From an optimization exercise on the open Yosys and OpenROAD flow, aimed at small area, a short achievable clock period and few clock cycles per item; shortcuts taken in it are not production practice. At most, simulation tests tie the RTL to the original design; equivalence was not proved. The series may have gaps, and a smaller design here may also do less where the tests do not look. The RTL of runs 2 to 7 and 9 to 12 was laid out without a check of its function.

Fig. 1: run 1, wiring heat map
(1 px per µm) The die is cut into 32 by 32 equal tiles; black is low, pale yellow is high, scaled to the fullest tile. Values are wire area over tile area, all layers added.
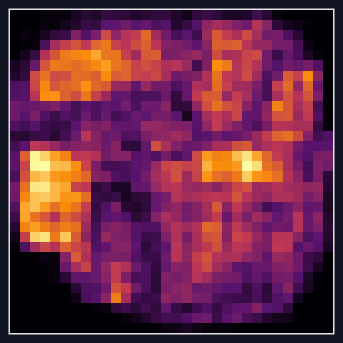
Fig. 2: run 1, logic cells by family
(2 px per µm)
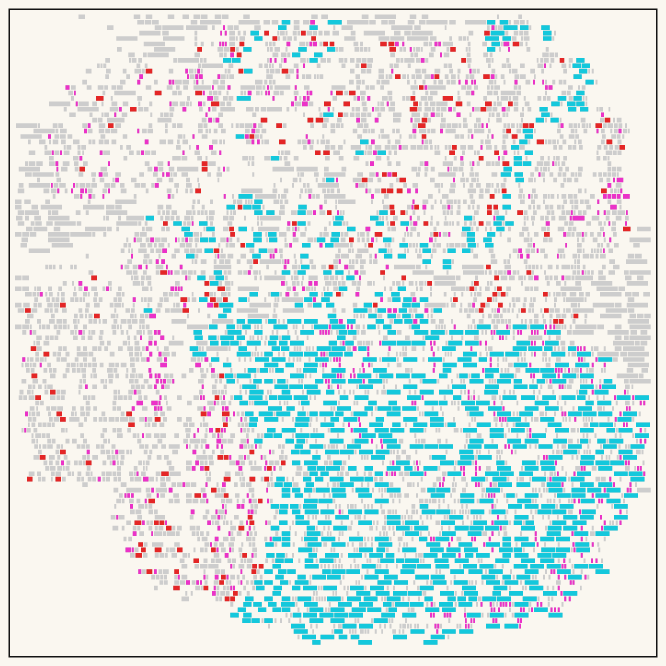
Fig. 3: run 1, M1 wires
(1.5 px per µm)
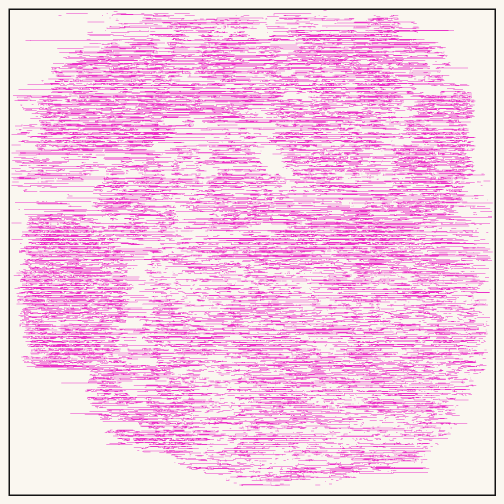
**run.sh**
```bash
#!/bin/bash
# synth_recipe.tcl (not shown) runs the flow's synth.tcl, then flattens the netlist and writes it again
# the make line also repeats each setting of config.mk as NAME=value (left out here)
make -C /OpenROAD-flow-scripts/flow DESIGN_CONFIG=/design/flow/config.mk WORK_HOME=/design/flow/orfs CLKGATE_MAP_FILE= SYNTH_SCRIPT=/design/flow/synth_recipe.tcl finish
```
**config.mk**
```make
export PLATFORM = sky130hd
export DESIGN_NAME = FPU
export DESIGN_NICKNAME = FPU
export VERILOG_FILES = /design/flow/design.v
export SDC_FILE = /design/flow/constraint.sdc
export NUM_CORES = 8
export LEC_CHECK = 0
export CAP_MARGIN = 20
export CORE_MARGIN = 2
export CORE_UTILIZATION = 40
export PLACE_DENSITY = 0.6
export SLEW_MARGIN = 20
```
**constraint.sdc**
```tcl
create_clock -name core_clock -period 15.0 [get_ports {Clock}]
set_input_delay 3.0000 -clock core_clock [delete_from_list [all_inputs] [get_ports {Clock}]]
set_output_delay 3.0000 -clock core_clock [all_outputs]
set_load 0.01 [all_outputs]
```
**design.v**
```verilog
module sign_multOut(
input wire[31:0] op1,
input wire[31:0] op2,
output wire sign
);
assign sign = op1[31]^op2[31];
endmodule
module mult_expAdd(
input wire[31:0] op1,
input wire[31:0] op2,
output wire [9:0] expOut);
wire [9:0] sum;
wire [9:0] exp1;
wire [9:0] exp2;
assign exp1={2'b00,op1[30:23]}-'d127;
assign exp2={2'b00,op2[30:23]}-'d127;
assign sum = exp1 + exp2;
assign expOut[9:0] = (sum + 'd127);
endmodule
module mant_mult(
input wire[31:0] op1,
input wire[31:0] op2,
output wire [47:0] mantOut);
wire [23:0] op1ExtMnt;
wire [23:0] op2ExtMnt;
assign op1ExtMnt = (op1[30:23]) ? {1'b1,op1[22:0]} : {1'b0,op1[22:0]};
assign op2ExtMnt = (op2[30:23]) ? {1'b1,op2[22:0]} : {1'b0,op2[22:0]};
assign mantOut = op1ExtMnt * op2ExtMnt;
endmodule
module LZC(
input [24:0] num,
output reg [5:0] count);
always @(*)  
casex (num)  
	25'b0000000000000000000000000: count=6'd25;
	25'b0000000000000000000000001: count=6'd24;
	25'b000000000000000000000001x: count=6'd23;
	25'b00000000000000000000001xx: count=6'd22;
	25'b0000000000000000000001xxx: count=6'd21;
	25'b000000000000000000001xxxx: count=6'd20;
	25'b00000000000000000001xxxxx: count=6'd19;
	25'b0000000000000000001xxxxxx: count=6'd18;
	25'b000000000000000001xxxxxxx: count=6'd17;
	25'b00000000000000001xxxxxxxx: count=6'd16;
	25'b0000000000000001xxxxxxxxx: count=6'd15;
	25'b000000000000001xxxxxxxxxx: count=6'd14;
	25'b00000000000001xxxxxxxxxxx: count=6'd13;
	25'b0000000000001xxxxxxxxxxxx: count=6'd12;
	25'b000000000001xxxxxxxxxxxxx: count=6'd11;
	25'b00000000001xxxxxxxxxxxxxx: count=6'd10;
	25'b0000000001xxxxxxxxxxxxxxx: count=6'd9;
	25'b000000001xxxxxxxxxxxxxxxx: count=6'd8;
	25'b00000001xxxxxxxxxxxxxxxxx: count=6'd7;
	25'b0000001xxxxxxxxxxxxxxxxxx: count=6'd6;
	25'b000001xxxxxxxxxxxxxxxxxxx: count=6'd5;
	25'b00001xxxxxxxxxxxxxxxxxxxx: count=6'd4;
	25'b0001xxxxxxxxxxxxxxxxxxxxx: count=6'd3;
	25'b001xxxxxxxxxxxxxxxxxxxxxx: count=6'd2;
	25'b01xxxxxxxxxxxxxxxxxxxxxxx: count=6'd1;
default: count=6'b000000;  
endcase  
endmodule
module mantBitSelect_mult(
input [47:0] mantProduct,
input [9:0] shift,
output reg [22:0] mantResult);
always @(*)
case (shift)
	10'b0000000001: mantResult = mantProduct[46:24];
	10'b0000000000: mantResult = mantProduct[45:23];
	10'b1111111111: mantResult = mantProduct[44:22];
	10'b1111111110: mantResult = mantProduct[43:21];
	10'b1111111101: mantResult = mantProduct[42:20];
	10'b1111111100: mantResult = mantProduct[41:19];
	10'b1111111011: mantResult = mantProduct[40:18];
	10'b1111111010: mantResult = mantProduct[39:17];
	10'b1111111001: mantResult = mantProduct[38:16];
	10'b1111111000: mantResult = mantProduct[37:15];
	10'b1111110111: mantResult = mantProduct[36:14];
	10'b1111110110: mantResult = mantProduct[35:13];
	10'b1111110101: mantResult = mantProduct[34:12];
	10'b1111110100: mantResult = mantProduct[33:11];
	10'b1111110011: mantResult = mantProduct[32:10];
	10'b1111110010: mantResult = mantProduct[31:9];
	10'b1111110001: mantResult = mantProduct[30:8];
	10'b1111110000: mantResult = mantProduct[29:7];
	10'b1111101111: mantResult = mantProduct[28:6];
	10'b1111101110: mantResult = mantProduct[27:5];
	10'b1111101101: mantResult = mantProduct[26:4];
	10'b1111101100: mantResult = mantProduct[25:3];
	10'b1111101011: mantResult = mantProduct[24:2];
	10'b1111101010: mantResult = mantProduct[23:1];
	10'b1111101001: mantResult = mantProduct[22:0];
default: mantResult = 23'b0;
endcase 
endmodule
module multiplier (
input wire[31:0] op1,
input wire[31:0] op2,
output [31:0] multOut);
wire sign_out;
wire [9:0] exp_out;
wire [47:0] mant_out;
wire [5:0] count;
wire [5:0] shift;
wire [9:0] expResult;
wire [7:0] expResult_chk;
wire OF, UF;
wire [22:0] mantResult;
wire [22:0] mantResult_chk;
wire [9:0] exp_temp;
reg [9:0] expShift;
sign_multOut sign(op1,op2,sign_out);
mult_expAdd exp(op1,op2,exp_out);
mant_mult mantissa(op1,op2,mant_out);
LZC shiftAmt(mant_out[47:23],count);
assign shift = 1 - count;
assign exp_temp = exp_out + {{4{shift[5]}},shift};
assign OF = ($signed(exp_temp)>254) ? 1'b1 : 1'b0;
assign UF = ($signed(exp_temp)<0) ? 1'b1 : 1'b0;
always @(*)
case ({OF,UF})
	2'b00: expShift = {{4{shift[5]}},shift};
	2'b01: expShift = (0 - exp_out);
	default: expShift = 1;
endcase
assign expResult = (op1[30:0]&&op2[30:0])? (exp_out + expShift) : 0;
mantBitSelect_mult mantselect(mant_out,expShift,mantResult);
assign expResult_chk = (OF ? (8'b11111111):(expResult[7:0]));
assign mantResult_chk = ((OF) ? 23'b0 :((op1[30:0]&op2[30:0])? mantResult : 0));
assign multOut = {sign_out, expResult_chk , mantResult_chk};
endmodule
module mantShiftRight(
input [23:0] mantissa,
input [8:0] shift,
output reg [23:0] mantShifted);
wire [47:0] extendedMant;
assign extendedMant = {{24{1'b0}},mantissa};
always @(*)
case (shift)
	9'd0: mantShifted = extendedMant[23:0];
	9'd1: mantShifted = extendedMant[24:1];
	9'd2: mantShifted = extendedMant[25:2];
	9'd3: mantShifted = extendedMant[26:3];
	9'd4: mantShifted = extendedMant[27:4];
	9'd5: mantShifted = extendedMant[28:5];
	9'd6: mantShifted = extendedMant[29:6];
	9'd7: mantShifted = extendedMant[30:7];
	9'd8: mantShifted = extendedMant[31:8];
	9'd9: mantShifted = extendedMant[32:9];
	9'd10: mantShifted = extendedMant[33:10];
	9'd11: mantShifted = extendedMant[34:11];
	9'd12: mantShifted = extendedMant[35:12];
	9'd13: mantShifted = extendedMant[36:13];
	9'd14: mantShifted = extendedMant[37:14];
	9'd15: mantShifted = extendedMant[38:15];
	9'd16: mantShifted = extendedMant[39:16];
	9'd17: mantShifted = extendedMant[40:17];
	9'd18: mantShifted = extendedMant[41:18];
	9'd19: mantShifted = extendedMant[42:19];
	9'd20: mantShifted = extendedMant[43:20];
	9'd21: mantShifted = extendedMant[44:21];
	9'd22: mantShifted = extendedMant[45:22];
	9'd23: mantShifted = extendedMant[46:23];
default: mantShifted = 24'b0;
endcase 
endmodule
module mntAdder(
input opControl,
input [23:0] mant1,
input [23:0] mant2,
output reg [24:0] mantSum);
always @(*)
case (opControl)
	1'b0: mantSum = {1'b0,mant1} + {1'b0,mant2};
	1'b1: mantSum = ({1'b0,mant1}>{1'b0,mant2}) ? ({1'b0,mant1} - {1'b0,mant2}) : ({1'b0,mant2} - {1'b0,mant1});
endcase
endmodule
module LZCAdd(
input [24:0] num,
output reg [5:0] count);
always @(*)  
casex (num)  
	25'b0000000000000000000000001: count=6'd24;
	25'b000000000000000000000001x: count=6'd23;
	25'b00000000000000000000001xx: count=6'd22;
	25'b0000000000000000000001xxx: count=6'd21;
	25'b000000000000000000001xxxx: count=6'd20;
	25'b00000000000000000001xxxxx: count=6'd19;
	25'b0000000000000000001xxxxxx: count=6'd18;
	25'b000000000000000001xxxxxxx: count=6'd17;
	25'b00000000000000001xxxxxxxx: count=6'd16;
	25'b0000000000000001xxxxxxxxx: count=6'd15;
	25'b000000000000001xxxxxxxxxx: count=6'd14;
	25'b00000000000001xxxxxxxxxxx: count=6'd13;
	25'b0000000000001xxxxxxxxxxxx: count=6'd12;
	25'b000000000001xxxxxxxxxxxxx: count=6'd11;
	25'b00000000001xxxxxxxxxxxxxx: count=6'd10;
	25'b0000000001xxxxxxxxxxxxxxx: count=6'd9;
	25'b000000001xxxxxxxxxxxxxxxx: count=6'd8;
	25'b00000001xxxxxxxxxxxxxxxxx: count=6'd7;
	25'b0000001xxxxxxxxxxxxxxxxxx: count=6'd6;
	25'b000001xxxxxxxxxxxxxxxxxxx: count=6'd5;
	25'b00001xxxxxxxxxxxxxxxxxxxx: count=6'd4;
	25'b0001xxxxxxxxxxxxxxxxxxxxx: count=6'd3;
	25'b001xxxxxxxxxxxxxxxxxxxxxx: count=6'd2;
	25'b01xxxxxxxxxxxxxxxxxxxxxxx: count=6'd1;
default: count=6'b000000;  
endcase  
endmodule
module mantNorm(
input [24:0] mantissa,
input [8:0] shift,
output reg [23:0] mantAdjusted);
wire [46:0] extendedMant;
assign extendedMant = {mantissa,{22{1'b0}}};
always @(*)
case (shift)
	9'b000000001: mantAdjusted = extendedMant[45:23];  
	9'b000000000: mantAdjusted = extendedMant[44:22];  
	9'b111111111: mantAdjusted = extendedMant[43:21];  
	9'b111111110: mantAdjusted = extendedMant[42:20];  
	9'b111111101: mantAdjusted = extendedMant[41:19];  
	9'b111111100: mantAdjusted = extendedMant[40:18];  
	9'b111111011: mantAdjusted = extendedMant[39:17];  
	9'b111111010: mantAdjusted = extendedMant[38:16];  
	9'b111111001: mantAdjusted = extendedMant[37:15];  
	9'b111111000: mantAdjusted = extendedMant[36:14];  
	9'b111110111: mantAdjusted = extendedMant[35:13];  
	9'b111110110: mantAdjusted = extendedMant[34:12];  
	9'b111110101: mantAdjusted = extendedMant[33:11];  
	9'b111110100: mantAdjusted = extendedMant[32:10];  
	9'b111110011: mantAdjusted = extendedMant[31:9];  
	9'b111110010: mantAdjusted = extendedMant[30:8];  
	9'b111110001: mantAdjusted = extendedMant[29:7];  
	9'b111110000: mantAdjusted = extendedMant[28:6];  
	9'b111101111: mantAdjusted = extendedMant[27:5];  
	9'b111101110: mantAdjusted = extendedMant[26:4];  
	9'b111101101: mantAdjusted = extendedMant[25:3];  
	9'b111101100: mantAdjusted = extendedMant[24:2];  
	9'b111101011: mantAdjusted = extendedMant[23:1];  
	9'b111101010: mantAdjusted = extendedMant[22:0];  
default: mantAdjusted = 23'b0;
endcase 
endmodule
module adder(
input [31:0] op1,
input [31:0] op2,
output [31:0] addOut
);
wire opSign1, opSign2;
wire [7:0] opExp1;
wire [7:0] opExp2;
wire [22:0] opMnt1;
wire [22:0] opMnt2;
wire [8:0] expSmall;
wire [8:0] expLarge;
wire [8:0] expDiff;
wire [31:0] opLarge;
wire [31:0] opSmall;
wire [23:0] Mant_expSmall;
wire [23:0] Mant_expLarge;
wire [23:0] Mant_expSmall_shifted;
wire [24:0] Mantout;
wire [5:0] count;
wire [5:0] shift;
wire OF,UF;
wire [8:0] exp_temp;
reg [8:0] expShift;
wire signResult;
wire [8:0] expResult;
wire [7:0] expResult_chk;
wire [22:0] mantResult;
wire [22:0] mantResult_chk;
assign opSign1 = op1[31];
assign opExp1 = op1[30:23];
assign opMnt1 = op1[22:0];
assign opSign2 = op2[31];
assign opExp2 = op2[30:23];
assign opMnt2 = op2[22:0];
assign expLarge = (opExp1>opExp2) ? {1'b0,opExp1}:{1'b0,opExp2};
assign expSmall = (opExp1<=opExp2)?{1'b0,opExp1}:{1'b0,opExp2};
assign expDiff = expLarge - expSmall;
assign opSmall = (opExp1>opExp2) ? op2:op1;
assign opLarge = (opExp1<=opExp2) ? op2:op1;
assign Mant_expLarge = expLarge ? {1'b1,opLarge[22:0]} : {1'b0,opLarge[22:0]};
assign Mant_expSmall = expSmall ? {1'b1,opSmall[22:0]} : {1'b0,opSmall[22:0]};
mantShiftRight mntSR(Mant_expSmall, expDiff, Mant_expSmall_shifted);
assign signResult = (Mant_expLarge > Mant_expSmall_shifted) ? opLarge[31]:opSmall[31];
mntAdder mntSum(opLarge[31]^opSmall[31], Mant_expLarge, Mant_expSmall_shifted, Mantout);
LZCAdd shiftAmt(Mantout,count);
assign shift = (op1[30:0]|op2[30:0]) ? (1 - count) : 0;
assign exp_temp = expLarge + {{3{shift[5]}},shift};
assign OF = ($signed(exp_temp)>254) ? 1'b1 : 1'b0;
assign UF = ($signed(exp_temp)<0) ? 1'b1 : 1'b0;
always @(*)
case ({OF,UF})
	2'b00: expShift = {{3{shift[5]}},shift};
	2'b01: expShift = (0 - expLarge);
	default: expShift = 1;
endcase
assign expResult = ((op1[30:0]==op2[30:0]) & (opSign1^opSign2)) ? 0 : (expLarge + expShift);
mantNorm mantselect(Mantout,expShift,mantResult);
assign expResult_chk = (OF ? 8'b11111111:expResult[7:0]);
assign mantResult_chk = ((OF) ? 23'b0 : mantResult);
assign addOut = {signResult,expResult_chk,mantResult_chk};
endmodule
module exception(
input [31:0]op1,
input [31:0]op2, 
output reg [31:0]addOutException,
output reg [31:0]multoutexception,
output reg exceptionFlagADD,
output reg exceptionFlagMUL
);
always @(*)
begin
if((op1[22:0] && op1[30:23]=={8{1'b1}}) || (op2[22:0] && op2[30:23]=={8{1'b1}}))
	begin
	exceptionFlagADD=1;
	exceptionFlagMUL=1;
	addOutException={32{1'b1}};	 
	multoutexception={32{1'b1}};  
	end
else if((op1[30:23]=={8{1'b1}} && op1[22:0]=={23{1'b0}}) && (op2[30:23]=={8{1'b1}} && op2[22:0]=={23{1'b0}}) && (op1[31]^op2[31]))
	begin
	exceptionFlagADD=1;
	exceptionFlagMUL=0;
	addOutException={32{1'b1}};	 
	multoutexception={32{1'b0}};
	end
else if(((op1[30:0]==31'b0)&&(op2[30:23]=={8{1'b1}} && op2[22:0]=={23{1'b0}}))||((op2[30:0]==31'b0)&&(op1[30:23]=={8{1'b1}} && op2[22:0]=={23{1'b0}})))
	begin
	exceptionFlagADD=0;	
	exceptionFlagMUL=1;
	addOutException={32{1'b0}};
	multoutexception={32{1'b1}};	 
	end
else begin
	exceptionFlagADD=0;
	exceptionFlagMUL=0;
	addOutException={32{1'b0}};
	multoutexception={32{1'b0}};
	end
end
endmodule
module muxExcept(
input [31:0] ValidOp,
input [31:0] ExceptOp,
input exceptionFlag,
output reg[31:0] opOut
);
always @(*)
case (exceptionFlag)
	1'b0: opOut = ValidOp;
	1'b1: opOut = ExceptOp;
endcase
endmodule
module muxOP(
input [31:0] addOut,
input [31:0] multOut,
input opControl,
output reg [31:0] opOut);
always @(*)
case (opControl)
	1'b0:opOut = addOut;
	1'b1:opOut = multOut;
endcase
endmodule
module FPU(
input [31:0] Data1,
input [31:0] Data2,
input Clock,
input Reset,
input In_Data_Valid,
input Op,
output reg [31:0] Data_Out,
output reg Out_Data_Valid
);
reg [31:0] op1;
reg [31:0] op2;
reg OpReg;
reg opValid;
wire [31:0] adderOut;
wire [31:0] addOutException;
wire [31:0] multiplierOut;
wire [31:0] multOutException;
wire EFAdd,EFMult;
wire [31:0] addOut_final;
wire [31:0] multOut_final;
wire [31:0] Data_Out_Reg;
adder ADD(op1,op2,adderOut);
multiplier MULTIPLY(op1,op2,multiplierOut);
exception exceptBlock(op1,op2,addOutException,multOutException,EFAdd,EFMult);
muxExcept muxAdd(adderOut,addOutException,EFAdd,addOut_final);
muxExcept muxMult(multiplierOut,multOutException,EFMult,multOut_final);
muxOP operation(addOut_final,multOut_final,OpReg,Data_Out_Reg);
always @(posedge Clock)
begin
if(In_Data_Valid)
	OpReg <= Op;
else
	OpReg <= OpReg;
end
always @(posedge Clock)
begin
if(In_Data_Valid)
begin
	{op1,op2} <= {Data1,Data2};
end
else
	{op1,op2} <= {op1,op2};
end
always @(posedge Clock)
begin
if(Reset)
begin
	opValid <= 1'b0;
	Out_Data_Valid <= 1'b0;
end
else
begin
	opValid <= In_Data_Valid;
	Out_Data_Valid <= opValid;
end
end
always @(posedge Clock)
if(opValid)
	Data_Out <= Data_Out_Reg;
endmodule
```
==> out/metrics.csv, run 1 <==
stage,metric,value,unit
run_status,status,no timing/DRC/antenna violations,
critical_path,r2r-end,Data_Out[4],
layout,final_common_cell,inv_1,
critical_path,critical_path_depth,49,
synth,synth_seq_area_share,7.25,%
route,dr_wl_met2,76.8,mm
synth,synth_edf_count,97,
sta,period_minus_slack,14.52,ns
layout,layout_common_cells,"inv_1 (712), nor2_1 (607), fa_1 (489), nand2_1 (475), buf_4 (376)",
die,nWellTaps,1368,
min_path,holdCritStartpoint,opValid,
critical_path,cp-startpoint,op1[8],
route,routed-wl-met3,23.3,mm
sta,max_clock_freq,68.9,MHz
sta,slew-limit-headroom,25.6,%
global_routing,grt_pass1_wl,278,mm
die,rows,117,
layout,seq-cell-share,6.50,%
synth,synth_top_area_cell,fa_1,
sta,final.period_utilization,96.8,%
route,wl_met1,76.2,mm
sta,slew_viol_final,0,
synth,synth-seq-cells,99,
synth,synth_fa_ha_area_share,35.5,%
synth,yosys.area_share.simple,20.6,%
synth,synth_xor_area_share,2.78,%
synth,synth.top_cell.area_share,24.1,%
layout,multi_input_cells,4145,
cts,cts_made_buffers,9,
cts,cts_tree,yes,
layout,dominant_cells,multi-input combinational cells,
global_routing,busiest_layer,met2,
critical_path,arrival,14.66,ns
synth,synth_top_family_by_area,adder cells,
critical_path,setup.worst_path.end,Data_Out[4],
layout,flops_and_latches,99,
layout,final-instance-count-excl-fill,6841,
Testbench counts for the RTL of run 1, summed over its fixed seeds: cycles 10,077, items 8,000.
## Picture notes: Fig. 1
13% of the tiles are nearly empty. The densest ninth of the die: west. 22% of the tiles are over half the peak.

## Picture notes: Fig. 2
Key: magenta = nand cells [cells 712, most used nand2_1, where widely spread]; cyan = fa/ha/maj cells [cells 861, most used fa_1]; red = non-inverting ao/oa cells [cells 211, most used a21o_1]

## Picture notes: Fig. 3
The wires run mostly horizontal. The layer carries 76.2 mm of wire. 5906 nets have wire on it.

Fig. 4: run 1, cell placement
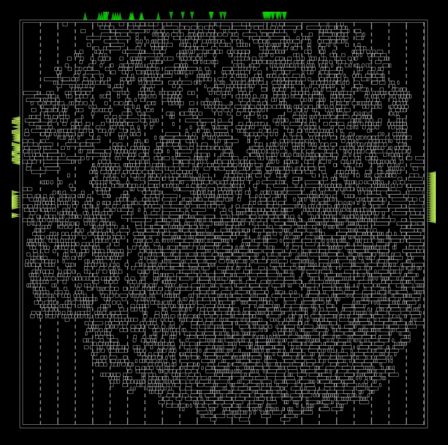

==> run 2, diff against run 1 <==
==> design.v (replaced) <==
module FPU(
input [31:0] Data1,
input [31:0] Data2,
input Clock,
input Reset,
input In_Data_Valid,
input Op,
output reg [31:0] Data_Out,
output reg Out_Data_Valid
);
reg [31:0] a0, b0;
reg op0;
reg v0, v1;
always @(posedge Clock) begin
	a0 <= Data1;
	b0 <= Data2;
	op0 <= Op;
end
always @(posedge Clock)
if (Reset) begin
	v0 <= 1'b0;
	v1 <= 1'b0;
	Out_Data_Valid <= 1'b0;
end else begin
	v0 <= In_Data_Valid;
	v1 <= v0;
	Out_Data_Valid <= v1;
end
wire s1 = a0[31];
wire s2 = b0[31];
wire [7:0] e1 = a0[30:23];
wire [7:0] e2 = b0[30:23];
wire [22:0] m1 = a0[22:0];
wire [22:0] m2 = b0[22:0];
wire [47:0] prod = {|e1, m1} * {|e2, m2};
wire [9:0] expm = {2'b00, e1} + {2'b00, e2} - 10'd127;
wire nzand = (|a0[30:0]) & (|b0[30:0]);
wire andz = ~|(a0[30:0] & b0[30:0]);
wire swap = b0[30:0] > a0[30:0];
wire [30:0] lg = swap ? b0[30:0] : a0[30:0];
wire [30:0] sm = swap ? a0[30:0] : b0[30:0];
wire sgnR = swap ? s2 : s1;
wire [7:0] eL = lg[30:23];
wire [7:0] eS = sm[30:23];
wire [23:0] ML = {|eL, lg[22:0]};
wire [23:0] MS = {|eS, sm[22:0]};
wire [7:0] d = eL - eS;
wire [23:0] MSs = MS >> d;
wire sub = s1 ^ s2;
wire [24:0] mant = sub ? ({1'b0, ML} - {1'b0, MSs}) : ({1'b0, ML} + {1'b0, MSs});
wire ff1 = &e1;
wire ff2 = &e2;
wire mz1 = ~|m1;
wire mz2 = ~|m2;
wire z1 = ~|a0[30:0];
wire z2 = ~|b0[30:0];
wire nan = (ff1 & ~mz1) | (ff2 & ~mz2);
wire inf1 = ff1 & mz1;
wire inf2 = ff2 & mz2;
wire efa = nan | (inf1 & inf2 & sub);
wire efm = nan | (z1 & inf2) | (z2 & inf1);
reg [47:0] x1;
reg [9:0] base1;
reg op1, sg1, ef1, nzand1, andz1, e254_1;
always @(posedge Clock) begin
	x1 <= op0 ? prod : {mant, 23'b0};
	base1 <= op0 ? expm : {2'b00, eL};
	op1 <= op0;
	sg1 <= op0 ? (s1 ^ s2) : sgnR;
	ef1 <= op0 ? efm : efa;
	nzand1 <= nzand;
	andz1 <= andz;
	e254_1 <= (eL == 8'd254);
end
wire [9:0] bp1 = base1 + 10'd1;
wire neg = bp1[9];
wire [24:0] lzin = x1[47:23] | ((!neg && bp1 <= 10'd24) ? (25'h1000000 >> bp1[4:0]) : 25'd0);
reg [4:0] cnt;
integer i;
always @(*) begin
	cnt = 5'd25;
	for (i = 0; i < 25; i = i + 1)
		if (lzin[i]) cnt = 5'd24 - i[4:0];
end
wire [47:0] shl = x1 << cnt;
wire zeroM = ~|x1[47:23];
wire [9:0] et = bp1 - {5'd0, cnt};
wire OFm = !et[9] && (et[8:0] >= 9'd255);
wire OFa = zeroM ? e254_1 : (et[8:0] == 9'd255);
wire OF = op1 ? OFm : OFa;
wire [22:0] mres = (OF || neg || cnt == 5'd25 || (op1 && andz1)) ? 23'd0 : shl[46:24];
wire [7:0] eres = OF ? 8'hFF :
                  (op1 ? ((nzand1 && !neg) ? et[7:0] : 8'd0)
                       : (zeroM ? 8'd0 : et[7:0]));
always @(posedge Clock)
	Data_Out <= ef1 ? 32'hFFFFFFFF : {sg1, eres, mres};
endmodule
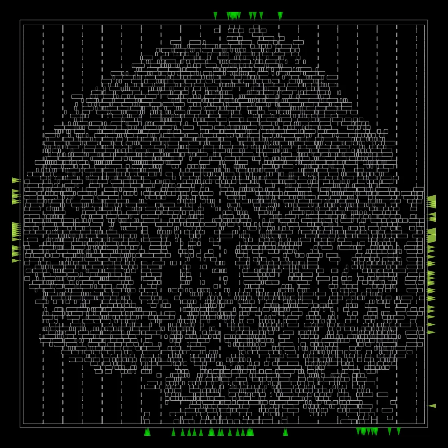
Fig. 5. Cell placement (run 2).
Post-Route Utilization: 43.7%
Tap Cells: 1050
core area: 0.0790 mm²
Seq area share: 9.52%
row cnt: 103

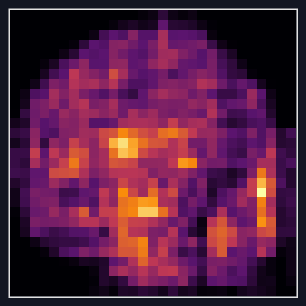
Fig. 6. Wiring heat map (run 2).
(1 px per µm) The die is cut into 29 by 29 equal tiles; black is low, pale yellow is high, scaled to the fullest tile. Values are wire area over tile area, all layers added.
The fullest tile reaches 0.77. The emptiest ninth of the die: north-east. 20% of the tiles are nearly empty.

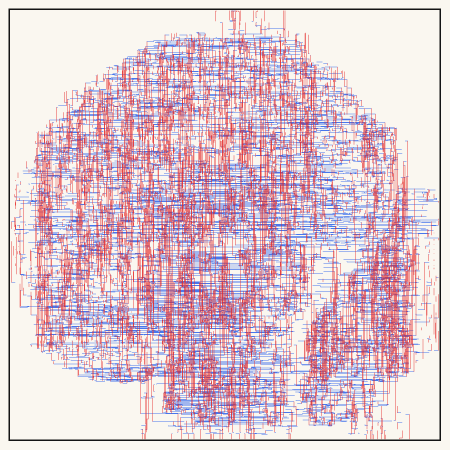
Fig. 7. Routed metal, one colour a layer (run 2).
(1.5 px per µm) Only two layers are drawn.
Key: red = M2 [wire length 45.0 mm]; blue = M1 [wire length 44.5 mm]
total wire length: 99.9 mm
routed len/inst: 21.2 µm

==> out/metrics.csv, run 2 <==
stage,metric,value,unit,change
sta,slew_viol_final,0,,unchanged
synth,synth_xor_area_share,2.82,%,+0.048 points
layout,flops_and_latches,164,,+66%
critical_path,arrival,10.70,ns,-3.96 ns
layout,layout_common_cells,"inv_1 (559), fa_1 (485), nand2_1 (476), ha_1 (281), and2_1 (243)",,
run_status,status,no timing/DRC/antenna violations,,
layout,dominant_cells,multi-input combinational cells,,
critical_path,critical_path_depth,39,,-20%
critical_path,setup.worst_path.end,x1[45],,
cts,cts_made_buffers,17,,+8
min_path,holdCritStartpoint,v1,,
synth,synth.top_cell.area_share,30.4,%,+6.4 points
synth,yosys.area_share.simple,17.3,%,-3.2 points
layout,n_clock_buffer,18,,
sta,final.period_utilization,68.8,%,-28 points
synth,synth_commonest_cells,"inv_1 (559), fa_1 (485), nand2_1 (476)",,
critical_path,r2r-end,x1[45],,
synth,synth_top_family_by_area,adder cells,,
synth,synth-seq-cells,164,,+66%
global_routing,grt_pass1_vias,26600,,
synth,synth_edf_count,0,,-100%
global_routing,busiest_layer,met2,,
route,routed-wl-met3,6.96,mm,-70%
critical_path,cp-startpoint,a0[10],,
sta,max_clock_freq,96.9,MHz,+41%
route,dr_wl_met2,45.0,mm,-41%
synth,synth_top_area_cell,fa_1,,
route,wl_met1,44.5,mm,-42%
placement,placed_area,0.0339,mm²,
die,ioPinCount,101,,
synth,synth_seq_area_share,10.3,%,+3.0 points
==> run 3, diff against run 2 <==
--- a/config.mk
+++ b/config.mk
@@ -7,2 +7,3 @@
 export LEC_CHECK = 0
+export ABC_CLOCK_PERIOD_IN_PS = 4000
 export CAP_MARGIN = 20
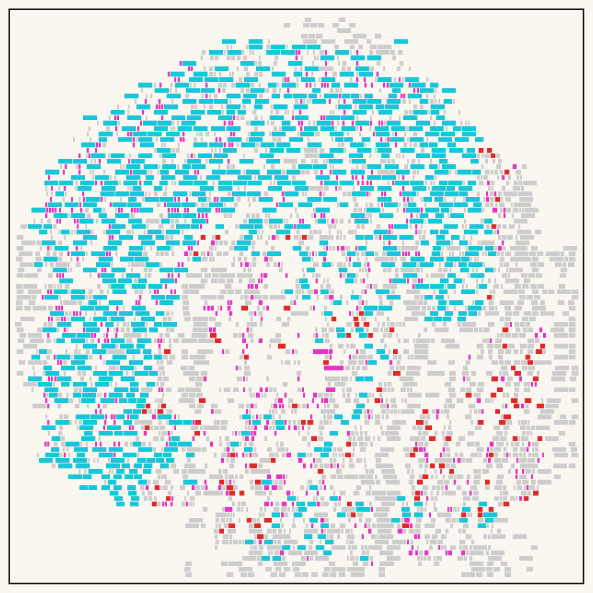
Fig. 8. Logic cells by family (run 3).
(2 px per µm)
Key: magenta = nand cells [cells 578, most used nand2_1, where widely spread]; red = non-inverting ao/oa cells [cells 113, most used a21o_1]; cyan = fa/ha/maj cells [cells 767, most used fa_1, where widely spread]
multi-input gate share of total cell area: 74.3%
leading cell type in the layout, fill and taps excluded: inv_1
Finished Layout Cells: 4721

==> out/metrics.csv, run 3 <==
stage,metric,value,unit,change
run_status,status,no timing/DRC/antenna violations,,
layout,n_clock_buffer,18,,unchanged
synth,synth_seq_area_share,10.3,%,unchanged
global_routing,busiest_layer,met2,,
critical_path,cp-startpoint,a0[10],,
sta,final.period_utilization,68.8,%,unchanged
global_routing,grt_pass1_vias,26600,,unchanged
synth,synth_xor_area_share,2.82,%,unchanged
layout,flops_and_latches,164,,unchanged
synth,synth-seq-cells,164,,unchanged
layout,seq-cell-share,9.52,%,unchanged
route,wl_met1,44.5,mm,unchanged
die,nWellTaps,1050,,unchanged
sta,slew_viol_final,0,,unchanged
placement,placed_area,0.0339,mm²,unchanged
cts,cts_made_buffers,17,,unchanged
route,routedWlPerCell,21.2,µm,unchanged
layout,layout_common_cells,"inv_1 (559), fa_1 (485), nand2_1 (476), ha_1 (281), and2_1 (243)",,
synth,yosys.area_share.simple,17.3,%,unchanged
synth,synth.top_cell.area_share,30.4,%,unchanged
route,routed-wl-met3,6.96,mm,unchanged
synth,synth_top_area_cell,fa_1,,
synth,synth_top_family_by_area,adder cells,,
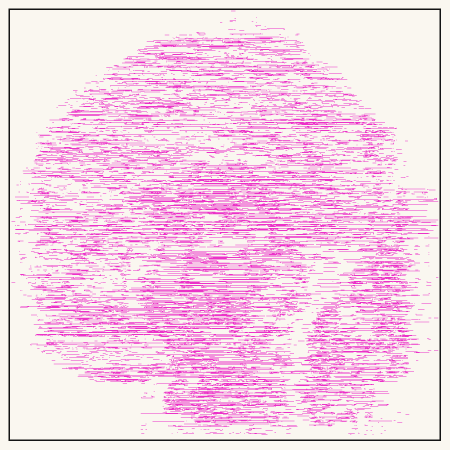
Fig. 9. M1 wires (run 3).
(1.5 px per µm)
The wires run mostly horizontal. 4077 nets have wire on it. The longest straight run is 101 µm.
Via Count: 26200
met1 usage: 34.3%

==> run 4, diff against run 3 <==
--- a/config.mk
+++ b/config.mk
@@ -7,3 +7,3 @@
 export LEC_CHECK = 0
-export ABC_CLOCK_PERIOD_IN_PS = 4000
+export ABC_AREA = 1
 export CAP_MARGIN = 20
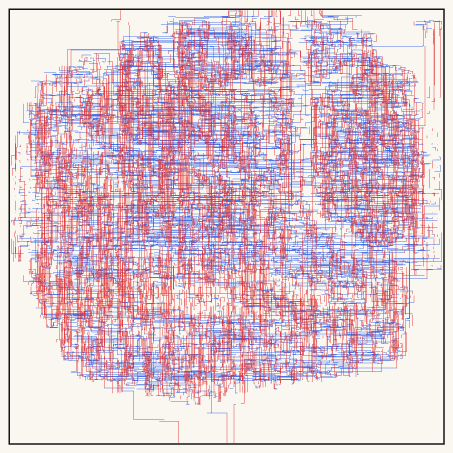
Fig. 10. Routed metal, one colour a layer (run 4).
(1.5 px per µm) Only two layers are drawn.
Key: red = M2 [wire length 47.9 mm]; blue = M1 [wire length 47.5 mm]
Via Count: 29600
routed len/inst: 18.9 µm

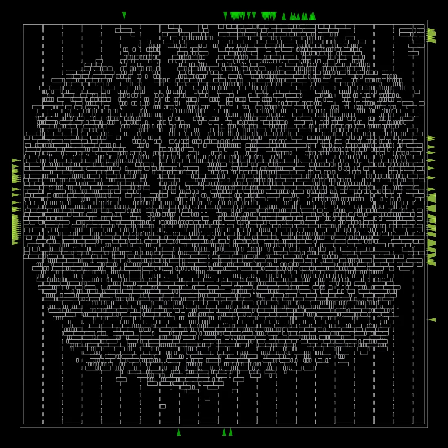
Fig. 11. Cell placement (run 4).
row cnt: 104
Finished Layout Cells: 5636
Fill cells: 8435
Post-Route Utilization: 43.4%
core area: 0.0804 mm²

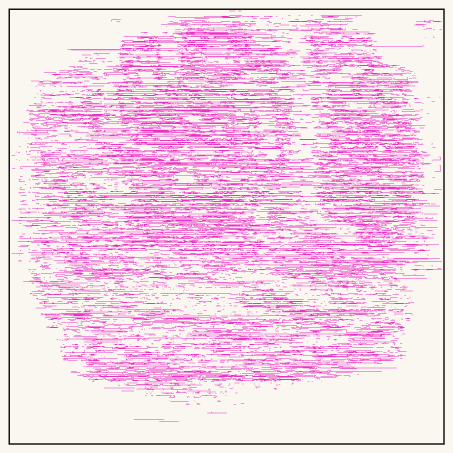
Fig. 12. M1 wires (run 4).
(1.5 px per µm)
The layer carries 47.5 mm of wire. The longest straight run is 76.4 µm. The wires run mostly horizontal. The layer holds 45% of the routed length.
met1 usage: 37.0%
total wire length: 107 mm

==> out/metrics.csv, run 4 <==
stage,metric,value,unit,change
run_status,status,no timing/DRC/antenna violations,,
layout,final_nets,5398,,
layout,signal_buffers,162,,
layout,n_clock_buffer,17,,-1
layout,layout_common_cells,"nand2_1 (1230), inv_1 (997), nand3_1 (514), fa_1 (485), ha_1 (282)",,
placement,placed_area,0.0343,mm²,+1.2%
layout,flops_and_latches,164,,unchanged
cts,cts_made_buffers,17,,unchanged
sta,setup_slack,5.67,ns,
layout,multi_input_area_share,69.9,%,-4.4 points
die,nWellTaps,1060,,+0.95%
global_routing,busiest_layer,met2,,
layout,seq-cell-share,9.41,%,-0.11 points
die,die_h,289,µm,
synth,synth.top_cell.area_share,29.9,%,-0.53 points
route,routed-wl-met3,8.11,mm,+17%
synth,synth_xor_area_share,1.63,%,-1.2 points
route,via_per_inst,5.25,,
synth,synth-seq-cells,164,,unchanged
layout,final_cell_area,0.0349,mm²,
sta,finalHoldViolCount,0,,
layout,final_common_cell,nand2_1,,
global_routing,grt_pass1_vias,29500,,+11%
synth,yosys.area_share.simple,26.6,%,+9.3 points
synth,synth_top_family_by_area,adder cells,,
synth,synth_seq_area_share,10.1,%,-0.18 points
sta,slew_viol_final,0,,unchanged
synth,synth_compound_area_share,6.06,%,
sta,final.period_utilization,62.2,%,-6.6 points
synth,synth.most_common_cell,nand2_1,,
synth,synth_top_area_cell,fa_1,,
flow_run,maxCapViolations,0,,
critical_path,cp-startpoint,a0[23],,
synth,synth_commonest_cells,"nand2_1 (1230), inv_1 (997), nand3_1 (514)",,
route,wl_met1,47.5,mm,+6.6%
Fig. 13: run 4, logic cells by family
(2 px per µm)
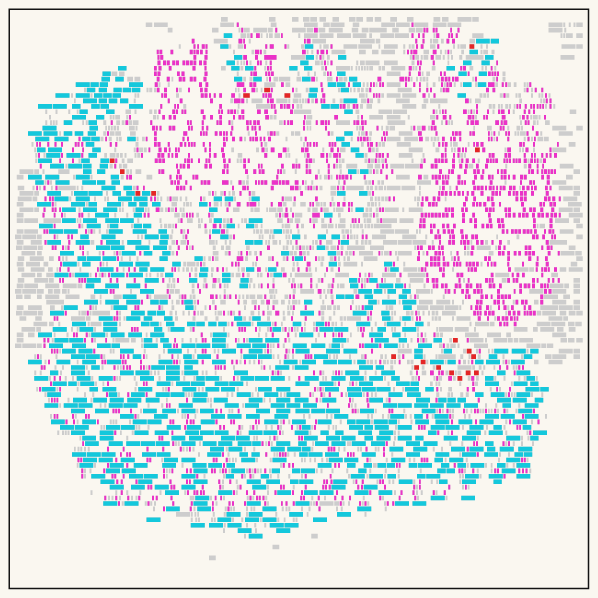

==> run 5, diff against run 4 <==
==> flow/run.sh (new file) <==
#!/bin/bash
set -euo pipefail
bash standard.sh SETUP_SLACK_MARGIN=9 finish > standard.log 2>&1
==> standard.sh (new file) <==
#!/bin/bash
# synth_recipe.tcl (not shown) runs the flow's synth.tcl, then flattens the netlist and writes it again
# the make line also repeats each setting of config.mk as NAME=value (left out here)
make -C /OpenROAD-flow-scripts/flow DESIGN_CONFIG=/design/flow/config.mk WORK_HOME=/design/flow/orfs CLKGATE_MAP_FILE= SYNTH_SCRIPT=/design/flow/synth_recipe.tcl "${@:-finish}"
--- a/config.mk
+++ b/config.mk
@@ -7,3 +7,2 @@
 export LEC_CHECK = 0
-export ABC_AREA = 1
 export CAP_MARGIN = 20
removed: run.sh
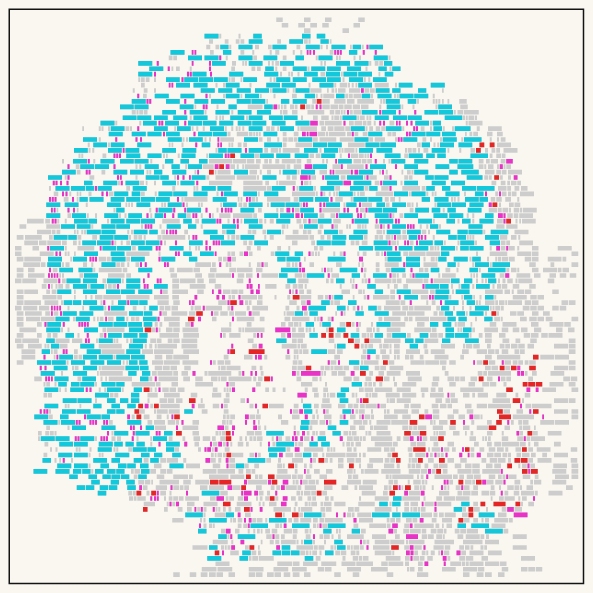
Fig. 14. Logic cells by family (run 5).
(2 px per µm)
Key: red = non-inverting ao/oa cells [cells 114, most used a21o_1]; cyan = fa/ha/maj cells [cells 767, most used fa_1, where widely spread]; magenta = nand cells [cells 578, most used nand2_1, where widely spread]

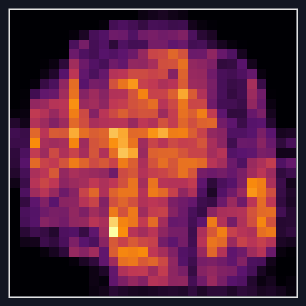
Fig. 15. Wiring heat map (run 5).
(1 px per µm) The die is cut into 29 by 29 equal tiles; black is low, pale yellow is high, scaled to the fullest tile. Values are wire area over tile area, all layers added.
The densest ninth of the die: centre. 23% of the tiles are over half the peak. The fullest tile reaches 0.78.

==> out/metrics.csv, run 5 <==
stage,metric,value,unit,change
route,wl,117,mm,+10%
global_routing,grt_use_met1,37.6,%,+0.66 points
critical_path,cp-startpoint,b0[6],,
die,die_h,286,µm,-0.86%
layout,signal_buffers,448,,+180%
layout,fill_cells,7181,,-15%
synth,synth_seq_area_share,10.3,%,+0.18 points
layout,final_common_cell,inv_1,,
layout,multi_input_area_share,68.9,%,-0.98 points
global_routing,grt_pass1_vias,28400,,-3.8%
route,routed-wl-met3,10.0,mm,+23%
sta,setup_slack,6.93,ns,+1.26 ns
layout,n_clock_buffer,18,,+1
synth,synth_top_family_by_area,adder cells,,
sta,final.period_utilization,53.8,%,-8.4 points
layout,flops_and_latches,164,,unchanged
route,routedWlPerCell,23.5,µm,+24%
route,via_per_inst,5.67,,+8.0%
run_status,status,no timing/DRC/antenna violations,,
synth,yosys.area_share.simple,17.3,%,-9.3 points
synth,synth_commonest_cells,"inv_1 (559), fa_1 (485), nand2_1 (476)",,
synth,synth.most_common_cell,inv_1,,
synth,synth_top_area_cell,fa_1,,
sta,finalHoldViolCount,0,,unchanged
flow_run,maxCapViolations,0,,unchanged
layout,final_cell_area,0.0403,mm²,+15%
die,nWellTaps,1050,,-0.94%
global_routing,busiest_layer,met2,,
synth,synth_compound_area_share,12.0,%,+6.0 points
synth,synth-seq-cells,164,,unchanged
sta,slew_viol_final,0,,unchanged
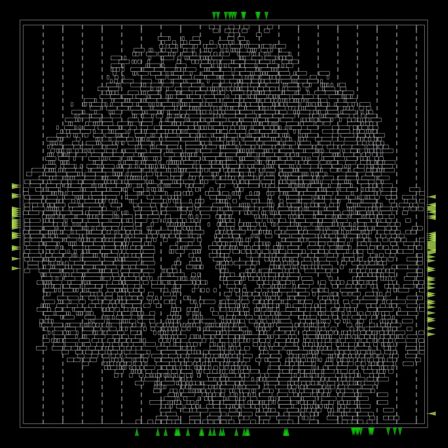
Fig. 16. Cell placement (run 5).
Post-Route Utilization: 51.0%
Finished Layout Cells: 5001
Seq area share: 8.62%
row cnt: 103

Fig. 17: run 5, M1 wires
(1.5 px per µm)
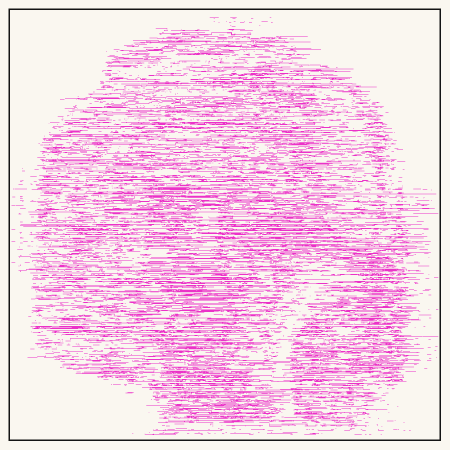

==> run 6, diff against run 5 <==
--- a/design.v
+++ b/design.v
@@ -10,13 +10,8 @@
 );
-reg [31:0] a0, b0;
-reg op0;
-reg v0, v1;
-always @(posedge Clock) begin
-	a0 <= Data1;
-	b0 <= Data2;
-	op0 <= Op;
-end
+wire [31:0] a0 = Data1;
+wire [31:0] b0 = Data2;
+wire op0 = Op;
+reg v1;
 always @(posedge Clock)
 if (Reset) begin
-	v0 <= 1'b0;
 	v1 <= 1'b0;
@@ -24,4 +19,3 @@
 end else begin
-	v0 <= In_Data_Valid;
-	v1 <= v0;
+	v1 <= In_Data_Valid;
 	Out_Data_Valid <= v1;
==> run.sh (new file) <==
#!/bin/bash
# synth_recipe.tcl (not shown) runs the flow's synth.tcl, then flattens the netlist and writes it again
# the make line also repeats each setting of config.mk as NAME=value (left out here)
make -C /OpenROAD-flow-scripts/flow DESIGN_CONFIG=/design/flow/config.mk WORK_HOME=/design/flow/orfs CLKGATE_MAP_FILE= SYNTH_SCRIPT=/design/flow/synth_recipe.tcl finish
removed: flow/run.sh
removed: standard.sh
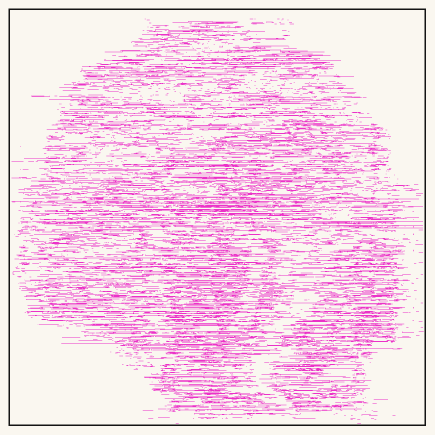
Fig. 18. M1 wires (run 6).
(1.5 px per µm)
The layer carries 40.1 mm of wire. The wires run mostly horizontal. The layer holds 44% of the routed length.
total wire length: 91.8 mm
Via Count: 24600
met1 usage: 33.2%

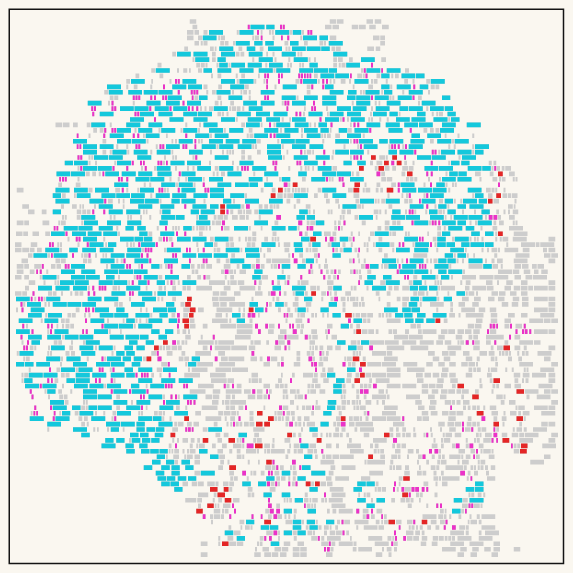
Fig. 19. Logic cells by family (run 6).
(2 px per µm)
Key: cyan = fa/ha/maj cells [cells 767, most used fa_1, where widely spread]; magenta = nand cells [cells 526, most used nand2_1, where widely spread]; red = non-inverting ao/oa cells [cells 79, most used a21o_1]
Finished Layout Cells: 4448
multi-input gate share of total cell area: 77.8%

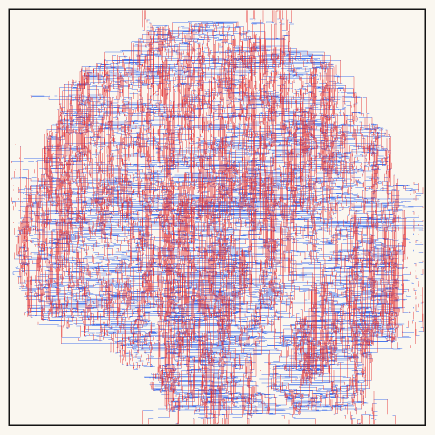
Fig. 20. Routed metal, one colour a layer (run 6).
(1.5 px per µm) Only two layers are drawn.
Key: red = M2 [wire length 43.4 mm]; blue = M1 [wire length 40.1 mm]
routed len/inst: 20.6 µm
Total Routing Usage GR: 24.1%

==> out/metrics.csv, run 6 <==
stage,metric,value,unit,change
synth,yosys.area_share.simple,17.5,%,+0.22 points
layout,final_cell_area,0.0320,mm²,-20%
die,nWellTaps,959,,-8.7%
global_routing,grt_pass1_vias,25200,,-11%
die,die_h,276,µm,-3.5%
layout,seq-cell-share,6.12,%,-2.5 points
layout,final_core_util,43.8,%,-7.2 points
flow_run,maxCapViolations,0,,unchanged
synth,synth-seq-cells,98,,-40%
layout,fill_cells,7363,,+2.5%
synth,ys_warn_count,1,,
die,rows,99,,-3.9%
layout,final_common_cell,inv_1,,
synth,synth_seq_area_share,6.61,%,-3.7 points
cts,cts_made_buffers,9,,
layout,n_clock_buffer,10,,-8
sta,setup_slack,2.27,ns,-4.66 ns
placement,dp_slack,1.98,ns,
synth,synth_flop_cell,dfxtp_1,,
critical_path,cp-startpoint,Data1[8],,
die,die_w,276,µm,
route,drtIter0Drc,1765,,
synth,synth_commonest_cells,"inv_1 (569), fa_1 (485), nand2_1 (447)",,
synth,synth_compound_area_share,10.7,%,-1.3 points
layout,signal_buffers,170,,-62%
critical_path,rrSetupSlack,6.94,ns,
synth,synth_top_area_cell,fa_1,,
sta,final.period_utilization,84.9,%,+31 points
layout,largest_register,x1,,
sta,tightest_slew,1.15,ns,
global_routing,busiest_layer,met2,,
synth,synth_top_family_by_area,adder cells,,
critical_path,reg2regPathDepth,26,,
sta,finalHoldViolCount,0,,unchanged
layout,flops_and_latches,98,,-40%
sta,slew_viol_final,0,,unchanged
placement,gp_congestion,0.981,,
sta,setup_viol,0,,
route,routed-wl-met3,6.25,mm,-38%
synth,synth.most_common_cell,inv_1,,
route,via_per_inst,5.54,,-2.4%
run_status,status,no timing/DRC/antenna violations,,
Fig. 21: run 6, wiring heat map
(1.5 px per µm) The die is cut into 28 by 28 equal tiles; black is low, pale yellow is high, scaled to the fullest tile. Values are wire area over tile area, all layers added.
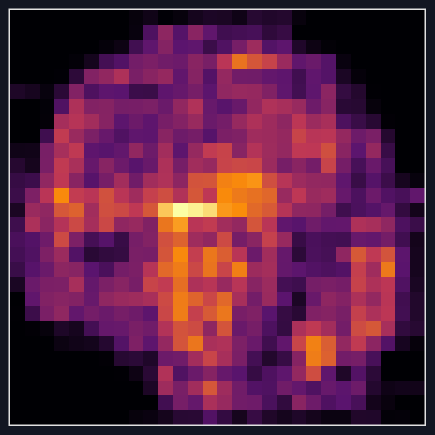

--- run 7 (changed files replaced; the others as in run 6) ---
removed: run.sh
==> design.v <==
module mul24(input [23:0] a, input [11:0] one, input [11:0] two, input [11:0] neg, input b23, input en, input [25:0] x0, input [25:0] x1, output [47:0] r0, output [47:0] r1);
wire [299:0] pv;
wire [25:0] ax = {1'b0, a, 1'b0};
wire [23:0] pl = a & {24{b23}};
wire [11:0] nn = ~neg & {12{en}};
wire t1, t2;
wire t3, t4;
wire t5, t6;
wire t7, t8;
wire t9, t10;
wire t11, t12;
wire t13, t14;
wire t15, t16;
wire t17, t18;
wire t19, t20;
wire t21, t22;
wire t23, t24;
wire t25, t26;
wire t27, t28;
wire t29, t30;
wire t31, t32;
wire t33, t34;
wire t35, t36;
wire t37, t38;
wire t39, t40;
wire t41, t42;
wire t43, t44;
wire t45, t46;
wire t47, t48;
wire t49, t50;
wire t51, t52;
wire t53, t54;
wire t55, t56;
wire t57, t58;
wire t59, t60;
wire t61, t62;
wire t63, t64;
wire t65, t66;
wire t67, t68;
wire t69, t70;
wire t71, t72;
wire t73, t74;
wire t75, t76;
wire t77, t78;
wire t79, t80;
wire t81, t82;
wire t83, t84;
wire t85, t86;
wire t87, t88;
wire t89, t90;
wire t91, t92;
wire t93, t94;
wire t95, t96;
wire t97, t98;
wire t99, t100;
wire t101, t102;
wire t103, t104;
wire t105, t106;
wire t107, t108;
wire t109, t110;
wire t111, t112;
wire t113, t114;
wire t115, t116;
wire t117, t118;
wire t119, t120;
wire t121, t122;
wire t123, t124;
wire t125, t126;
wire t127, t128;
wire t129, t130;
wire t131, t132;
wire t133, t134;
wire t135, t136;
wire t137, t138;
wire t139, t140;
wire t141, t142;
wire t143, t144;
wire t145, t146;
wire t147, t148;
wire t149, t150;
wire t151, t152;
wire t153, t154;
wire t155, t156;
wire t157, t158;
wire t159, t160;
wire t161, t162;
wire t163, t164;
wire t165, t166;
wire t167, t168;
wire t169, t170;
wire t171, t172;
wire t173, t174;
wire t175, t176;
wire t177, t178;
wire t179, t180;
wire t181, t182;
wire t183, t184;
wire t185, t186;
wire t187, t188;
wire t189, t190;
wire t191, t192;
wire t193, t194;
wire t195, t196;
wire t197, t198;
wire t199, t200;
wire t201, t202;
wire t203, t204;
wire t205, t206;
wire t207, t208;
wire t209, t210;
wire t211, t212;
wire t213, t214;
wire t215, t216;
wire t217, t218;
wire t219, t220;
wire t221, t222;
wire t223, t224;
wire t225, t226;
wire t227, t228;
wire t229, t230;
wire t231, t232;
wire t233, t234;
wire t235, t236;
wire t237, t238;
wire t239, t240;
wire t241, t242;
wire t243, t244;
wire t245, t246;
wire t247, t248;
wire t249, t250;
wire t251, t252;
wire t253, t254;
wire t255, t256;
wire t257, t258;
wire t259, t260;
wire t261, t262;
wire t263, t264;
wire t265, t266;
wire t267, t268;
wire t269, t270;
wire t271, t272;
wire t273, t274;
wire t275, t276;
wire t277, t278;
wire t279, t280;
wire t281, t282;
wire t283, t284;
wire t285, t286;
wire t287, t288;
wire t289, t290;
wire t291, t292;
wire t293, t294;
wire t295, t296;
wire t297, t298;
wire t299, t300;
wire t301, t302;
wire t303, t304;
wire t305, t306;
wire t307, t308;
wire t309, t310;
wire t311, t312;
wire t313, t314;
wire t315, t316;
wire t317, t318;
wire t319, t320;
wire t321, t322;
wire t323, t324;
wire t325, t326;
wire t327, t328;
wire t329, t330;
wire t331, t332;
wire t333, t334;
wire t335, t336;
wire t337, t338;
wire t339, t340;
wire t341, t342;
wire t343, t344;
wire t345, t346;
wire t347, t348;
wire t349, t350;
wire t351, t352;
wire t353, t354;
wire t355, t356;
wire t357, t358;
wire t359, t360;
wire t361, t362;
wire t363, t364;
wire t365, t366;
wire t367, t368;
wire t369, t370;
wire t371, t372;
wire t373, t374;
wire t375, t376;
wire t377, t378;
wire t379, t380;
wire t381, t382;
wire t383, t384;
wire t385, t386;
wire t387, t388;
wire t389, t390;
wire t391, t392;
wire t393, t394;
wire t395, t396;
wire t397, t398;
wire t399, t400;
wire t401, t402;
wire t403, t404;
wire t405, t406;
wire t407, t408;
wire t409, t410;
wire t411, t412;
wire t413, t414;
wire t415, t416;
wire t417, t418;
wire t419, t420;
wire t421, t422;
wire t423, t424;
wire t425, t426;
wire t427, t428;
wire t429, t430;
wire t431, t432;
wire t433, t434;
wire t435, t436;
wire t437, t438;
wire t439, t440;
wire t441, t442;
wire t443, t444;
wire t445, t446;
wire t447, t448;
wire t449, t450;
wire t451, t452;
wire t453, t454;
wire t455, t456;
wire t457, t458;
wire t459, t460;
wire t461, t462;
wire t463, t464;
wire t465, t466;
wire t467, t468;
wire t469, t470;
wire t471, t472;
wire t473, t474;
wire t475, t476;
wire t477, t478;
wire t479, t480;
wire t481, t482;
wire t483, t484;
wire t485, t486;
wire t487, t488;
wire t489, t490;
wire t491, t492;
wire t493, t494;
wire t495, t496;
wire t497, t498;
wire t499, t500;
wire t501, t502;
wire t503, t504;
wire t505, t506;
wire t507, t508;
wire t509, t510;
wire t511, t512;
wire t513, t514;
wire t515, t516;
wire t517, t518;
wire t519, t520;
wire t521, t522;
wire t523, t524;
wire t525, t526;
wire t527, t528;
wire t529, t530;
wire t531, t532;
wire t533, t534;
wire t535, t536;
wire t537, t538;
wire t539, t540;
wire t541, t542;
wire t543, t544;
wire t545, t546;
wire t547, t548;
wire t549, t550;
wire t551, t552;
wire t553, t554;
wire t555, t556;
wire t557, t558;
wire t559, t560;
wire t561, t562;
wire t563, t564;
wire t565, t566;
wire t567, t568;
wire t569, t570;
wire t571, t572;
wire t573, t574;
wire t575, t576;
wire t577, t578;
wire t579, t580;
wire t581, t582;
wire t583, t584;
wire t585, t586;
wire t587, t588;
wire t589, t590;
wire t591, t592;
genvar gi, gj;
generate for (gi = 0; gi < 12; gi = gi + 1) begin : g_pp
  for (gj = 0; gj < 25; gj = gj + 1) begin : g_j
    bpp u(one[gi], two[gi], neg[gi], ax[gj+1], ax[gj], pv[gi*25+gj]);
  end
end endgenerate
ha2 ut1(pv[16], pv[39], t1, t2);
ha2 ut3(pv[17], pv[40], t3, t4);
fa3 ut5(pv[18], pv[41], pv[64], t5, t6);
ha2 ut7(pv[87], pv[110], t7, t8);
fa3 ut9(pv[19], pv[42], pv[65], t9, t10);
ha2 ut11(pv[88], pv[111], t11, t12);
fa3 ut13(pv[20], pv[43], pv[66], t13, t14);
fa3 ut15(pv[89], pv[112], pv[135], t15, t16);
ha2 ut17(pv[158], pv[181], t17, t18);
fa3 ut19(pv[21], pv[44], pv[67], t19, t20);
fa3 ut21(pv[90], pv[113], pv[136], t21, t22);
ha2 ut23(pv[159], pv[182], t23, t24);
fa3 ut25(pv[22], pv[45], pv[68], t25, t26);
fa3 ut27(pv[91], pv[114], pv[137], t27, t28);
fa3 ut29(pv[160], pv[183], pv[206], t29, t30);
ha2 ut31(pv[229], pv[252], t31, t32);
fa3 ut33(pv[23], pv[46], pv[69], t33, t34);
fa3 ut35(pv[92], pv[115], pv[138], t35, t36);
fa3 ut37(pv[161], pv[184], pv[207], t37, t38);
ha2 ut39(pv[230], pv[253], t39, t40);
fa3 ut41(pv[24], pv[47], pv[70], t41, t42);
fa3 ut43(pv[93], pv[116], pv[139], t43, t44);
fa3 ut45(pv[162], pv[185], pv[208], t45, t46);
fa3 ut47(pv[231], pv[254], pv[277], t47, t48);
fa3 ut49(neg[0], pv[48], pv[71], t49, t50);
fa3 ut51(pv[94], pv[117], pv[140], t51, t52);
fa3 ut53(pv[163], pv[186], pv[209], t53, t54);
fa3 ut55(pv[232], pv[255], pv[278], t55, t56);
fa3 ut57(neg[0], pv[49], pv[72], t57, t58);
fa3 ut59(pv[95], pv[118], pv[141], t59, t60);
fa3 ut61(pv[164], pv[187], pv[210], t61, t62);
fa3 ut63(pv[233], pv[256], pv[279], t63, t64);
fa3 ut65(nn[0], nn[1], pv[73], t65, t66);
fa3 ut67(pv[96], pv[119], pv[142], t67, t68);
fa3 ut69(pv[165], pv[188], pv[211], t69, t70);
fa3 ut71(pv[234], pv[257], pv[280], t71, t72);
fa3 ut73(en, pv[74], pv[97], t73, t74);
fa3 ut75(pv[120], pv[143], pv[166], t75, t76);
fa3 ut77(pv[189], pv[212], pv[235], t77, t78);
ha2 ut79(pv[258], pv[281], t79, t80);
fa3 ut81(nn[2], pv[98], pv[121], t81, t82);
fa3 ut83(pv[144], pv[167], pv[190], t83, t84);
fa3 ut85(pv[213], pv[236], pv[259], t85, t86);
fa3 ut87(en, pv[99], pv[122], t87, t88);
fa3 ut89(pv[145], pv[168], pv[191], t89, t90);
ha2 ut91(pv[214], pv[237], t91, t92);
fa3 ut93(nn[3], pv[123], pv[146], t93, t94);
fa3 ut95(pv[169], pv[192], pv[215], t95, t96);
fa3 ut97(en, pv[124], pv[147], t97, t98);
ha2 ut99(pv[170], pv[193], t99, t100);
fa3 ut101(nn[4], pv[148], pv[171], t101, t102);
ha2 ut103(en, pv[149], t103, t104);
ha2 ut105(pv[10], pv[33], t105, t106);
ha2 ut107(pv[11], pv[34], t107, t108);
fa3 ut109(pv[12], pv[35], pv[58], t109, t110);
ha2 ut111(pv[81], pv[104], t111, t112);
fa3 ut113(pv[13], pv[36], pv[59], t113, t114);
ha2 ut115(pv[82], pv[105], t115, t116);
fa3 ut117(pv[14], pv[37], pv[60], t117, t118);
fa3 ut119(pv[83], pv[106], pv[129], t119, t120);
ha2 ut121(pv[152], pv[175], t121, t122);
fa3 ut123(pv[15], pv[38], pv[61], t123, t124);
fa3 ut125(pv[84], pv[107], pv[130], t125, t126);
ha2 ut127(pv[153], pv[176], t127, t128);
fa3 ut129(t1, pv[62], pv[85], t129, t130);
fa3 ut131(pv[108], pv[131], pv[154], t131, t132);
fa3 ut133(pv[177], pv[200], neg[8], t133, t134);
fa3 ut135(t2, t3, pv[63], t135, t136);
fa3 ut137(pv[86], pv[109], pv[132], t137, t138);
fa3 ut139(pv[155], pv[178], pv[201], t139, t140);
fa3 ut141(t4, t5, t7, t141, t142);
fa3 ut143(pv[133], pv[156], pv[179], t143, t144);
fa3 ut145(pv[202], pv[225], neg[9], t145, t146);
fa3 ut147(t6, t8, t9, t147, t148);
fa3 ut149(t11, pv[134], pv[157], t149, t150);
fa3 ut151(pv[180], pv[203], pv[226], t151, t152);
fa3 ut153(t10, t12, t13, t153, t154);
fa3 ut155(t15, t17, pv[204], t155, t156);
fa3 ut157(pv[227], pv[250], neg[10], t157, t158);
fa3 ut159(t14, t16, t18, t159, t160);
fa3 ut161(t19, t21, t23, t161, t162);
fa3 ut163(pv[205], pv[228], pv[251], t163, t164);
fa3 ut165(t20, t22, t24, t165, t166);
fa3 ut167(t25, t27, t29, t167, t168);
fa3 ut169(t31, pv[275], neg[11], t169, t170);
fa3 ut171(t26, t28, t30, t171, t172);
fa3 ut173(t32, t33, t35, t173, t174);
fa3 ut175(t37, t39, pv[276], t175, t176);
fa3 ut177(t34, t36, t38, t177, t178);
fa3 ut179(t40, t41, t43, t179, t180);
fa3 ut181(t45, t47, pl[0], t181, t182);
fa3 ut183(t42, t44, t46, t183, t184);
fa3 ut185(t48, t49, t51, t185, t186);
fa3 ut187(t53, t55, pl[1], t187, t188);
fa3 ut189(t50, t52, t54, t189, t190);
fa3 ut191(t56, t57, t59, t191, t192);
fa3 ut193(t61, t63, pl[2], t193, t194);
fa3 ut195(t58, t60, t62, t195, t196);
fa3 ut197(t64, t65, t67, t197, t198);
fa3 ut199(t69, t71, pl[3], t199, t200);
fa3 ut201(t66, t68, t70, t201, t202);
fa3 ut203(t72, t73, t75, t203, t204);
fa3 ut205(t77, t79, pl[4], t205, t206);
fa3 ut207(t74, t76, t78, t207, t208);
fa3 ut209(t80, t81, t83, t209, t210);
fa3 ut211(t85, pv[282], pl[5], t211, t212);
fa3 ut213(t82, t84, t86, t213, t214);
fa3 ut215(t87, t89, t91, t215, t216);
fa3 ut217(pv[260], pv[283], pl[6], t217, t218);
fa3 ut219(t88, t90, t92, t219, t220);
fa3 ut221(t93, t95, pv[238], t221, t222);
fa3 ut223(pv[261], pv[284], pl[7], t223, t224);
fa3 ut225(t94, t96, t97, t225, t226);
fa3 ut227(t99, pv[216], pv[239], t227, t228);
fa3 ut229(pv[262], pv[285], pl[8], t229, t230);
fa3 ut231(t98, t100, t101, t231, t232);
fa3 ut233(pv[194], pv[217], pv[240], t233, t234);
fa3 ut235(pv[263], pv[286], pl[9], t235, t236);
fa3 ut237(t102, t103, pv[172], t237, t238);
fa3 ut239(pv[195], pv[218], pv[241], t239, t240);
fa3 ut241(pv[264], pv[287], pl[10], t241, t242);
fa3 ut243(t104, nn[5], pv[173], t243, t244);
fa3 ut245(pv[196], pv[219], pv[242], t245, t246);
fa3 ut247(pv[265], pv[288], pl[11], t247, t248);
fa3 ut249(en, pv[174], pv[197], t249, t250);
fa3 ut251(pv[220], pv[243], pv[266], t251, t252);
ha2 ut253(pv[289], pl[12], t253, t254);
fa3 ut255(nn[6], pv[198], pv[221], t255, t256);
fa3 ut257(pv[244], pv[267], pv[290], t257, t258);
fa3 ut259(en, pv[199], pv[222], t259, t260);
ha2 ut261(pv[245], pv[268], t261, t262);
fa3 ut263(nn[7], pv[223], pv[246], t263, t264);
ha2 ut265(en, pv[224], t265, t266);
ha2 ut267(pv[6], pv[29], t267, t268);
ha2 ut269(pv[7], pv[30], t269, t270);
fa3 ut271(pv[8], pv[31], pv[54], t271, t272);
ha2 ut273(pv[77], pv[100], t273, t274);
fa3 ut275(pv[9], pv[32], pv[55], t275, t276);
ha2 ut277(pv[78], pv[101], t277, t278);
fa3 ut279(t105, pv[56], pv[79], t279, t280);
fa3 ut281(pv[102], pv[125], neg[5], t281, t282);
fa3 ut283(t106, t107, pv[57], t283, t284);
fa3 ut285(pv[80], pv[103], pv[126], t285, t286);
fa3 ut287(t108, t109, t111, t287, t288);
fa3 ut289(pv[127], pv[150], neg[6], t289, t290);
fa3 ut291(t110, t112, t113, t291, t292);
fa3 ut293(t115, pv[128], pv[151], t293, t294);
fa3 ut295(t114, t116, t117, t295, t296);
fa3 ut297(t119, t121, neg[7], t297, t298);
fa3 ut299(t118, t120, t122, t299, t300);
fa3 ut301(t123, t125, t127, t301, t302);
fa3 ut303(t124, t126, t128, t303, t304);
fa3 ut305(t129, t131, t133, t305, t306);
fa3 ut307(t130, t132, t134, t307, t308);
fa3 ut309(t135, t137, t139, t309, t310);
fa3 ut311(t136, t138, t140, t311, t312);
fa3 ut313(t141, t143, t145, t313, t314);
fa3 ut315(t142, t144, t146, t315, t316);
fa3 ut317(t147, t149, t151, t317, t318);
fa3 ut319(t148, t150, t152, t319, t320);
fa3 ut321(t153, t155, t157, t321, t322);
fa3 ut323(t154, t156, t158, t323, t324);
fa3 ut325(t159, t161, t163, t325, t326);
fa3 ut327(t160, t162, t164, t327, t328);
fa3 ut329(t165, t167, t169, t329, t330);
fa3 ut331(t166, t168, t170, t331, t332);
fa3 ut333(t171, t173, t175, t333, t334);
fa3 ut335(t172, t174, t176, t335, t336);
fa3 ut337(t177, t179, t181, t337, t338);
fa3 ut339(t178, t180, t182, t339, t340);
fa3 ut341(t183, t185, t187, t341, t342);
fa3 ut343(t184, t186, t188, t343, t344);
fa3 ut345(t189, t191, t193, t345, t346);
fa3 ut347(t190, t192, t194, t347, t348);
fa3 ut349(t195, t197, t199, t349, t350);
fa3 ut351(t196, t198, t200, t351, t352);
fa3 ut353(t201, t203, t205, t353, t354);
fa3 ut355(t202, t204, t206, t355, t356);
fa3 ut357(t207, t209, t211, t357, t358);
fa3 ut359(t208, t210, t212, t359, t360);
fa3 ut361(t213, t215, t217, t361, t362);
fa3 ut363(t214, t216, t218, t363, t364);
fa3 ut365(t219, t221, t223, t365, t366);
fa3 ut367(t220, t222, t224, t367, t368);
fa3 ut369(t225, t227, t229, t369, t370);
fa3 ut371(t226, t228, t230, t371, t372);
fa3 ut373(t231, t233, t235, t373, t374);
fa3 ut375(t232, t234, t236, t375, t376);
fa3 ut377(t237, t239, t241, t377, t378);
fa3 ut379(t238, t240, t242, t379, t380);
fa3 ut381(t243, t245, t247, t381, t382);
fa3 ut383(t244, t246, t248, t383, t384);
fa3 ut385(t249, t251, t253, t385, t386);
fa3 ut387(t250, t252, t254, t387, t388);
fa3 ut389(t255, t257, pl[13], t389, t390);
fa3 ut391(t256, t258, t259, t391, t392);
fa3 ut393(t261, pv[291], pl[14], t393, t394);
fa3 ut395(t260, t262, t263, t395, t396);
fa3 ut397(pv[269], pv[292], pl[15], t397, t398);
fa3 ut399(t264, t265, pv[247], t399, t400);
fa3 ut401(pv[270], pv[293], pl[16], t401, t402);
fa3 ut403(t266, nn[8], pv[248], t403, t404);
fa3 ut405(pv[271], pv[294], pl[17], t405, t406);
fa3 ut407(en, pv[249], pv[272], t407, t408);
ha2 ut409(pv[295], pl[18], t409, t410);
fa3 ut411(nn[9], pv[273], pv[296], t411, t412);
ha2 ut413(en, pv[274], t413, t414);
ha2 ut415(pv[4], pv[27], t415, t416);
ha2 ut417(pv[5], pv[28], t417, t418);
fa3 ut419(t267, pv[52], pv[75], t419, t420);
fa3 ut421(t268, t269, pv[53], t421, t422);
fa3 ut423(t270, t271, t273, t423, t424);
fa3 ut425(t272, t274, t275, t425, t426);
fa3 ut427(t276, t278, t279, t427, t428);
fa3 ut429(t280, t282, t283, t429, t430);
fa3 ut431(t284, t286, t287, t431, t432);
fa3 ut433(t288, t290, t291, t433, t434);
fa3 ut435(t292, t294, t295, t435, t436);
fa3 ut437(t296, t298, t299, t437, t438);
fa3 ut439(t300, t302, t303, t439, t440);
fa3 ut441(t304, t306, t307, t441, t442);
fa3 ut443(t308, t310, t311, t443, t444);
fa3 ut445(t312, t314, t315, t445, t446);
fa3 ut447(t316, t318, t319, t447, t448);
fa3 ut449(t320, t322, t323, t449, t450);
fa3 ut451(t324, t326, t327, t451, t452);
fa3 ut453(t328, t330, t331, t453, t454);
fa3 ut455(t332, t334, t335, t455, t456);
fa3 ut457(t336, t338, t339, t457, t458);
fa3 ut459(t340, t342, t343, t459, t460);
fa3 ut461(t344, t346, t347, t461, t462);
fa3 ut463(t348, t350, t351, t463, t464);
fa3 ut465(t352, t354, t355, t465, t466);
fa3 ut467(t356, t358, t359, t467, t468);
fa3 ut469(t360, t362, t363, t469, t470);
fa3 ut471(t364, t366, t367, t471, t472);
fa3 ut473(t368, t370, t371, t473, t474);
fa3 ut475(t372, t374, t375, t475, t476);
fa3 ut477(t376, t378, t379, t477, t478);
fa3 ut479(t380, t382, t383, t479, t480);
fa3 ut481(t384, t386, t387, t481, t482);
fa3 ut483(t388, t390, t391, t483, t484);
fa3 ut485(t392, t394, t395, t485, t486);
fa3 ut487(t396, t398, t399, t487, t488);
fa3 ut489(t400, t402, t403, t489, t490);
fa3 ut491(t404, t406, t407, t491, t492);
fa3 ut493(t408, t410, t411, t493, t494);
fa3 ut495(t412, t413, pv[297], t495, t496);
fa3 ut497(t414, nn[10], pv[298], t497, t498);
ha2 ut499(en, pv[299], t499, t500);
ha2 ut501(pv[2], pv[25], t501, t502);
ha2 ut503(pv[3], pv[26], t503, t504);
fa3 ut505(t415, pv[50], neg[2], t505, t506);
fa3 ut507(t416, t417, pv[51], t507, t508);
fa3 ut509(t418, t419, neg[3], t509, t510);
fa3 ut511(t420, t421, pv[76], t511, t512);
fa3 ut513(t422, t423, neg[4], t513, t514);
fa3 ut515(t424, t425, t277, t515, t516);
fa3 ut517(t426, t427, t281, t517, t518);
fa3 ut519(t428, t429, t285, t519, t520);
fa3 ut521(t430, t431, t289, t521, t522);
fa3 ut523(t432, t433, t293, t523, t524);
fa3 ut525(t434, t435, t297, t525, t526);
fa3 ut527(t436, t437, t301, t527, t528);
fa3 ut529(t438, t439, t305, t529, t530);
fa3 ut531(t440, t441, t309, t531, t532);
fa3 ut533(t442, t443, t313, t533, t534);
fa3 ut535(t444, t445, t317, t535, t536);
fa3 ut537(t446, t447, t321, t537, t538);
fa3 ut539(t448, t449, t325, t539, t540);
fa3 ut541(t450, t451, t329, t541, t542);
fa3 ut543(t452, t453, t333, t543, t544);
fa3 ut545(t454, t455, t337, t545, t546);
fa3 ut547(t456, t457, t341, t547, t548);
fa3 ut549(t458, t459, t345, t549, t550);
fa3 ut551(t460, t461, t349, t551, t552);
fa3 ut553(t462, t463, t353, t553, t554);
fa3 ut555(t464, t465, t357, t555, t556);
fa3 ut557(t466, t467, t361, t557, t558);
fa3 ut559(t468, t469, t365, t559, t560);
fa3 ut561(t470, t471, t369, t561, t562);
fa3 ut563(t472, t473, t373, t563, t564);
fa3 ut565(t474, t475, t377, t565, t566);
fa3 ut567(t476, t477, t381, t567, t568);
fa3 ut569(t478, t479, t385, t569, t570);
fa3 ut571(t480, t481, t389, t571, t572);
fa3 ut573(t482, t483, t393, t573, t574);
fa3 ut575(t484, t485, t397, t575, t576);
fa3 ut577(t486, t487, t401, t577, t578);
fa3 ut579(t488, t489, t405, t579, t580);
fa3 ut581(t490, t491, t409, t581, t582);
fa3 ut583(t492, t493, pl[19], t583, t584);
fa3 ut585(t494, t495, pl[20], t585, t586);
fa3 ut587(t496, t497, pl[21], t587, t588);
fa3 ut589(t498, t499, pl[22], t589, t590);
fa3 ut591(t500, nn[11], pl[23], t591, t592);
assign r0 = {t590, t588, t586, t584, t582, t580, t578, t576, t574, t572, t570, t568, t566, t564, t562, t560, t558, t556, t554, t552, t550, t548, t546, t544, t542, t540, t538, t536, t534, t532, t530, t528, t526, t524, t522, t520, t518, t516, t514, t512, t510, t508, t506, t504, t502, t501, pv[1], pv[0]} | {x0, 22'd0};
assign r1 = {t591, t589, t587, t585, t583, t581, t579, t577, t575, t573, t571, t569, t567, t565, t563, t561, t559, t557, t555, t553, t551, t549, t547, t545, t543, t541, t539, t537, t535, t533, t531, t529, t527, t525, t523, t521, t519, t517, t515, t513, t511, t509, t507, t505, t503, neg[1], 1'b0, neg[0]} | {x1, 22'd0};
endmodule
module fa3(input a, input b, input c, output s, output co);
assign s = a ^ b ^ c;
assign co = (a & b) | (a & c) | (b & c);
endmodule
module bpp(input one, input two, input neg, input x, input xl, output p);
assign p = ((one & x) | (two & xl)) ^ neg;
endmodule
module ha2(input a, input b, output s, output co);
assign s = a ^ b;
assign co = a & b;
endmodule
module FPU(
input [31:0] Data1,
input [31:0] Data2,
input Clock,
input Reset,
input In_Data_Valid,
input Op,
output reg [31:0] Data_Out,
output reg Out_Data_Valid
);
reg [31:0] a0, b0;
reg [11:0] one0, two0, neg0;
reg b23_0, ha0;
reg op0;
wire [25:0] be = {1'b0, |Data2[30:23], Data2[22:0], 1'b0};
integer i;
reg [1:0] vp;
always @(posedge Clock) begin
	a0 <= Data1;
	b0 <= Data2;
	op0 <= Op;
	ha0 <= |Data1[30:23];
	b23_0 <= Op & (|Data2[30:23]);
	for (i = 0; i < 12; i = i + 1) begin
		one0[i] <= Op & (be[2*i+1] ^ be[2*i]);
		two0[i] <= Op & ((be[2*i+2] & ~be[2*i+1] & ~be[2*i]) | (~be[2*i+2] & be[2*i+1] & be[2*i]));
		neg0[i] <= Op & be[2*i+2];
	end
end
always @(posedge Clock)
if (Reset) begin
	vp <= 2'd0;
	Out_Data_Valid <= 1'b0;
end else begin
	vp <= {vp[0], In_Data_Valid};
	Out_Data_Valid <= vp[1];
end
wire s1 = a0[31];
wire s2 = b0[31];
wire [7:0] e1 = a0[30:23];
wire [7:0] e2 = b0[30:23];
wire [23:0] MA = {ha0, a0[22:0]};
wire [23:0] MB = {|e2, b0[22:0]};
wire addm = ~op0;
wire swap = b0[30:0] > a0[30:0];
wire ge = e1 >= e2;
wire [7:0] d = ge ? (e1 - e2) : (e2 - e1);
wire [7:0] eL = ge ? e1 : e2;
wire [23:0] ML = swap ? MB : {|e1, a0[22:0]};
wire [23:0] MS = swap ? {|e1, a0[22:0]} : MB;
wire sub = addm & (s1 ^ s2);
wire [23:0] MSs = (op0 || d > 8'd23) ? 24'd0 : (MS >> d[4:0]);
wire [47:0] A0 = {1'b0, ML & {24{addm}}, sub, 22'd0};
wire [47:0] A1 = {sub, MSs ^ {24{sub}}, sub, 22'd0};
wire [47:0] r0, r1;
mul24 mul(.a(MA), .one(one0), .two(two0), .neg(neg0), .b23(b23_0), .en(op0),
	.x0(A0[47:22]), .x1(A1[47:22]), .r0(r0), .r1(r1));
wire [9:0] expm = {2'b00, e1} + {2'b00, e2} - 10'd127;
wire [9:0] base = op0 ? expm : {2'b00, eL};
wire [9:0] thr = base - 10'd254;
wire ff1 = &e1;
wire ff2 = &e2;
wire mz1 = ~|a0[22:0];
wire mz2 = ~|b0[22:0];
wire z1 = ~|a0[30:0];
wire z2 = ~|b0[30:0];
wire nan = (ff1 & ~mz1) | (ff2 & ~mz2);
wire inf1 = ff1 & mz1;
wire inf2 = ff2 & mz2;
wire efa = nan | (inf1 & inf2 & (s1 ^ s2));
wire efm = nan | (z1 & inf2) | (z2 & inf1);
wire [9:0] bp = base + 10'd1;
reg [47:0] row0, row1;
reg [7:0] bp1;
reg [4:0] mpos1;
reg men1, negx1;
reg [5:0] thr1;
reg thrbig1;
reg op1, sg1, ef1, nzand1, andz1, e254_1;
always @(posedge Clock) begin
	row0 <= r0;
	row1 <= r1;
	bp1 <= bp[7:0];
	mpos1 <= bp[4:0];
	men1 <= ~bp[9] & (bp <= 10'd24);
	negx1 <= bp[9];
	thr1 <= {thr[9], thr[4:0]};
	thrbig1 <= ~thr[9] & (|thr[8:5]);
	op1 <= op0;
	sg1 <= op0 ? (s1 ^ s2) : (swap ? s2 : s1);
	ef1 <= op0 ? efm : efa;
	nzand1 <= ~z1 & ~z2;
	andz1 <= ~|(a0[30:0] & b0[30:0]);
	e254_1 <= (eL == 8'd254);
end
wire [47:0] X = row0 + row1;
wire negx = negx1;
wire [24:0] mask = men1 ? (25'h1000000 >> mpos1) : 25'd0;
wire [31:0] lzin32 = {X[47:23] | mask, 7'h7f};
wire [31:0] lz_z0 = ~lzin32;
wire [15:0] lz_z1;
wire [15:0] lz_c1;
assign lz_z1[0] = lz_z0[1] & lz_z0[0];
assign lz_c1[0] = lz_z0[1];
assign lz_z1[1] = lz_z0[3] & lz_z0[2];
assign lz_c1[1] = lz_z0[3];
assign lz_z1[2] = lz_z0[5] & lz_z0[4];
assign lz_c1[2] = lz_z0[5];
assign lz_z1[3] = lz_z0[7] & lz_z0[6];
assign lz_c1[3] = lz_z0[7];
assign lz_z1[4] = lz_z0[9] & lz_z0[8];
assign lz_c1[4] = lz_z0[9];
assign lz_z1[5] = lz_z0[11] & lz_z0[10];
assign lz_c1[5] = lz_z0[11];
assign lz_z1[6] = lz_z0[13] & lz_z0[12];
assign lz_c1[6] = lz_z0[13];
assign lz_z1[7] = lz_z0[15] & lz_z0[14];
assign lz_c1[7] = lz_z0[15];
assign lz_z1[8] = lz_z0[17] & lz_z0[16];
assign lz_c1[8] = lz_z0[17];
assign lz_z1[9] = lz_z0[19] & lz_z0[18];
assign lz_c1[9] = lz_z0[19];
assign lz_z1[10] = lz_z0[21] & lz_z0[20];
assign lz_c1[10] = lz_z0[21];
assign lz_z1[11] = lz_z0[23] & lz_z0[22];
assign lz_c1[11] = lz_z0[23];
assign lz_z1[12] = lz_z0[25] & lz_z0[24];
assign lz_c1[12] = lz_z0[25];
assign lz_z1[13] = lz_z0[27] & lz_z0[26];
assign lz_c1[13] = lz_z0[27];
assign lz_z1[14] = lz_z0[29] & lz_z0[28];
assign lz_c1[14] = lz_z0[29];
assign lz_z1[15] = lz_z0[31] & lz_z0[30];
assign lz_c1[15] = lz_z0[31];
wire [7:0] lz_z2;
wire [15:0] lz_c2;
assign lz_z2[0] = lz_z1[1] & lz_z1[0];
assign lz_c2[1:0] = lz_z1[1] ? {1'b1, lz_c1[0:0]} : {1'b0, lz_c1[1:1]};
assign lz_z2[1] = lz_z1[3] & lz_z1[2];
assign lz_c2[3:2] = lz_z1[3] ? {1'b1, lz_c1[2:2]} : {1'b0, lz_c1[3:3]};
assign lz_z2[2] = lz_z1[5] & lz_z1[4];
assign lz_c2[5:4] = lz_z1[5] ? {1'b1, lz_c1[4:4]} : {1'b0, lz_c1[5:5]};
assign lz_z2[3] = lz_z1[7] & lz_z1[6];
assign lz_c2[7:6] = lz_z1[7] ? {1'b1, lz_c1[6:6]} : {1'b0, lz_c1[7:7]};
assign lz_z2[4] = lz_z1[9] & lz_z1[8];
assign lz_c2[9:8] = lz_z1[9] ? {1'b1, lz_c1[8:8]} : {1'b0, lz_c1[9:9]};
assign lz_z2[5] = lz_z1[11] & lz_z1[10];
assign lz_c2[11:10] = lz_z1[11] ? {1'b1, lz_c1[10:10]} : {1'b0, lz_c1[11:11]};
assign lz_z2[6] = lz_z1[13] & lz_z1[12];
assign lz_c2[13:12] = lz_z1[13] ? {1'b1, lz_c1[12:12]} : {1'b0, lz_c1[13:13]};
assign lz_z2[7] = lz_z1[15] & lz_z1[14];
assign lz_c2[15:14] = lz_z1[15] ? {1'b1, lz_c1[14:14]} : {1'b0, lz_c1[15:15]};
wire [3:0] lz_z3;
wire [11:0] lz_c3;
assign lz_z3[0] = lz_z2[1] & lz_z2[0];
assign lz_c3[2:0] = lz_z2[1] ? {1'b1, lz_c2[1:0]} : {1'b0, lz_c2[3:2]};
assign lz_z3[1] = lz_z2[3] & lz_z2[2];
assign lz_c3[5:3] = lz_z2[3] ? {1'b1, lz_c2[5:4]} : {1'b0, lz_c2[7:6]};
assign lz_z3[2] = lz_z2[5] & lz_z2[4];
assign lz_c3[8:6] = lz_z2[5] ? {1'b1, lz_c2[9:8]} : {1'b0, lz_c2[11:10]};
assign lz_z3[3] = lz_z2[7] & lz_z2[6];
assign lz_c3[11:9] = lz_z2[7] ? {1'b1, lz_c2[13:12]} : {1'b0, lz_c2[15:14]};
wire [1:0] lz_z4;
wire [7:0] lz_c4;
assign lz_z4[0] = lz_z3[1] & lz_z3[0];
assign lz_c4[3:0] = lz_z3[1] ? {1'b1, lz_c3[2:0]} : {1'b0, lz_c3[5:3]};
assign lz_z4[1] = lz_z3[3] & lz_z3[2];
assign lz_c4[7:4] = lz_z3[3] ? {1'b1, lz_c3[8:6]} : {1'b0, lz_c3[11:9]};
wire [0:0] lz_z5;
wire [4:0] lz_c5;
assign lz_z5[0] = lz_z4[1] & lz_z4[0];
assign lz_c5[4:0] = lz_z4[1] ? {1'b1, lz_c4[3:0]} : {1'b0, lz_c4[7:4]};
wire [4:0] cnt = lz_c5;
wire zeroM = ~|X[47:23];
wire [47:0] shl = X << cnt;
wire [7:0] et = bp1 - {3'd0, cnt};
wire thrneg = thr1[5];
wire OFm = thrbig1 | (~thrneg & ({1'b0, cnt} <= thr1));
wire OFa = zeroM ? e254_1 : (~thrneg & ~thrbig1 & ({1'b0, cnt} == thr1));
wire OF = op1 ? OFm : OFa;
wire [22:0] mres = (OF || negx || cnt == 5'd25 || (op1 && andz1)) ? 23'd0 : shl[46:24];
wire [7:0] eres = OF ? 8'hFF :
                  (op1 ? ((nzand1 && !negx) ? et : 8'd0)
                       : (zeroM ? 8'd0 : et));
always @(posedge Clock)
	Data_Out <= ef1 ? 32'hFFFFFFFF : {sg1, eres, mres};
endmodule
==> flow/run.sh <==
#!/bin/bash
set -euo pipefail
bash standard.sh SETUP_SLACK_MARGIN=10 finish > standard.log 2>&1
==> standard.sh <==
#!/bin/bash
# synth_recipe.tcl (not shown) runs the flow's synth.tcl, then flattens the netlist and writes it again
# the make line also repeats each setting of config.mk as NAME=value (left out here)
make -C /OpenROAD-flow-scripts/flow DESIGN_CONFIG=/design/flow/config.mk WORK_HOME=/design/flow/orfs CLKGATE_MAP_FILE= SYNTH_SCRIPT=/design/flow/synth_recipe.tcl "${@:-finish}"
==> config.mk <==
export PLATFORM = sky130hd
export DESIGN_NAME = FPU
export DESIGN_NICKNAME = FPU
export VERILOG_FILES = /design/flow/design.v
export SDC_FILE = /design/flow/constraint.sdc
export NUM_CORES = 8
export LEC_CHECK = 0
export CAP_MARGIN = 20
export CORE_MARGIN = 2
export CORE_UTILIZATION = 55
export PLACE_DENSITY = 0.65
export SLEW_MARGIN = 20
export SYNTH_HIERARCHICAL = 1
export SYNTH_MINIMUM_KEEP_SIZE = 0
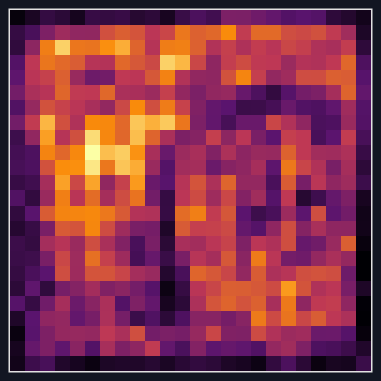
Fig. 22. Wiring heat map (run 7).
(1.5 px per µm) The die is cut into 24 by 24 equal tiles; black is low, pale yellow is high, scaled to the fullest tile. Values are wire area over tile area, all layers added.
The fullest tile reaches 0.77. 1.0% of the tiles are nearly empty. The mean over all tiles is 0.31. 33% of the tiles are over half the peak.
total wire length: 107 mm
routed len/inst: 26.4 µm
Total Routing Usage GR: 36.4%

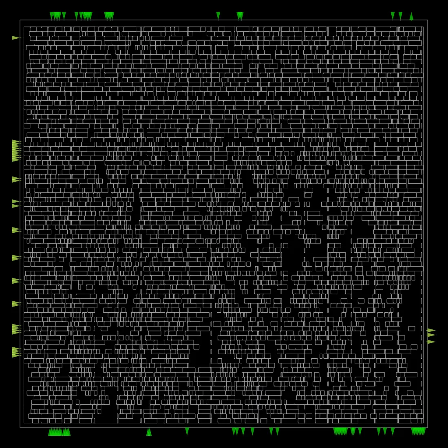
Fig. 23. Cell placement (run 7).
row cnt: 86
Seq area share: 14.6%
core area: 0.0552 mm²
Post-Route Utilization: 64.0%
FFs & Latches: 256

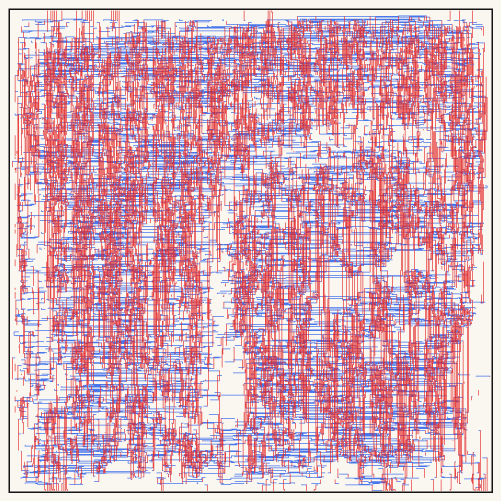
Fig. 24. Routed metal, one colour a layer (run 7).
(2 px per µm) Only two layers are drawn.
Key: red = M2 [wire length 50.5 mm]; blue = M1 [wire length 41.5 mm]

==> out/metrics.csv, run 7 <==
stage,metric,value,unit,change
critical_path,cp-startpoint,row0[15],,
die,dieArea,0.0580,mm²,
synth,synth_flop_cell,dfxtp_1,,
global_routing,grt_pass1_vias,27700,,+10%
layout,final-clk-cell-share,2.80,%,
route,routed-wl-met3,8.65,mm,+38%
sta,finalHoldViolCount,0,,unchanged
global_routing,grt_use_met1,46.4,%,+13 points
critical_path,cp_top_family,simple AND/OR/NAND/NOR gates,,
sta,slew-limit-headroom,24.7,%,
layout,final_cell_area,0.0353,mm²,+10%
run_status,status,no timing/DRC/antenna violations,,
global_routing,busiest_layer,met2,,
cts,cts_made_buffers,29,,+20
synth,synth.top_cell.area_share,17.5,%,
layout,final-instance-count-excl-fill,4045,,-9.1%
min_path,min_to,Data_Out[31],,
synth,synth_compound_area_share,24.4,%,+14 points
sta,slew_viol_final,0,,unchanged
flow_run,maxCapViolations,0,,unchanged
global_routing,grt_pass1_wl,162,mm,
die,die_h,241,µm,-13%
synth,synth_top_family_by_area,compound AO/OA/AOI/OAI gates,,
die,die_w,241,µm,-13%
critical_path,rrSetupSlack,9.29,ns,+2.35 ns
layout,n_clock_buffer,34,,+24
die,nWellTaps,748,,-22%
synth,synth_seq_area_share,16.6,%,+10 points
placement,dp_slack,7.72,ns,+5.74 ns
min_path,whs_path_depth,1,,
route,drtIter0Drc,2558,,+45%
placement,gp_congestion,0.982,,about the same
synth,synth.most_common_cell,xnor2_1,,
sta,setup_viol,0,,unchanged
route,vias,26900,,+9.2%
critical_path,reg2regPathDepth,30,,+15%
sta,setup_slack,9.29,ns,+7.02 ns
layout,signal_buffers,250,,+47%
synth,synth-seq-cells,256,,+160%
layout,fill_cells,4575,,-38%
layout,multi_input_area_share,72.3,%,-5.5 points
synth,synth_top_area_cell,fa_1,,
synth,ys_warn_count,7,,+6
sta,tightest_slew,1.12,ns,-0.0315 ns
layout,multi_input_cells,2632,,
synth,yosys.area_share.simple,12.2,%,-5.3 points
route,via_per_inst,6.65,,+20%
layout,final_common_cell,xnor2_1,,
sta,final.period_utilization,38.1,%,-47 points
synth,synth_commonest_cells,"xnor2_1 (342), a22oi_2 (300), fa_1 (269)",,
critical_path,worstPathMaxFanout,7,,
Fig. 25: run 7, M1 wires
(2 px per µm)
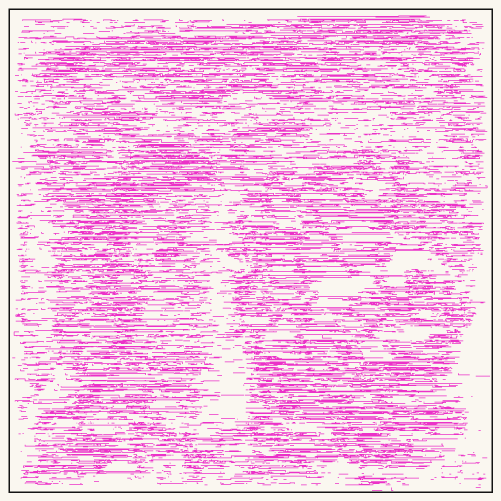

==> run 8, diff against run 7 <==
--- a/design.v
+++ b/design.v
@@ -633,3 +633,3 @@
 integer i;
-reg [1:0] vp;
+reg [2:0] vp;
 always @(posedge Clock) begin
@@ -648,7 +648,7 @@
 if (Reset) begin
-	vp <= 2'd0;
+	vp <= 3'd0;
 	Out_Data_Valid <= 1'b0;
 end else begin
-	vp <= {vp[0], In_Data_Valid};
-	Out_Data_Valid <= vp[1];
+	vp <= {vp[1:0], In_Data_Valid};
+	Out_Data_Valid <= vp[2];
 end
@@ -713,5 +713,27 @@
 wire [47:0] X = row0 + row1;
-wire negx = negx1;
-wire [24:0] mask = men1 ? (25'h1000000 >> mpos1) : 25'd0;
-wire [31:0] lzin32 = {X[47:23] | mask, 7'h7f};
+reg [47:0] X2;
+reg [7:0] bp2;
+reg [4:0] mpos2;
+reg men2, negx2;
+reg [5:0] thr2;
+reg thrbig2;
+reg op2, sg2, ef2, nzand2, andz2, e254_2;
+always @(posedge Clock) begin
+	X2 <= X;
+	bp2 <= bp1;
+	mpos2 <= mpos1;
+	men2 <= men1;
+	negx2 <= negx1;
+	thr2 <= thr1;
+	thrbig2 <= thrbig1;
+	op2 <= op1;
+	sg2 <= sg1;
+	ef2 <= ef1;
+	nzand2 <= nzand1;
+	andz2 <= andz1;
+	e254_2 <= e254_1;
+end
+wire negx = negx2;
+wire [24:0] mask = men2 ? (25'h1000000 >> mpos2) : 25'd0;
+wire [31:0] lzin32 = {X2[47:23] | mask, 7'h7f};
 wire [31:0] lz_z0 = ~lzin32;
@@ -790,15 +812,15 @@
 wire [4:0] cnt = lz_c5;
-wire zeroM = ~|X[47:23];
-wire [47:0] shl = X << cnt;
-wire [7:0] et = bp1 - {3'd0, cnt};
-wire thrneg = thr1[5];
-wire OFm = thrbig1 | (~thrneg & ({1'b0, cnt} <= thr1));
-wire OFa = zeroM ? e254_1 : (~thrneg & ~thrbig1 & ({1'b0, cnt} == thr1));
-wire OF = op1 ? OFm : OFa;
-wire [22:0] mres = (OF || negx || cnt == 5'd25 || (op1 && andz1)) ? 23'd0 : shl[46:24];
+wire zeroM = ~|X2[47:23];
+wire [47:0] shl = X2 << cnt;
+wire [7:0] et = bp2 - {3'd0, cnt};
+wire thrneg = thr2[5];
+wire OFm = thrbig2 | (~thrneg & ({1'b0, cnt} <= thr2));
+wire OFa = zeroM ? e254_2 : (~thrneg & ~thrbig2 & ({1'b0, cnt} == thr2));
+wire OF = op2 ? OFm : OFa;
+wire [22:0] mres = (OF || negx || cnt == 5'd25 || (op2 && andz2)) ? 23'd0 : shl[46:24];
 wire [7:0] eres = OF ? 8'hFF :
-                  (op1 ? ((nzand1 && !negx) ? et : 8'd0)
+                  (op2 ? ((nzand2 && !negx) ? et : 8'd0)
                        : (zeroM ? 8'd0 : et));
 always @(posedge Clock)
-	Data_Out <= ef1 ? 32'hFFFFFFFF : {sg1, eres, mres};
+	Data_Out <= ef2 ? 32'hFFFFFFFF : {sg2, eres, mres};
 endmodule
==> flow/run.sh (replaced) <==
#!/bin/bash
set -euo pipefail
bash standard.sh SETUP_SLACK_MARGIN=11 finish > standard.log 2>&1
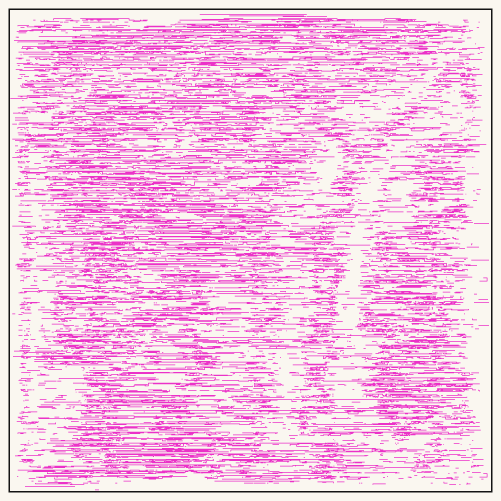
Fig. 26. M1 wires (run 8).
(2 px per µm)
The layer carries 41.3 mm of wire. The longest straight run is 129 µm.
met1 usage: 46.9%
total wire length: 111 mm
Via Count: 25900

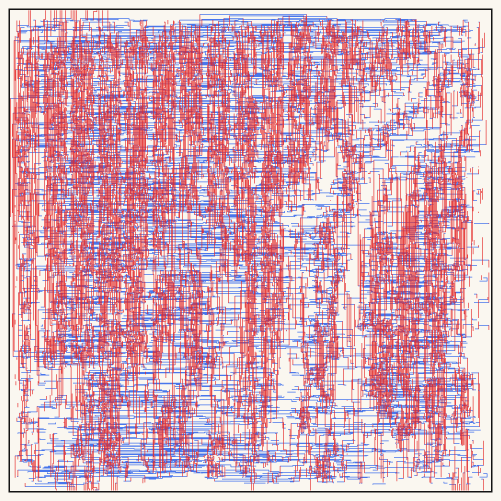
Fig. 27. Routed metal, one colour a layer (run 8).
(2 px per µm) Only two layers are drawn.
Key: blue = M1 [wire length 41.3 mm]; red = M2 [wire length 49.6 mm]

==> out/metrics.csv, run 8 <==
stage,metric,value,unit,change
synth,synth_flop_cell,dfxtp_1,,
synth,synth.most_common_cell,xnor2_1,,
cts,cts.hold.buffers_added,0,,
placement,gp_congestion,0.966,,-1.6%
synth,ys_warn_count,7,,unchanged
layout,final-instance-count-excl-fill,3923,,-3.0%
synth,synth_top_area_cell,dfxtp_1,,
synth,synth_seq_area_share,21.3,%,+4.7 points
sta,setup_slack,10.84,ns,+1.55 ns
sta,slew_viol_final,0,,unchanged
die,nWellTaps,748,,unchanged
synth,synth_compound_area_share,21.4,%,-3.0 points
route,via_per_inst,6.59,,-0.85%
layout,signal_buffers,279,,+12%
synth,synth-seq-cells,328,,+28%
route,routedWlPerCell,28.3,µm,+6.9%
min_path,min_to,thr2[2],,
layout,final_core_util,66.9,%,+2.9 points
layout,final-clk-cell-share,3.61,%,+0.81 points
run_status,status,no timing/DRC/antenna violations,,
sta,slew-limit-headroom,24.6,%,-0.087 points
die,die_w,240,µm,-0.10%
layout,multi_input_area_share,65.8,%,-6.5 points
critical_path,cp-startpoint,X2[44],,
cts,path_clk_slew,0.06,ns,
sta,setup_viol,0,,unchanged
sta,final.period_utilization,27.8,%,-10 points
synth,synth_commonest_cells,"xnor2_1 (364), dfxtp_1 (328), a22oi_2 (300)",,
layout,seq-cell-share,18.4,%,+3.9 points
layout,fill_cells,4229,,-7.6%
global_routing,grt_pass1_vias,26900,,-3.0%
global_routing,grt_pass1_wl,164,mm,+1.5%
critical_path,rrSetupSlack,10.84,ns,+1.55 ns
placement,dp_slack,9.48,ns,+1.76 ns
synth,muxShareOfSynthArea,7.66,%,
sta,finalHoldViolCount,0,,unchanged
global_routing,busiest_layer,met2,,
min_path,whs_path_depth,0,,-1
die,dieArea,0.0578,mm²,-0.20%
route,routed-wl-met3,12.0,mm,+39%
sta,tightest_slew,1.12,ns,-0.00149 ns
critical_path,reg2regPathDepth,20,,-33%
die,rows,86,,unchanged
critical_path,worstPathMaxFanout,5,,-2
synth,yosys.area_share.simple,10.4,%,-1.8 points
critical_path,cp_top_family,compound AO/OA/AOI/OAI gates,,
layout,flops_and_latches,328,,+28%
layout,final_cell_area,0.0370,mm²,+4.5%
synth,synth_top_family_by_area,adder cells,,
route,drc,0,,
die,die_h,240,µm,-0.10%
Testbench counts for the RTL of run 8, summed over its fixed seeds: cycles 14,231, items 8,000.
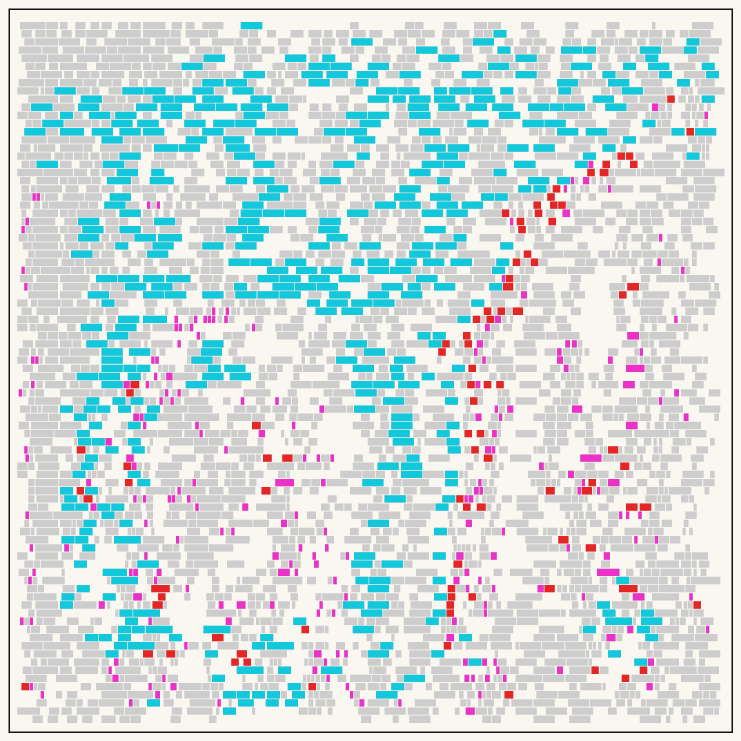
Fig. 28. Logic cells by family (run 8).
(3 px per µm)
Key: red = non-inverting ao/oa cells [cells 92, most used a21o_1, where widely spread]; magenta = nand cells [cells 227, most used nand2_1]; cyan = fa/ha/maj cells [cells 440, most used fa_1, where widely spread]

Fig. 29: run 8, cell placement
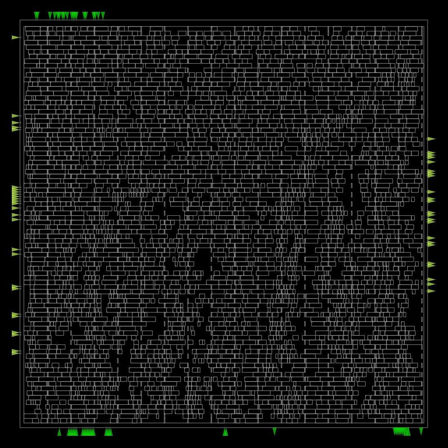

==> run 9, diff against run 8 <==
--- a/design.v
+++ b/design.v
@@ -693,4 +693,4 @@
 reg men1, negx1;
-reg [5:0] thr1;
-reg thrbig1;
+reg [4:0] thr1;
+reg thrv1, thrge1;
 reg op1, sg1, ef1, nzand1, andz1, e254_1;
@@ -703,4 +703,5 @@
 	negx1 <= bp[9];
-	thr1 <= {thr[9], thr[4:0]};
-	thrbig1 <= ~thr[9] & (|thr[8:5]);
+	thr1 <= thr[4:0];
+	thrv1 <= ~thr[9] & (thr <= 10'd24);
+	thrge1 <= ~thr[9] & (thr >= 10'd25);
 	op1 <= op0;
@@ -717,4 +718,4 @@
 reg men2, negx2;
-reg [5:0] thr2;
-reg thrbig2;
+reg [4:0] thr2;
+reg thrv2, thrge2;
 reg op2, sg2, ef2, nzand2, andz2, e254_2;
@@ -727,3 +728,4 @@
 	thr2 <= thr1;
-	thrbig2 <= thrbig1;
+	thrv2 <= thrv1;
+	thrge2 <= thrge1;
 	op2 <= op1;
@@ -813,9 +815,15 @@
 wire zeroM = ~|X2[47:23];
-wire [47:0] shl = X2 << cnt;
+wire [46:0] q0 = X2[46:0];
+wire [46:0] q1 = cnt[4] ? {q0[30:0], 16'd0} : q0;
+wire [46:0] q2 = cnt[3] ? {q1[38:0], 8'd0} : q1;
+wire [46:0] q3 = cnt[2] ? {q2[42:0], 4'd0} : q2;
+wire [46:0] q4 = cnt[1] ? {q3[44:0], 2'd0} : q3;
+wire [46:0] shl = cnt[0] ? {q4[45:0], 1'd0} : q4;
 wire [7:0] et = bp2 - {3'd0, cnt};
-wire thrneg = thr2[5];
-wire OFm = thrbig2 | (~thrneg & ({1'b0, cnt} <= thr2));
-wire OFa = zeroM ? e254_2 : (~thrneg & ~thrbig2 & ({1'b0, cnt} == thr2));
+wire [24:0] therm = ~(25'h0ffffff >> thr2);
+wire OFm = thrge2 | (thrv2 & (|(X2[47:23] & therm)));
+wire OFa = zeroM ? e254_2 : (thrv2 & (((thr2 == 5'd0) & X2[47]) | ((thr2 == 5'd1) & ~X2[47] & X2[46])));
 wire OF = op2 ? OFm : OFa;
-wire [22:0] mres = (OF || negx || cnt == 5'd25 || (op2 && andz2)) ? 23'd0 : shl[46:24];
+wire zero25 = ~|lzin32[31:7];
+wire [22:0] mres = (OF || negx || zero25 || (op2 && andz2)) ? 23'd0 : shl[46:24];
 wire [7:0] eres = OF ? 8'hFF :
==> flow/run.sh (replaced) <==
#!/bin/bash
set -euo pipefail
bash standard.sh SETUP_SLACK_MARGIN=11.2 finish > standard.log 2>&1
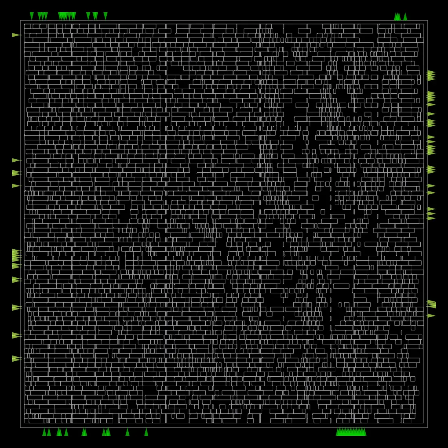
Fig. 30. Cell placement (run 9).
FFs & Latches: 328
Fill cells: 4031
Post-Route Utilization: 69.3%

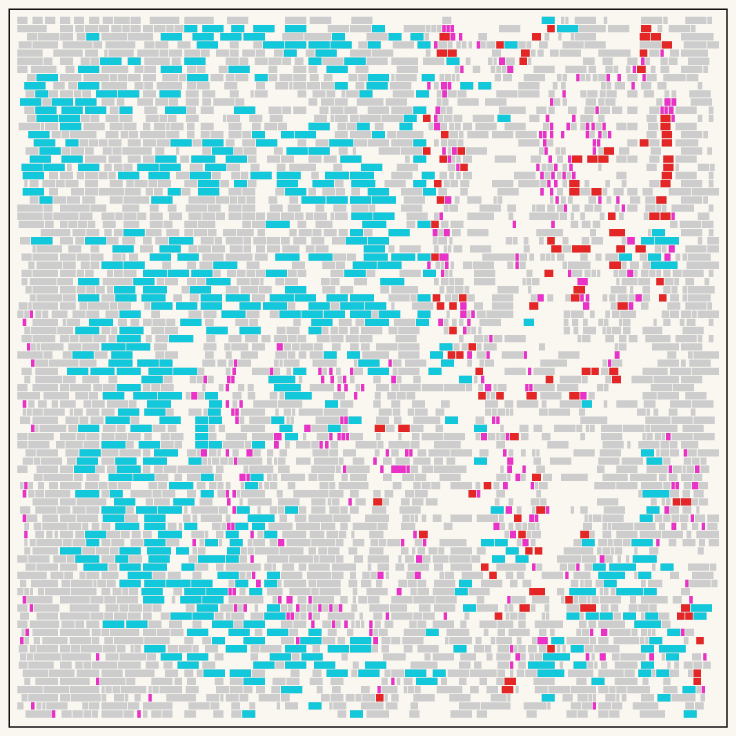
Fig. 31. Logic cells by family (run 9).
(3 px per µm)
Key: magenta = nand cells [cells 285, most used nand2_1]; red = non-inverting ao/oa cells [cells 109, most used a21o_1]; cyan = fa/ha/maj cells [cells 442, most used fa_1, where widely spread]

==> out/metrics.csv, run 9 <==
stage,metric,value,unit,change
run_status,status,no timing/DRC/antenna violations,,
route,routed-wl-met3,13.2,mm,+10%
synth,synth_commonest_cells,"xnor2_1 (372), dfxtp_1 (328), a22oi_2 (300)",,
sta,setup_viol,0,,unchanged
sta,finalHoldViolCount,0,,unchanged
global_routing,grt_pass1_vias,26800,,-0.52%
synth,synth-seq-cells,328,,unchanged
die,dieArea,0.0570,mm²,-1.4%
synth,synth_top_family_by_area,adder cells,,
layout,final-clk-cell-share,3.51,%,-0.099 points
synth,synth_top_area_cell,dfxtp_1,,
min_path,min_to,mpos2[0],,
synth,synth_seq_area_share,21.7,%,+0.32 points
critical_path,worstPathMaxFanout,4,,-1
route,via_per_inst,6.66,,+1.0%
critical_path,reg2regPathDepth,17,,-15%
global_routing,grt_use_met1,49.2,%,+2.3 points
layout,final-instance-count-excl-fill,3975,,+1.3%
die,die_h,239,µm,-0.72%
critical_path,rrSetupSlack,10.90,ns,+0.06 ns
route,drc,0,,unchanged
critical_path,cp_top_family,simple AND/OR/NAND/NOR gates,,
critical_path,cp-startpoint,a0[12],,
layout,seq-cell-share,18.1,%,-0.39 points
route,routedWlPerCell,29.4,µm,+4.0%
global_routing,grt_pass1_wl,170,mm,+3.5%
sta,slew_viol_final,0,,unchanged
synth,ys_warn_count,7,,unchanged
route,dr_wl_met2,50.0,mm,
sta,final.period_utilization,27.3,%,-0.42 points
sta,slew-limit-headroom,24.4,%,-0.20 points
die,rows,86,,unchanged
route,first_pass_iters,6,,
synth,synth.most_common_cell,xnor2_1,,
sta,tightest_slew,1.12,ns,+0.00828 ns
die,nWellTaps,704,,-5.9%
cts,path_clk_slew,0.06,ns,about the same
global_routing,busiest_layer,met2,,
placement,dp_slack,10.0,ns,+0.516 ns
synth,yosys.area_share.simple,10.6,%,+0.16 points
layout,multi_input_area_share,63.9,%,-1.8 points
route,wl,117,mm,+5.4%
route,vias,26500,,+2.4%
cts,cts.hold.buffers_added,0,,unchanged
sta,setup_slack,10.90,ns,+0.0628 ns
synth,synth_compound_area_share,22.9,%,+1.5 points
synth,synth_flop_cell,dfxtp_1,,
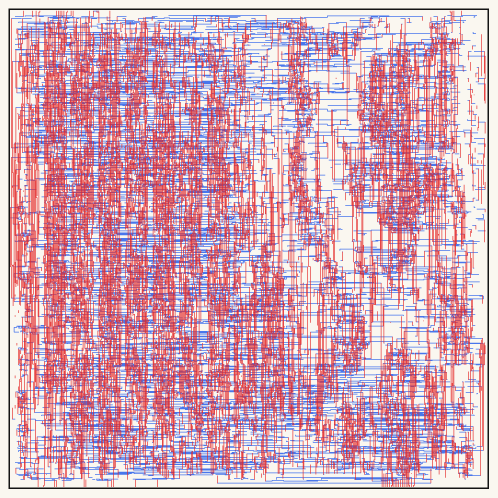
Fig. 32. Routed metal, one colour a layer (run 9).
(2 px per µm) Only two layers are drawn.
Key: blue = M1 [wire length 43.4 mm]; red = M2 [wire length 50.0 mm]

Fig. 33: run 9, wiring heat map
(1.5 px per µm) The die is cut into 24 by 24 equal tiles; black is low, pale yellow is high, scaled to the fullest tile. Values are wire area over tile area, all layers added.
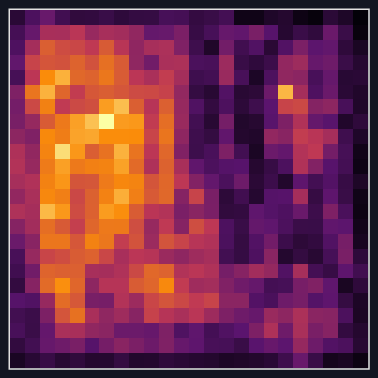

==> run 10, diff against run 9 <==
==> flow/run.sh (replaced) <==
#!/bin/bash
set -euo pipefail
bash standard.sh SETUP_SLACK_MARGIN=10.9 'BUFFER_PORTS_ARGS=-buffer_cell sky130_fd_sc_hd__buf_1' finish > standard.log 2>&1
--- a/config.mk
+++ b/config.mk
@@ -14 +14,2 @@
 export SYNTH_MINIMUM_KEEP_SIZE = 0
+export TNS_END_PERCENT = 5
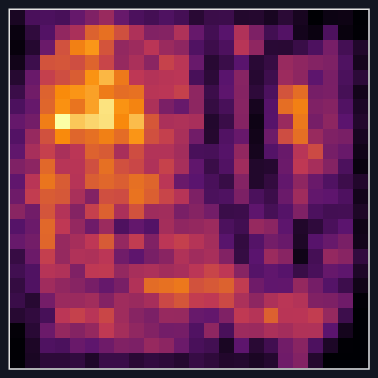
Fig. 34. Wiring heat map (run 10).
(1.5 px per µm) The die is cut into 24 by 24 equal tiles; black is low, pale yellow is high, scaled to the fullest tile. Values are wire area over tile area, all layers added.
The fullest tile reaches 0.90. The mean over all tiles is 0.31. 21% of the tiles are over half the peak. 2.6% of the tiles are nearly empty.
Total Routing Usage GR: 35.4%
Via Count: 25200
routed len/inst: 26.9 µm
total wire length: 104 mm

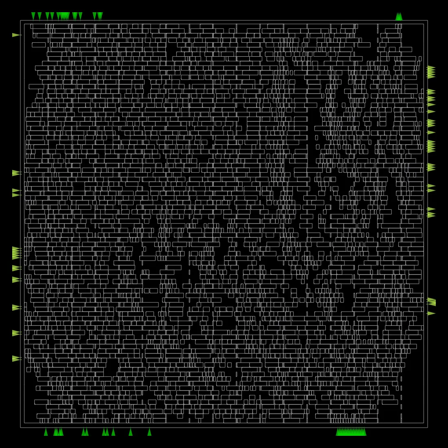
Fig. 35. Cell placement (run 10).
Post-Route Utilization: 64.3%
core area: 0.0548 mm²
Finished Layout Cells: 3868
Tap Cells: 704

==> out/metrics.csv, run 10 <==
stage,metric,value,unit,change
route,routed-wl-met3,10.3,mm,-22%
die,die_h,239,µm,unchanged
global_routing,busiest_layer,met2,,
sta,setup_viol,0,,unchanged
synth,synth.most_common_cell,xnor2_1,,
route,drc,0,,unchanged
critical_path,reg2regPathDepth,16,,-1
die,dieArea,0.0570,mm²,unchanged
synth,synth_commonest_cells,"xnor2_1 (372), dfxtp_1 (328), a22oi_2 (300)",,
sta,slew_viol_final,0,,unchanged
synth,synth_compound_area_share,22.9,%,unchanged
critical_path,cp-startpoint,a0[13],,
placement,dp_slack,10.02,ns,+0.0275 ns
synth,ys_warn_count,7,,unchanged
sta,finalHoldViolCount,0,,unchanged
cts,cts.hold.buffers_added,0,,unchanged
route,first_pass_iters,6,,unchanged
global_routing,grt_pass1_vias,25300,,-5.6%
synth,synth_seq_area_share,21.7,%,unchanged
critical_path,cp_top_family,simple AND/OR/NAND/NOR gates,,
run_status,status,no timing/DRC/antenna violations,,
layout,flops_and_latches,328,,unchanged
layout,seq-cell-share,19.0,%,+0.97 points
flow_run,maxCapViolations,0,,
sta,final.period_utilization,27.6,%,+0.26 points
synth,synth_top_family_by_area,adder cells,,
route,dr_wl_met2,47.3,mm,-5.3%
layout,multi_input_cells,2407,,
synth,synth_top_area_cell,dfxtp_1,,
sta,setup_slack,10.86,ns,-0.0396 ns
layout,fill_cells,4423,,+9.7%
critical_path,r2r-start,a0[13],,
synth,synth_flop_cell,dfxtp_1,,
layout,final-clk-cell-share,3.93,%,+0.42 points
global_routing,grt_pass1_wl,153,mm,-10%
die,rows,86,,unchanged
critical_path,worstPathMaxFanout,10,,+6
layout,multi_input_area_share,66.5,%,+2.6 points
route,via_per_inst,6.51,,-2.2%
synth,synth-seq-cells,328,,unchanged
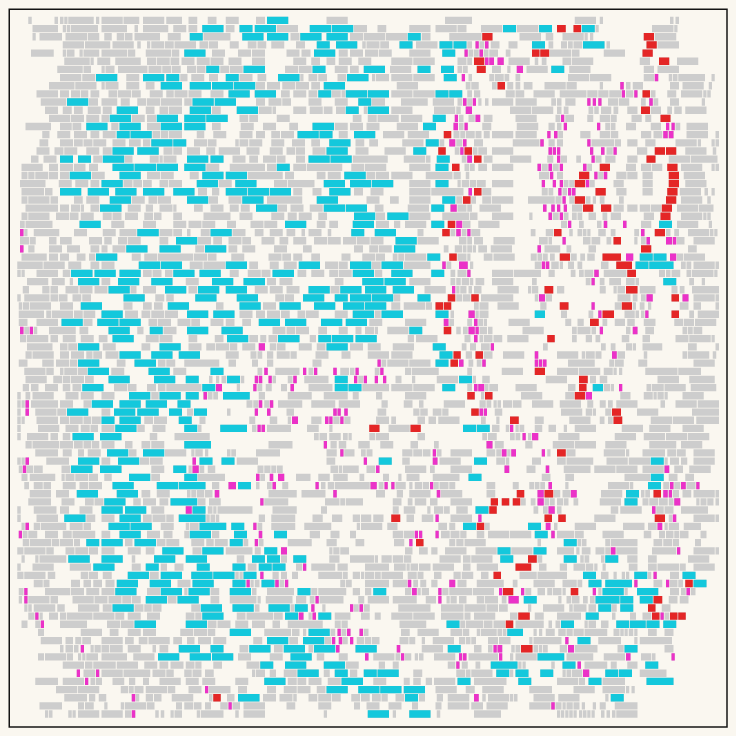
Fig. 36. Logic cells by family (run 10).
(3 px per µm)
Key: magenta = nand cells [cells 285, most used nand2_1]; red = non-inverting ao/oa cells [cells 108, most used a21o_1]; cyan = fa/ha/maj cells [cells 442, most used fa_1, where widely spread]

Fig. 37: run 10, routed metal, one colour a layer
(2 px per µm) Only two layers are drawn.
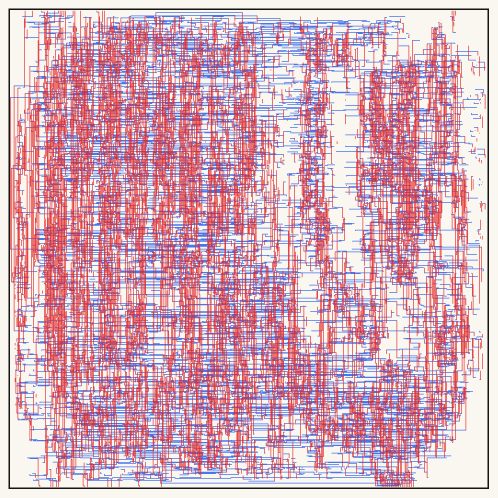

==> run 11, diff against run 10 <==
--- a/config.mk
+++ b/config.mk
@@ -10,2 +10,4 @@
 export CORE_UTILIZATION = 55
+export CTS_BUF_LIST = sky130_fd_sc_hd__clkbuf_8
+export CTS_CLUSTER_SIZE = 24
 export PLACE_DENSITY = 0.65
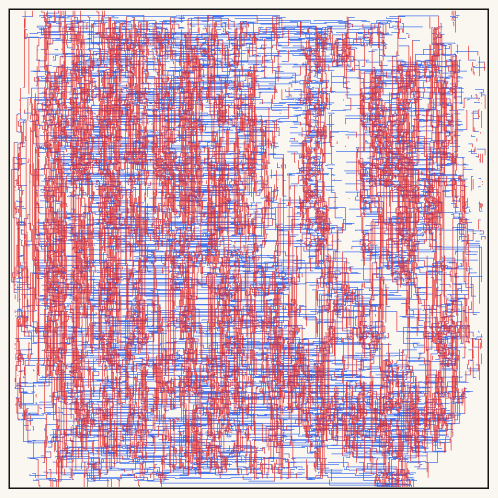
Fig. 38. Routed metal, one colour a layer (run 11).
(2 px per µm) Only two layers are drawn.
Key: red = M2 [wire length 46.7 mm]; blue = M1 [wire length 41.1 mm]

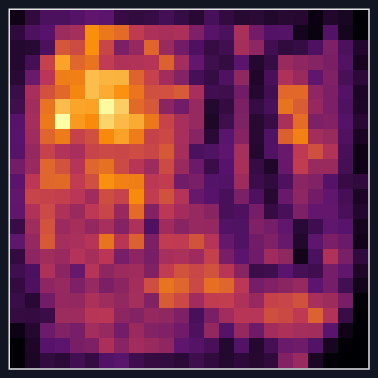
Fig. 39. Wiring heat map (run 11).
(1.5 px per µm) The die is cut into 24 by 24 equal tiles; black is low, pale yellow is high, scaled to the fullest tile. Values are wire area over tile area, all layers added.
The fullest tile reaches 0.87. 2.1% of the tiles are nearly empty. 23% of the tiles are over half the peak. The mean over all tiles is 0.31.
Total Routing Usage GR: 35.7%
routed len/inst: 26.5 µm
Via Count: 25200

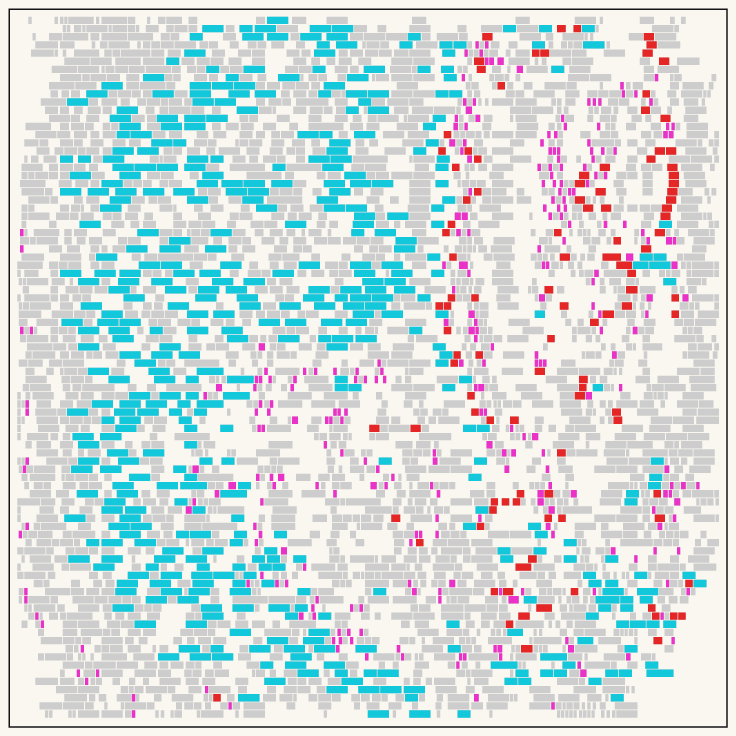
Fig. 40. Logic cells by family (run 11).
(3 px per µm)
Key: cyan = fa/ha/maj cells [cells 442, most used fa_1, where widely spread]; magenta = nand cells [cells 285, most used nand2_1]; red = non-inverting ao/oa cells [cells 109, most used a21o_1]

==> out/metrics.csv, run 11 <==
stage,metric,value,unit,change
global_routing,busiest_layer,met2,,
layout,flops_and_latches,328,,unchanged
critical_path,r2r-start,a0[21],,
route,wl,103,mm,-0.40%
synth,synth.most_common_cell,xnor2_1,,
die,coreArea,0.0548,mm²,unchanged
layout,final-clk-cell-share,3.67,%,-0.26 points
placement,port_buffers,100,,
layout,final-instance-count-excl-fill,3903,,+0.90%
cts,cts.hold.buffers_added,0,,unchanged
cts,cts_made_buffers,55,,
die,dieArea,0.0570,mm²,unchanged
synth,synth_top_family_by_area,adder cells,,
placement,dp_slack,10.02,ns,unchanged
synth,synth_compound_area_share,22.9,%,unchanged
synth,syn_area_per_cell,10.4,µm²,
layout,fill_cells,4422,,-0.023%
sta,setup_slack,10.89,ns,+0.0335 ns
route,drc,0,,unchanged
layout,seq-cell-share,19.0,%,about the same
synth,synth_top_area_cell,dfxtp_1,,
layout,final_core_util,64.3,%,about the same
flow_run,maxCapViolations,0,,unchanged
die,nWellTaps,704,,unchanged
critical_path,cp_top_family,flip-flops,,
route,routed-wl-met3,9.56,mm,-7.2%
critical_path,reg2regPathDepth,10,,-6
synth,synth_commonest_cells,"xnor2_1 (372), dfxtp_1 (328), a22oi_2 (300)",,
synth,ys_warn_count,7,,unchanged
critical_path,worstPathMaxFanout,1,,-9
global_routing,grt_pass1_wl,155,mm,+0.94%
synth,synth_seq_area_share,21.7,%,unchanged
sta,slew_viol_final,0,,unchanged
die,rows,86,,unchanged
die,die_h,239,µm,unchanged
route,dr_wl_met2,46.7,mm,-1.3%
layout,multi_input_cells,2406,,-0.042%
sta,setup_viol,0,,unchanged
sta,final.period_utilization,27.4,%,-0.22 points
critical_path,cp-startpoint,Data_Out[31],,
global_routing,grt_pass1_vias,25500,,+0.82%
run_status,status,no timing/DRC/antenna violations,,
synth,synth_flop_cell,dfxtp_1,,
Fig. 41: run 11, cell placement
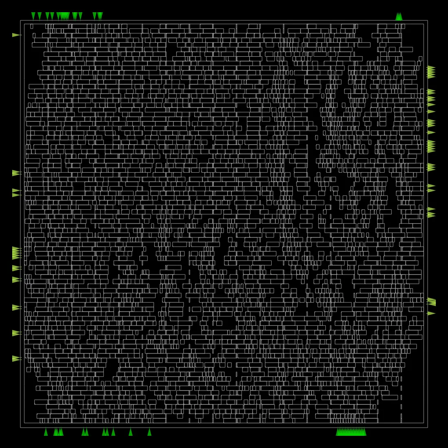

==> run 12, diff against run 11 <==
--- a/design.v
+++ b/design.v
@@ -691,7 +691,5 @@
 reg [7:0] bp1;
-reg [4:0] mpos1;
 reg men1, negx1;
-reg [4:0] thr1;
 reg thrv1, thrge1;
-reg op1, sg1, ef1, nzand1, andz1, e254_1;
+reg op1, sg1, ef1, nzand1, andz1;
 always @(posedge Clock) begin
@@ -700,6 +698,4 @@
 	bp1 <= bp[7:0];
-	mpos1 <= bp[4:0];
 	men1 <= ~bp[9] & (bp <= 10'd24);
 	negx1 <= bp[9];
-	thr1 <= thr[4:0];
 	thrv1 <= ~thr[9] & (thr <= 10'd24);
@@ -711,3 +707,2 @@
 	andz1 <= ~|(a0[30:0] & b0[30:0]);
-	e254_1 <= (eL == 8'd254);
 end
@@ -716,7 +711,5 @@
 reg [7:0] bp2;
-reg [4:0] mpos2;
 reg men2, negx2;
-reg [4:0] thr2;
 reg thrv2, thrge2;
-reg op2, sg2, ef2, nzand2, andz2, e254_2;
+reg op2, sg2, ef2, nzand2, andz2;
 always @(posedge Clock) begin
@@ -724,6 +717,4 @@
 	bp2 <= bp1;
-	mpos2 <= mpos1;
 	men2 <= men1;
 	negx2 <= negx1;
-	thr2 <= thr1;
 	thrv2 <= thrv1;
@@ -735,6 +726,5 @@
 	andz2 <= andz1;
-	e254_2 <= e254_1;
 end
 wire negx = negx2;
-wire [24:0] mask = men2 ? (25'h1000000 >> mpos2) : 25'd0;
+wire [24:0] mask = men2 ? (25'h1000000 >> bp2[4:0]) : 25'd0;
 wire [31:0] lzin32 = {X2[47:23] | mask, 7'h7f};
@@ -822,5 +812,7 @@
 wire [7:0] et = bp2 - {3'd0, cnt};
-wire [24:0] therm = ~(25'h0ffffff >> thr2);
+wire [4:0] thr5 = bp2[4:0] + 5'd1;
+wire [24:0] therm = ~(25'h0ffffff >> thr5);
 wire OFm = thrge2 | (thrv2 & (|(X2[47:23] & therm)));
-wire OFa = zeroM ? e254_2 : (thrv2 & (((thr2 == 5'd0) & X2[47]) | ((thr2 == 5'd1) & ~X2[47] & X2[46])));
+wire bp255 = (bp2 == 8'd255);
+wire OFa = zeroM ? bp255 : ((bp255 & X2[47]) | ((bp2 == 8'd0) & ~X2[47] & X2[46]));
 wire OF = op2 ? OFm : OFa;
--- a/config.mk
+++ b/config.mk
@@ -10,4 +10,2 @@
 export CORE_UTILIZATION = 55
-export CTS_BUF_LIST = sky130_fd_sc_hd__clkbuf_8
-export CTS_CLUSTER_SIZE = 24
 export PLACE_DENSITY = 0.65
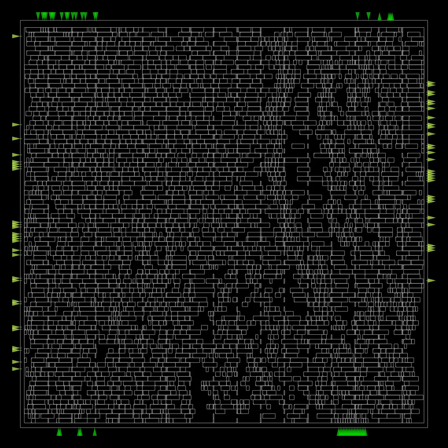
Fig. 42. Cell placement (run 12).
FFs & Latches: 316
Finished Layout Cells: 3921
row cnt: 85
Post-Route Utilization: 66.5%

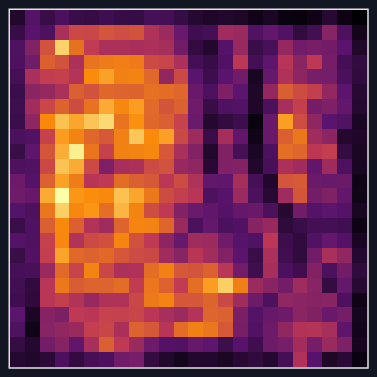
Fig. 43. Wiring heat map (run 12).
(1.5 px per µm) The die is cut into 24 by 24 equal tiles; black is low, pale yellow is high, scaled to the fullest tile. Values are wire area over tile area, all layers added.
The mean over all tiles is 0.32. The densest ninth of the die: west. 33% of the tiles are over half the peak. 0.20% of the tiles are nearly empty. The fullest tile reaches 0.83.

==> out/metrics.csv, run 12 <==
stage,metric,value,unit,change
critical_path,cp.required,15.46,ns,
synth,synth_seq_area_share,21.0,%,-0.67 points
placement,port_buffers,100,,unchanged
critical_path,critPathBufInv,4,,
flow_run,maxCapViolations,0,,unchanged
critical_path,worstPathMaxFanout,11,,+10
critical_path,reg2regPathDepth,17,,+7
sta,final.period_utilization,27.2,%,-0.15 points
cts,cts_made_buffers,37,,-33%
route,routedWlPerCell,27.1,µm,+2.2%
global_routing,grt_pass1_wl,153,mm,-0.91%
global_routing,antenna_found_initial,8,,
sta,slew_viol_final,0,,unchanged
global_routing,grt_pass1_vias,25300,,-0.79%
route,routed-wl-met3,10.5,mm,+9.6%
synth,synth_top_area_cell,dfxtp_1,,
layout,final-clk-cell-share,3.67,%,+0.0049 points
route,drc,0,,unchanged
critical_path,crit_path_cell_trace,buf_12 -> inv_1 -> ha_1 -> a21oi_1 -> o21a_1 -> o2111ai_1 -> a211oi_2 -> o21a_1 -> buf_6 -> buf_12 -> mux2i_4 -> mux4_2 -> mux2_4 -> and2_1 -> nor4_2 -> xnor2_1 -> or2_2,,
layout,fill_cells,4195,,-5.1%
synth,synth_commonest_cells,"xnor2_1 (380), dfxtp_1 (316), a22oi_2 (300)",,
synth,synth_compound_area_share,22.3,%,-0.62 points
synth,syn_area_per_cell,10.5,µm²,+0.65%
die,ioPinCount,101,,
die,nWellTaps,696,,-1.1%
synth,yosys.area_share.simple,10.1,%,
run_status,status,no timing/DRC/antenna violations,,
cts,cts-resized-gates,133,,
synth,synth_flop_cell,dfxtp_1,,
critical_path,cp-startpoint,a0[4],,
synth,synth_top_family_by_area,adder cells,,
sta,setup_slack,10.92,ns,+0.0223 ns
layout,seq-cell-share,18.0,%,-1.0 points
critical_path,rrSetupSlack,10.92,ns,
sta,setup_viol,0,,unchanged
layout,multi_input_cells,2374,,-1.3%
critical_path,r2r-start,a0[4],,
critical_path,cp_top_family,compound AO/OA/AOI/OAI gates,,
route,vias,25500,,+1.4%
route,dr_wl_met2,47.9,mm,+2.4%
synth,synth.most_common_cell,xnor2_1,,
synth,ys_warn_count,7,,unchanged
die,coreArea,0.0540,mm²,-1.4%
die,die_h,238,µm,-0.28%
global_routing,track_usage,35.5,%,-0.17 points
placement,dp_slack,9.79,ns,-0.236 ns
cts,root_buffer,clkbuf_16,,
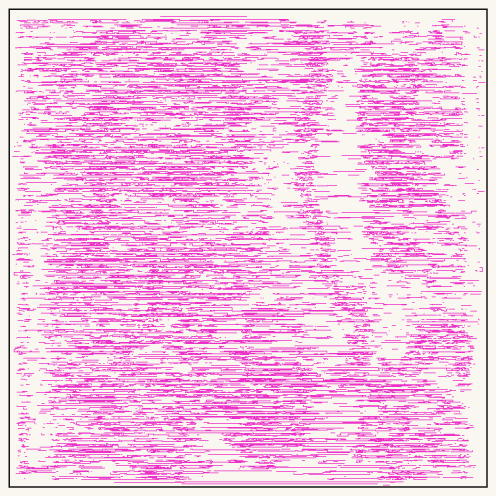
Fig. 44. M1 wires (run 12).
(2 px per µm)
The wires run mostly horizontal. The layer holds 39% of the routed length.

[port drivers added, routing unchanged]
In the flow no input, the clock included, has a driving cell. The finished layouts below were timed again as built, in two steps. Step 1 assumes that a clkbuf_16 drives the clock port and a buf_2 every other input. Step 2, shift: input delay + t, output delay - t, t = (earliest + latest rising clock arrival at the registers) / 2. This alone moves slack from input paths to output paths. a / b / c = no drivers / after step 1 / after step 2; a / b = the first two.
run | shift t [ns] | slack for setup (ns) | latest minus earliest clock arrival (ns) | worst slew at a driven data input, ns
run 1 | 0.470 | 0.483 / 0.483 / 0.483 | 0.032 / 0.032 | 0.07
run 2 | 0.569 | 4.676 / 4.676 / 4.676 | 0.040 / 0.040 | 0.04
run 3 | 0.569 | 4.676 / 4.676 / 4.676 | 0.040 / 0.040 | 0.04
run 4 | 0.556 | 5.665 / 5.665 / 5.665 | 0.029 / 0.029 | 0.07
run 5 | 0.549 | 6.930 / 6.930 / 6.930 | 0.023 / 0.022 | 0.04
run 6 | 0.396 | 2.268 / 2.280 / 1.885 | 0.011 / 0.011 | 0.10
run 7 | 0.671 | 9.288 / 9.288 / 9.288 | 0.029 / 0.029 | 0.05
run 8 | 0.656 | 10.836 / 10.836 / 10.686 | 0.041 / 0.042 | 0.06
run 9 | 0.653 | 10.899 / 10.899 / 10.657 | 0.032 / 0.033 | 0.09
run 10 | 0.641 | 10.859 / 10.859 / 10.498 | 0.031 / 0.031 | 0.06
run 11 | 0.742 | 10.893 / 10.836 / 10.479 | 0.056 / 0.055 | 0.05
run 12 | 0.635 | 10.915 / 10.898 / 10.405 | 0.036 / 0.037 | 0.05
After both steps setup and hold are still met in every run listed. The setup slack of run 12, which loses most, moves by -0.017 ns with the drivers and by -0.510 ns with both steps.
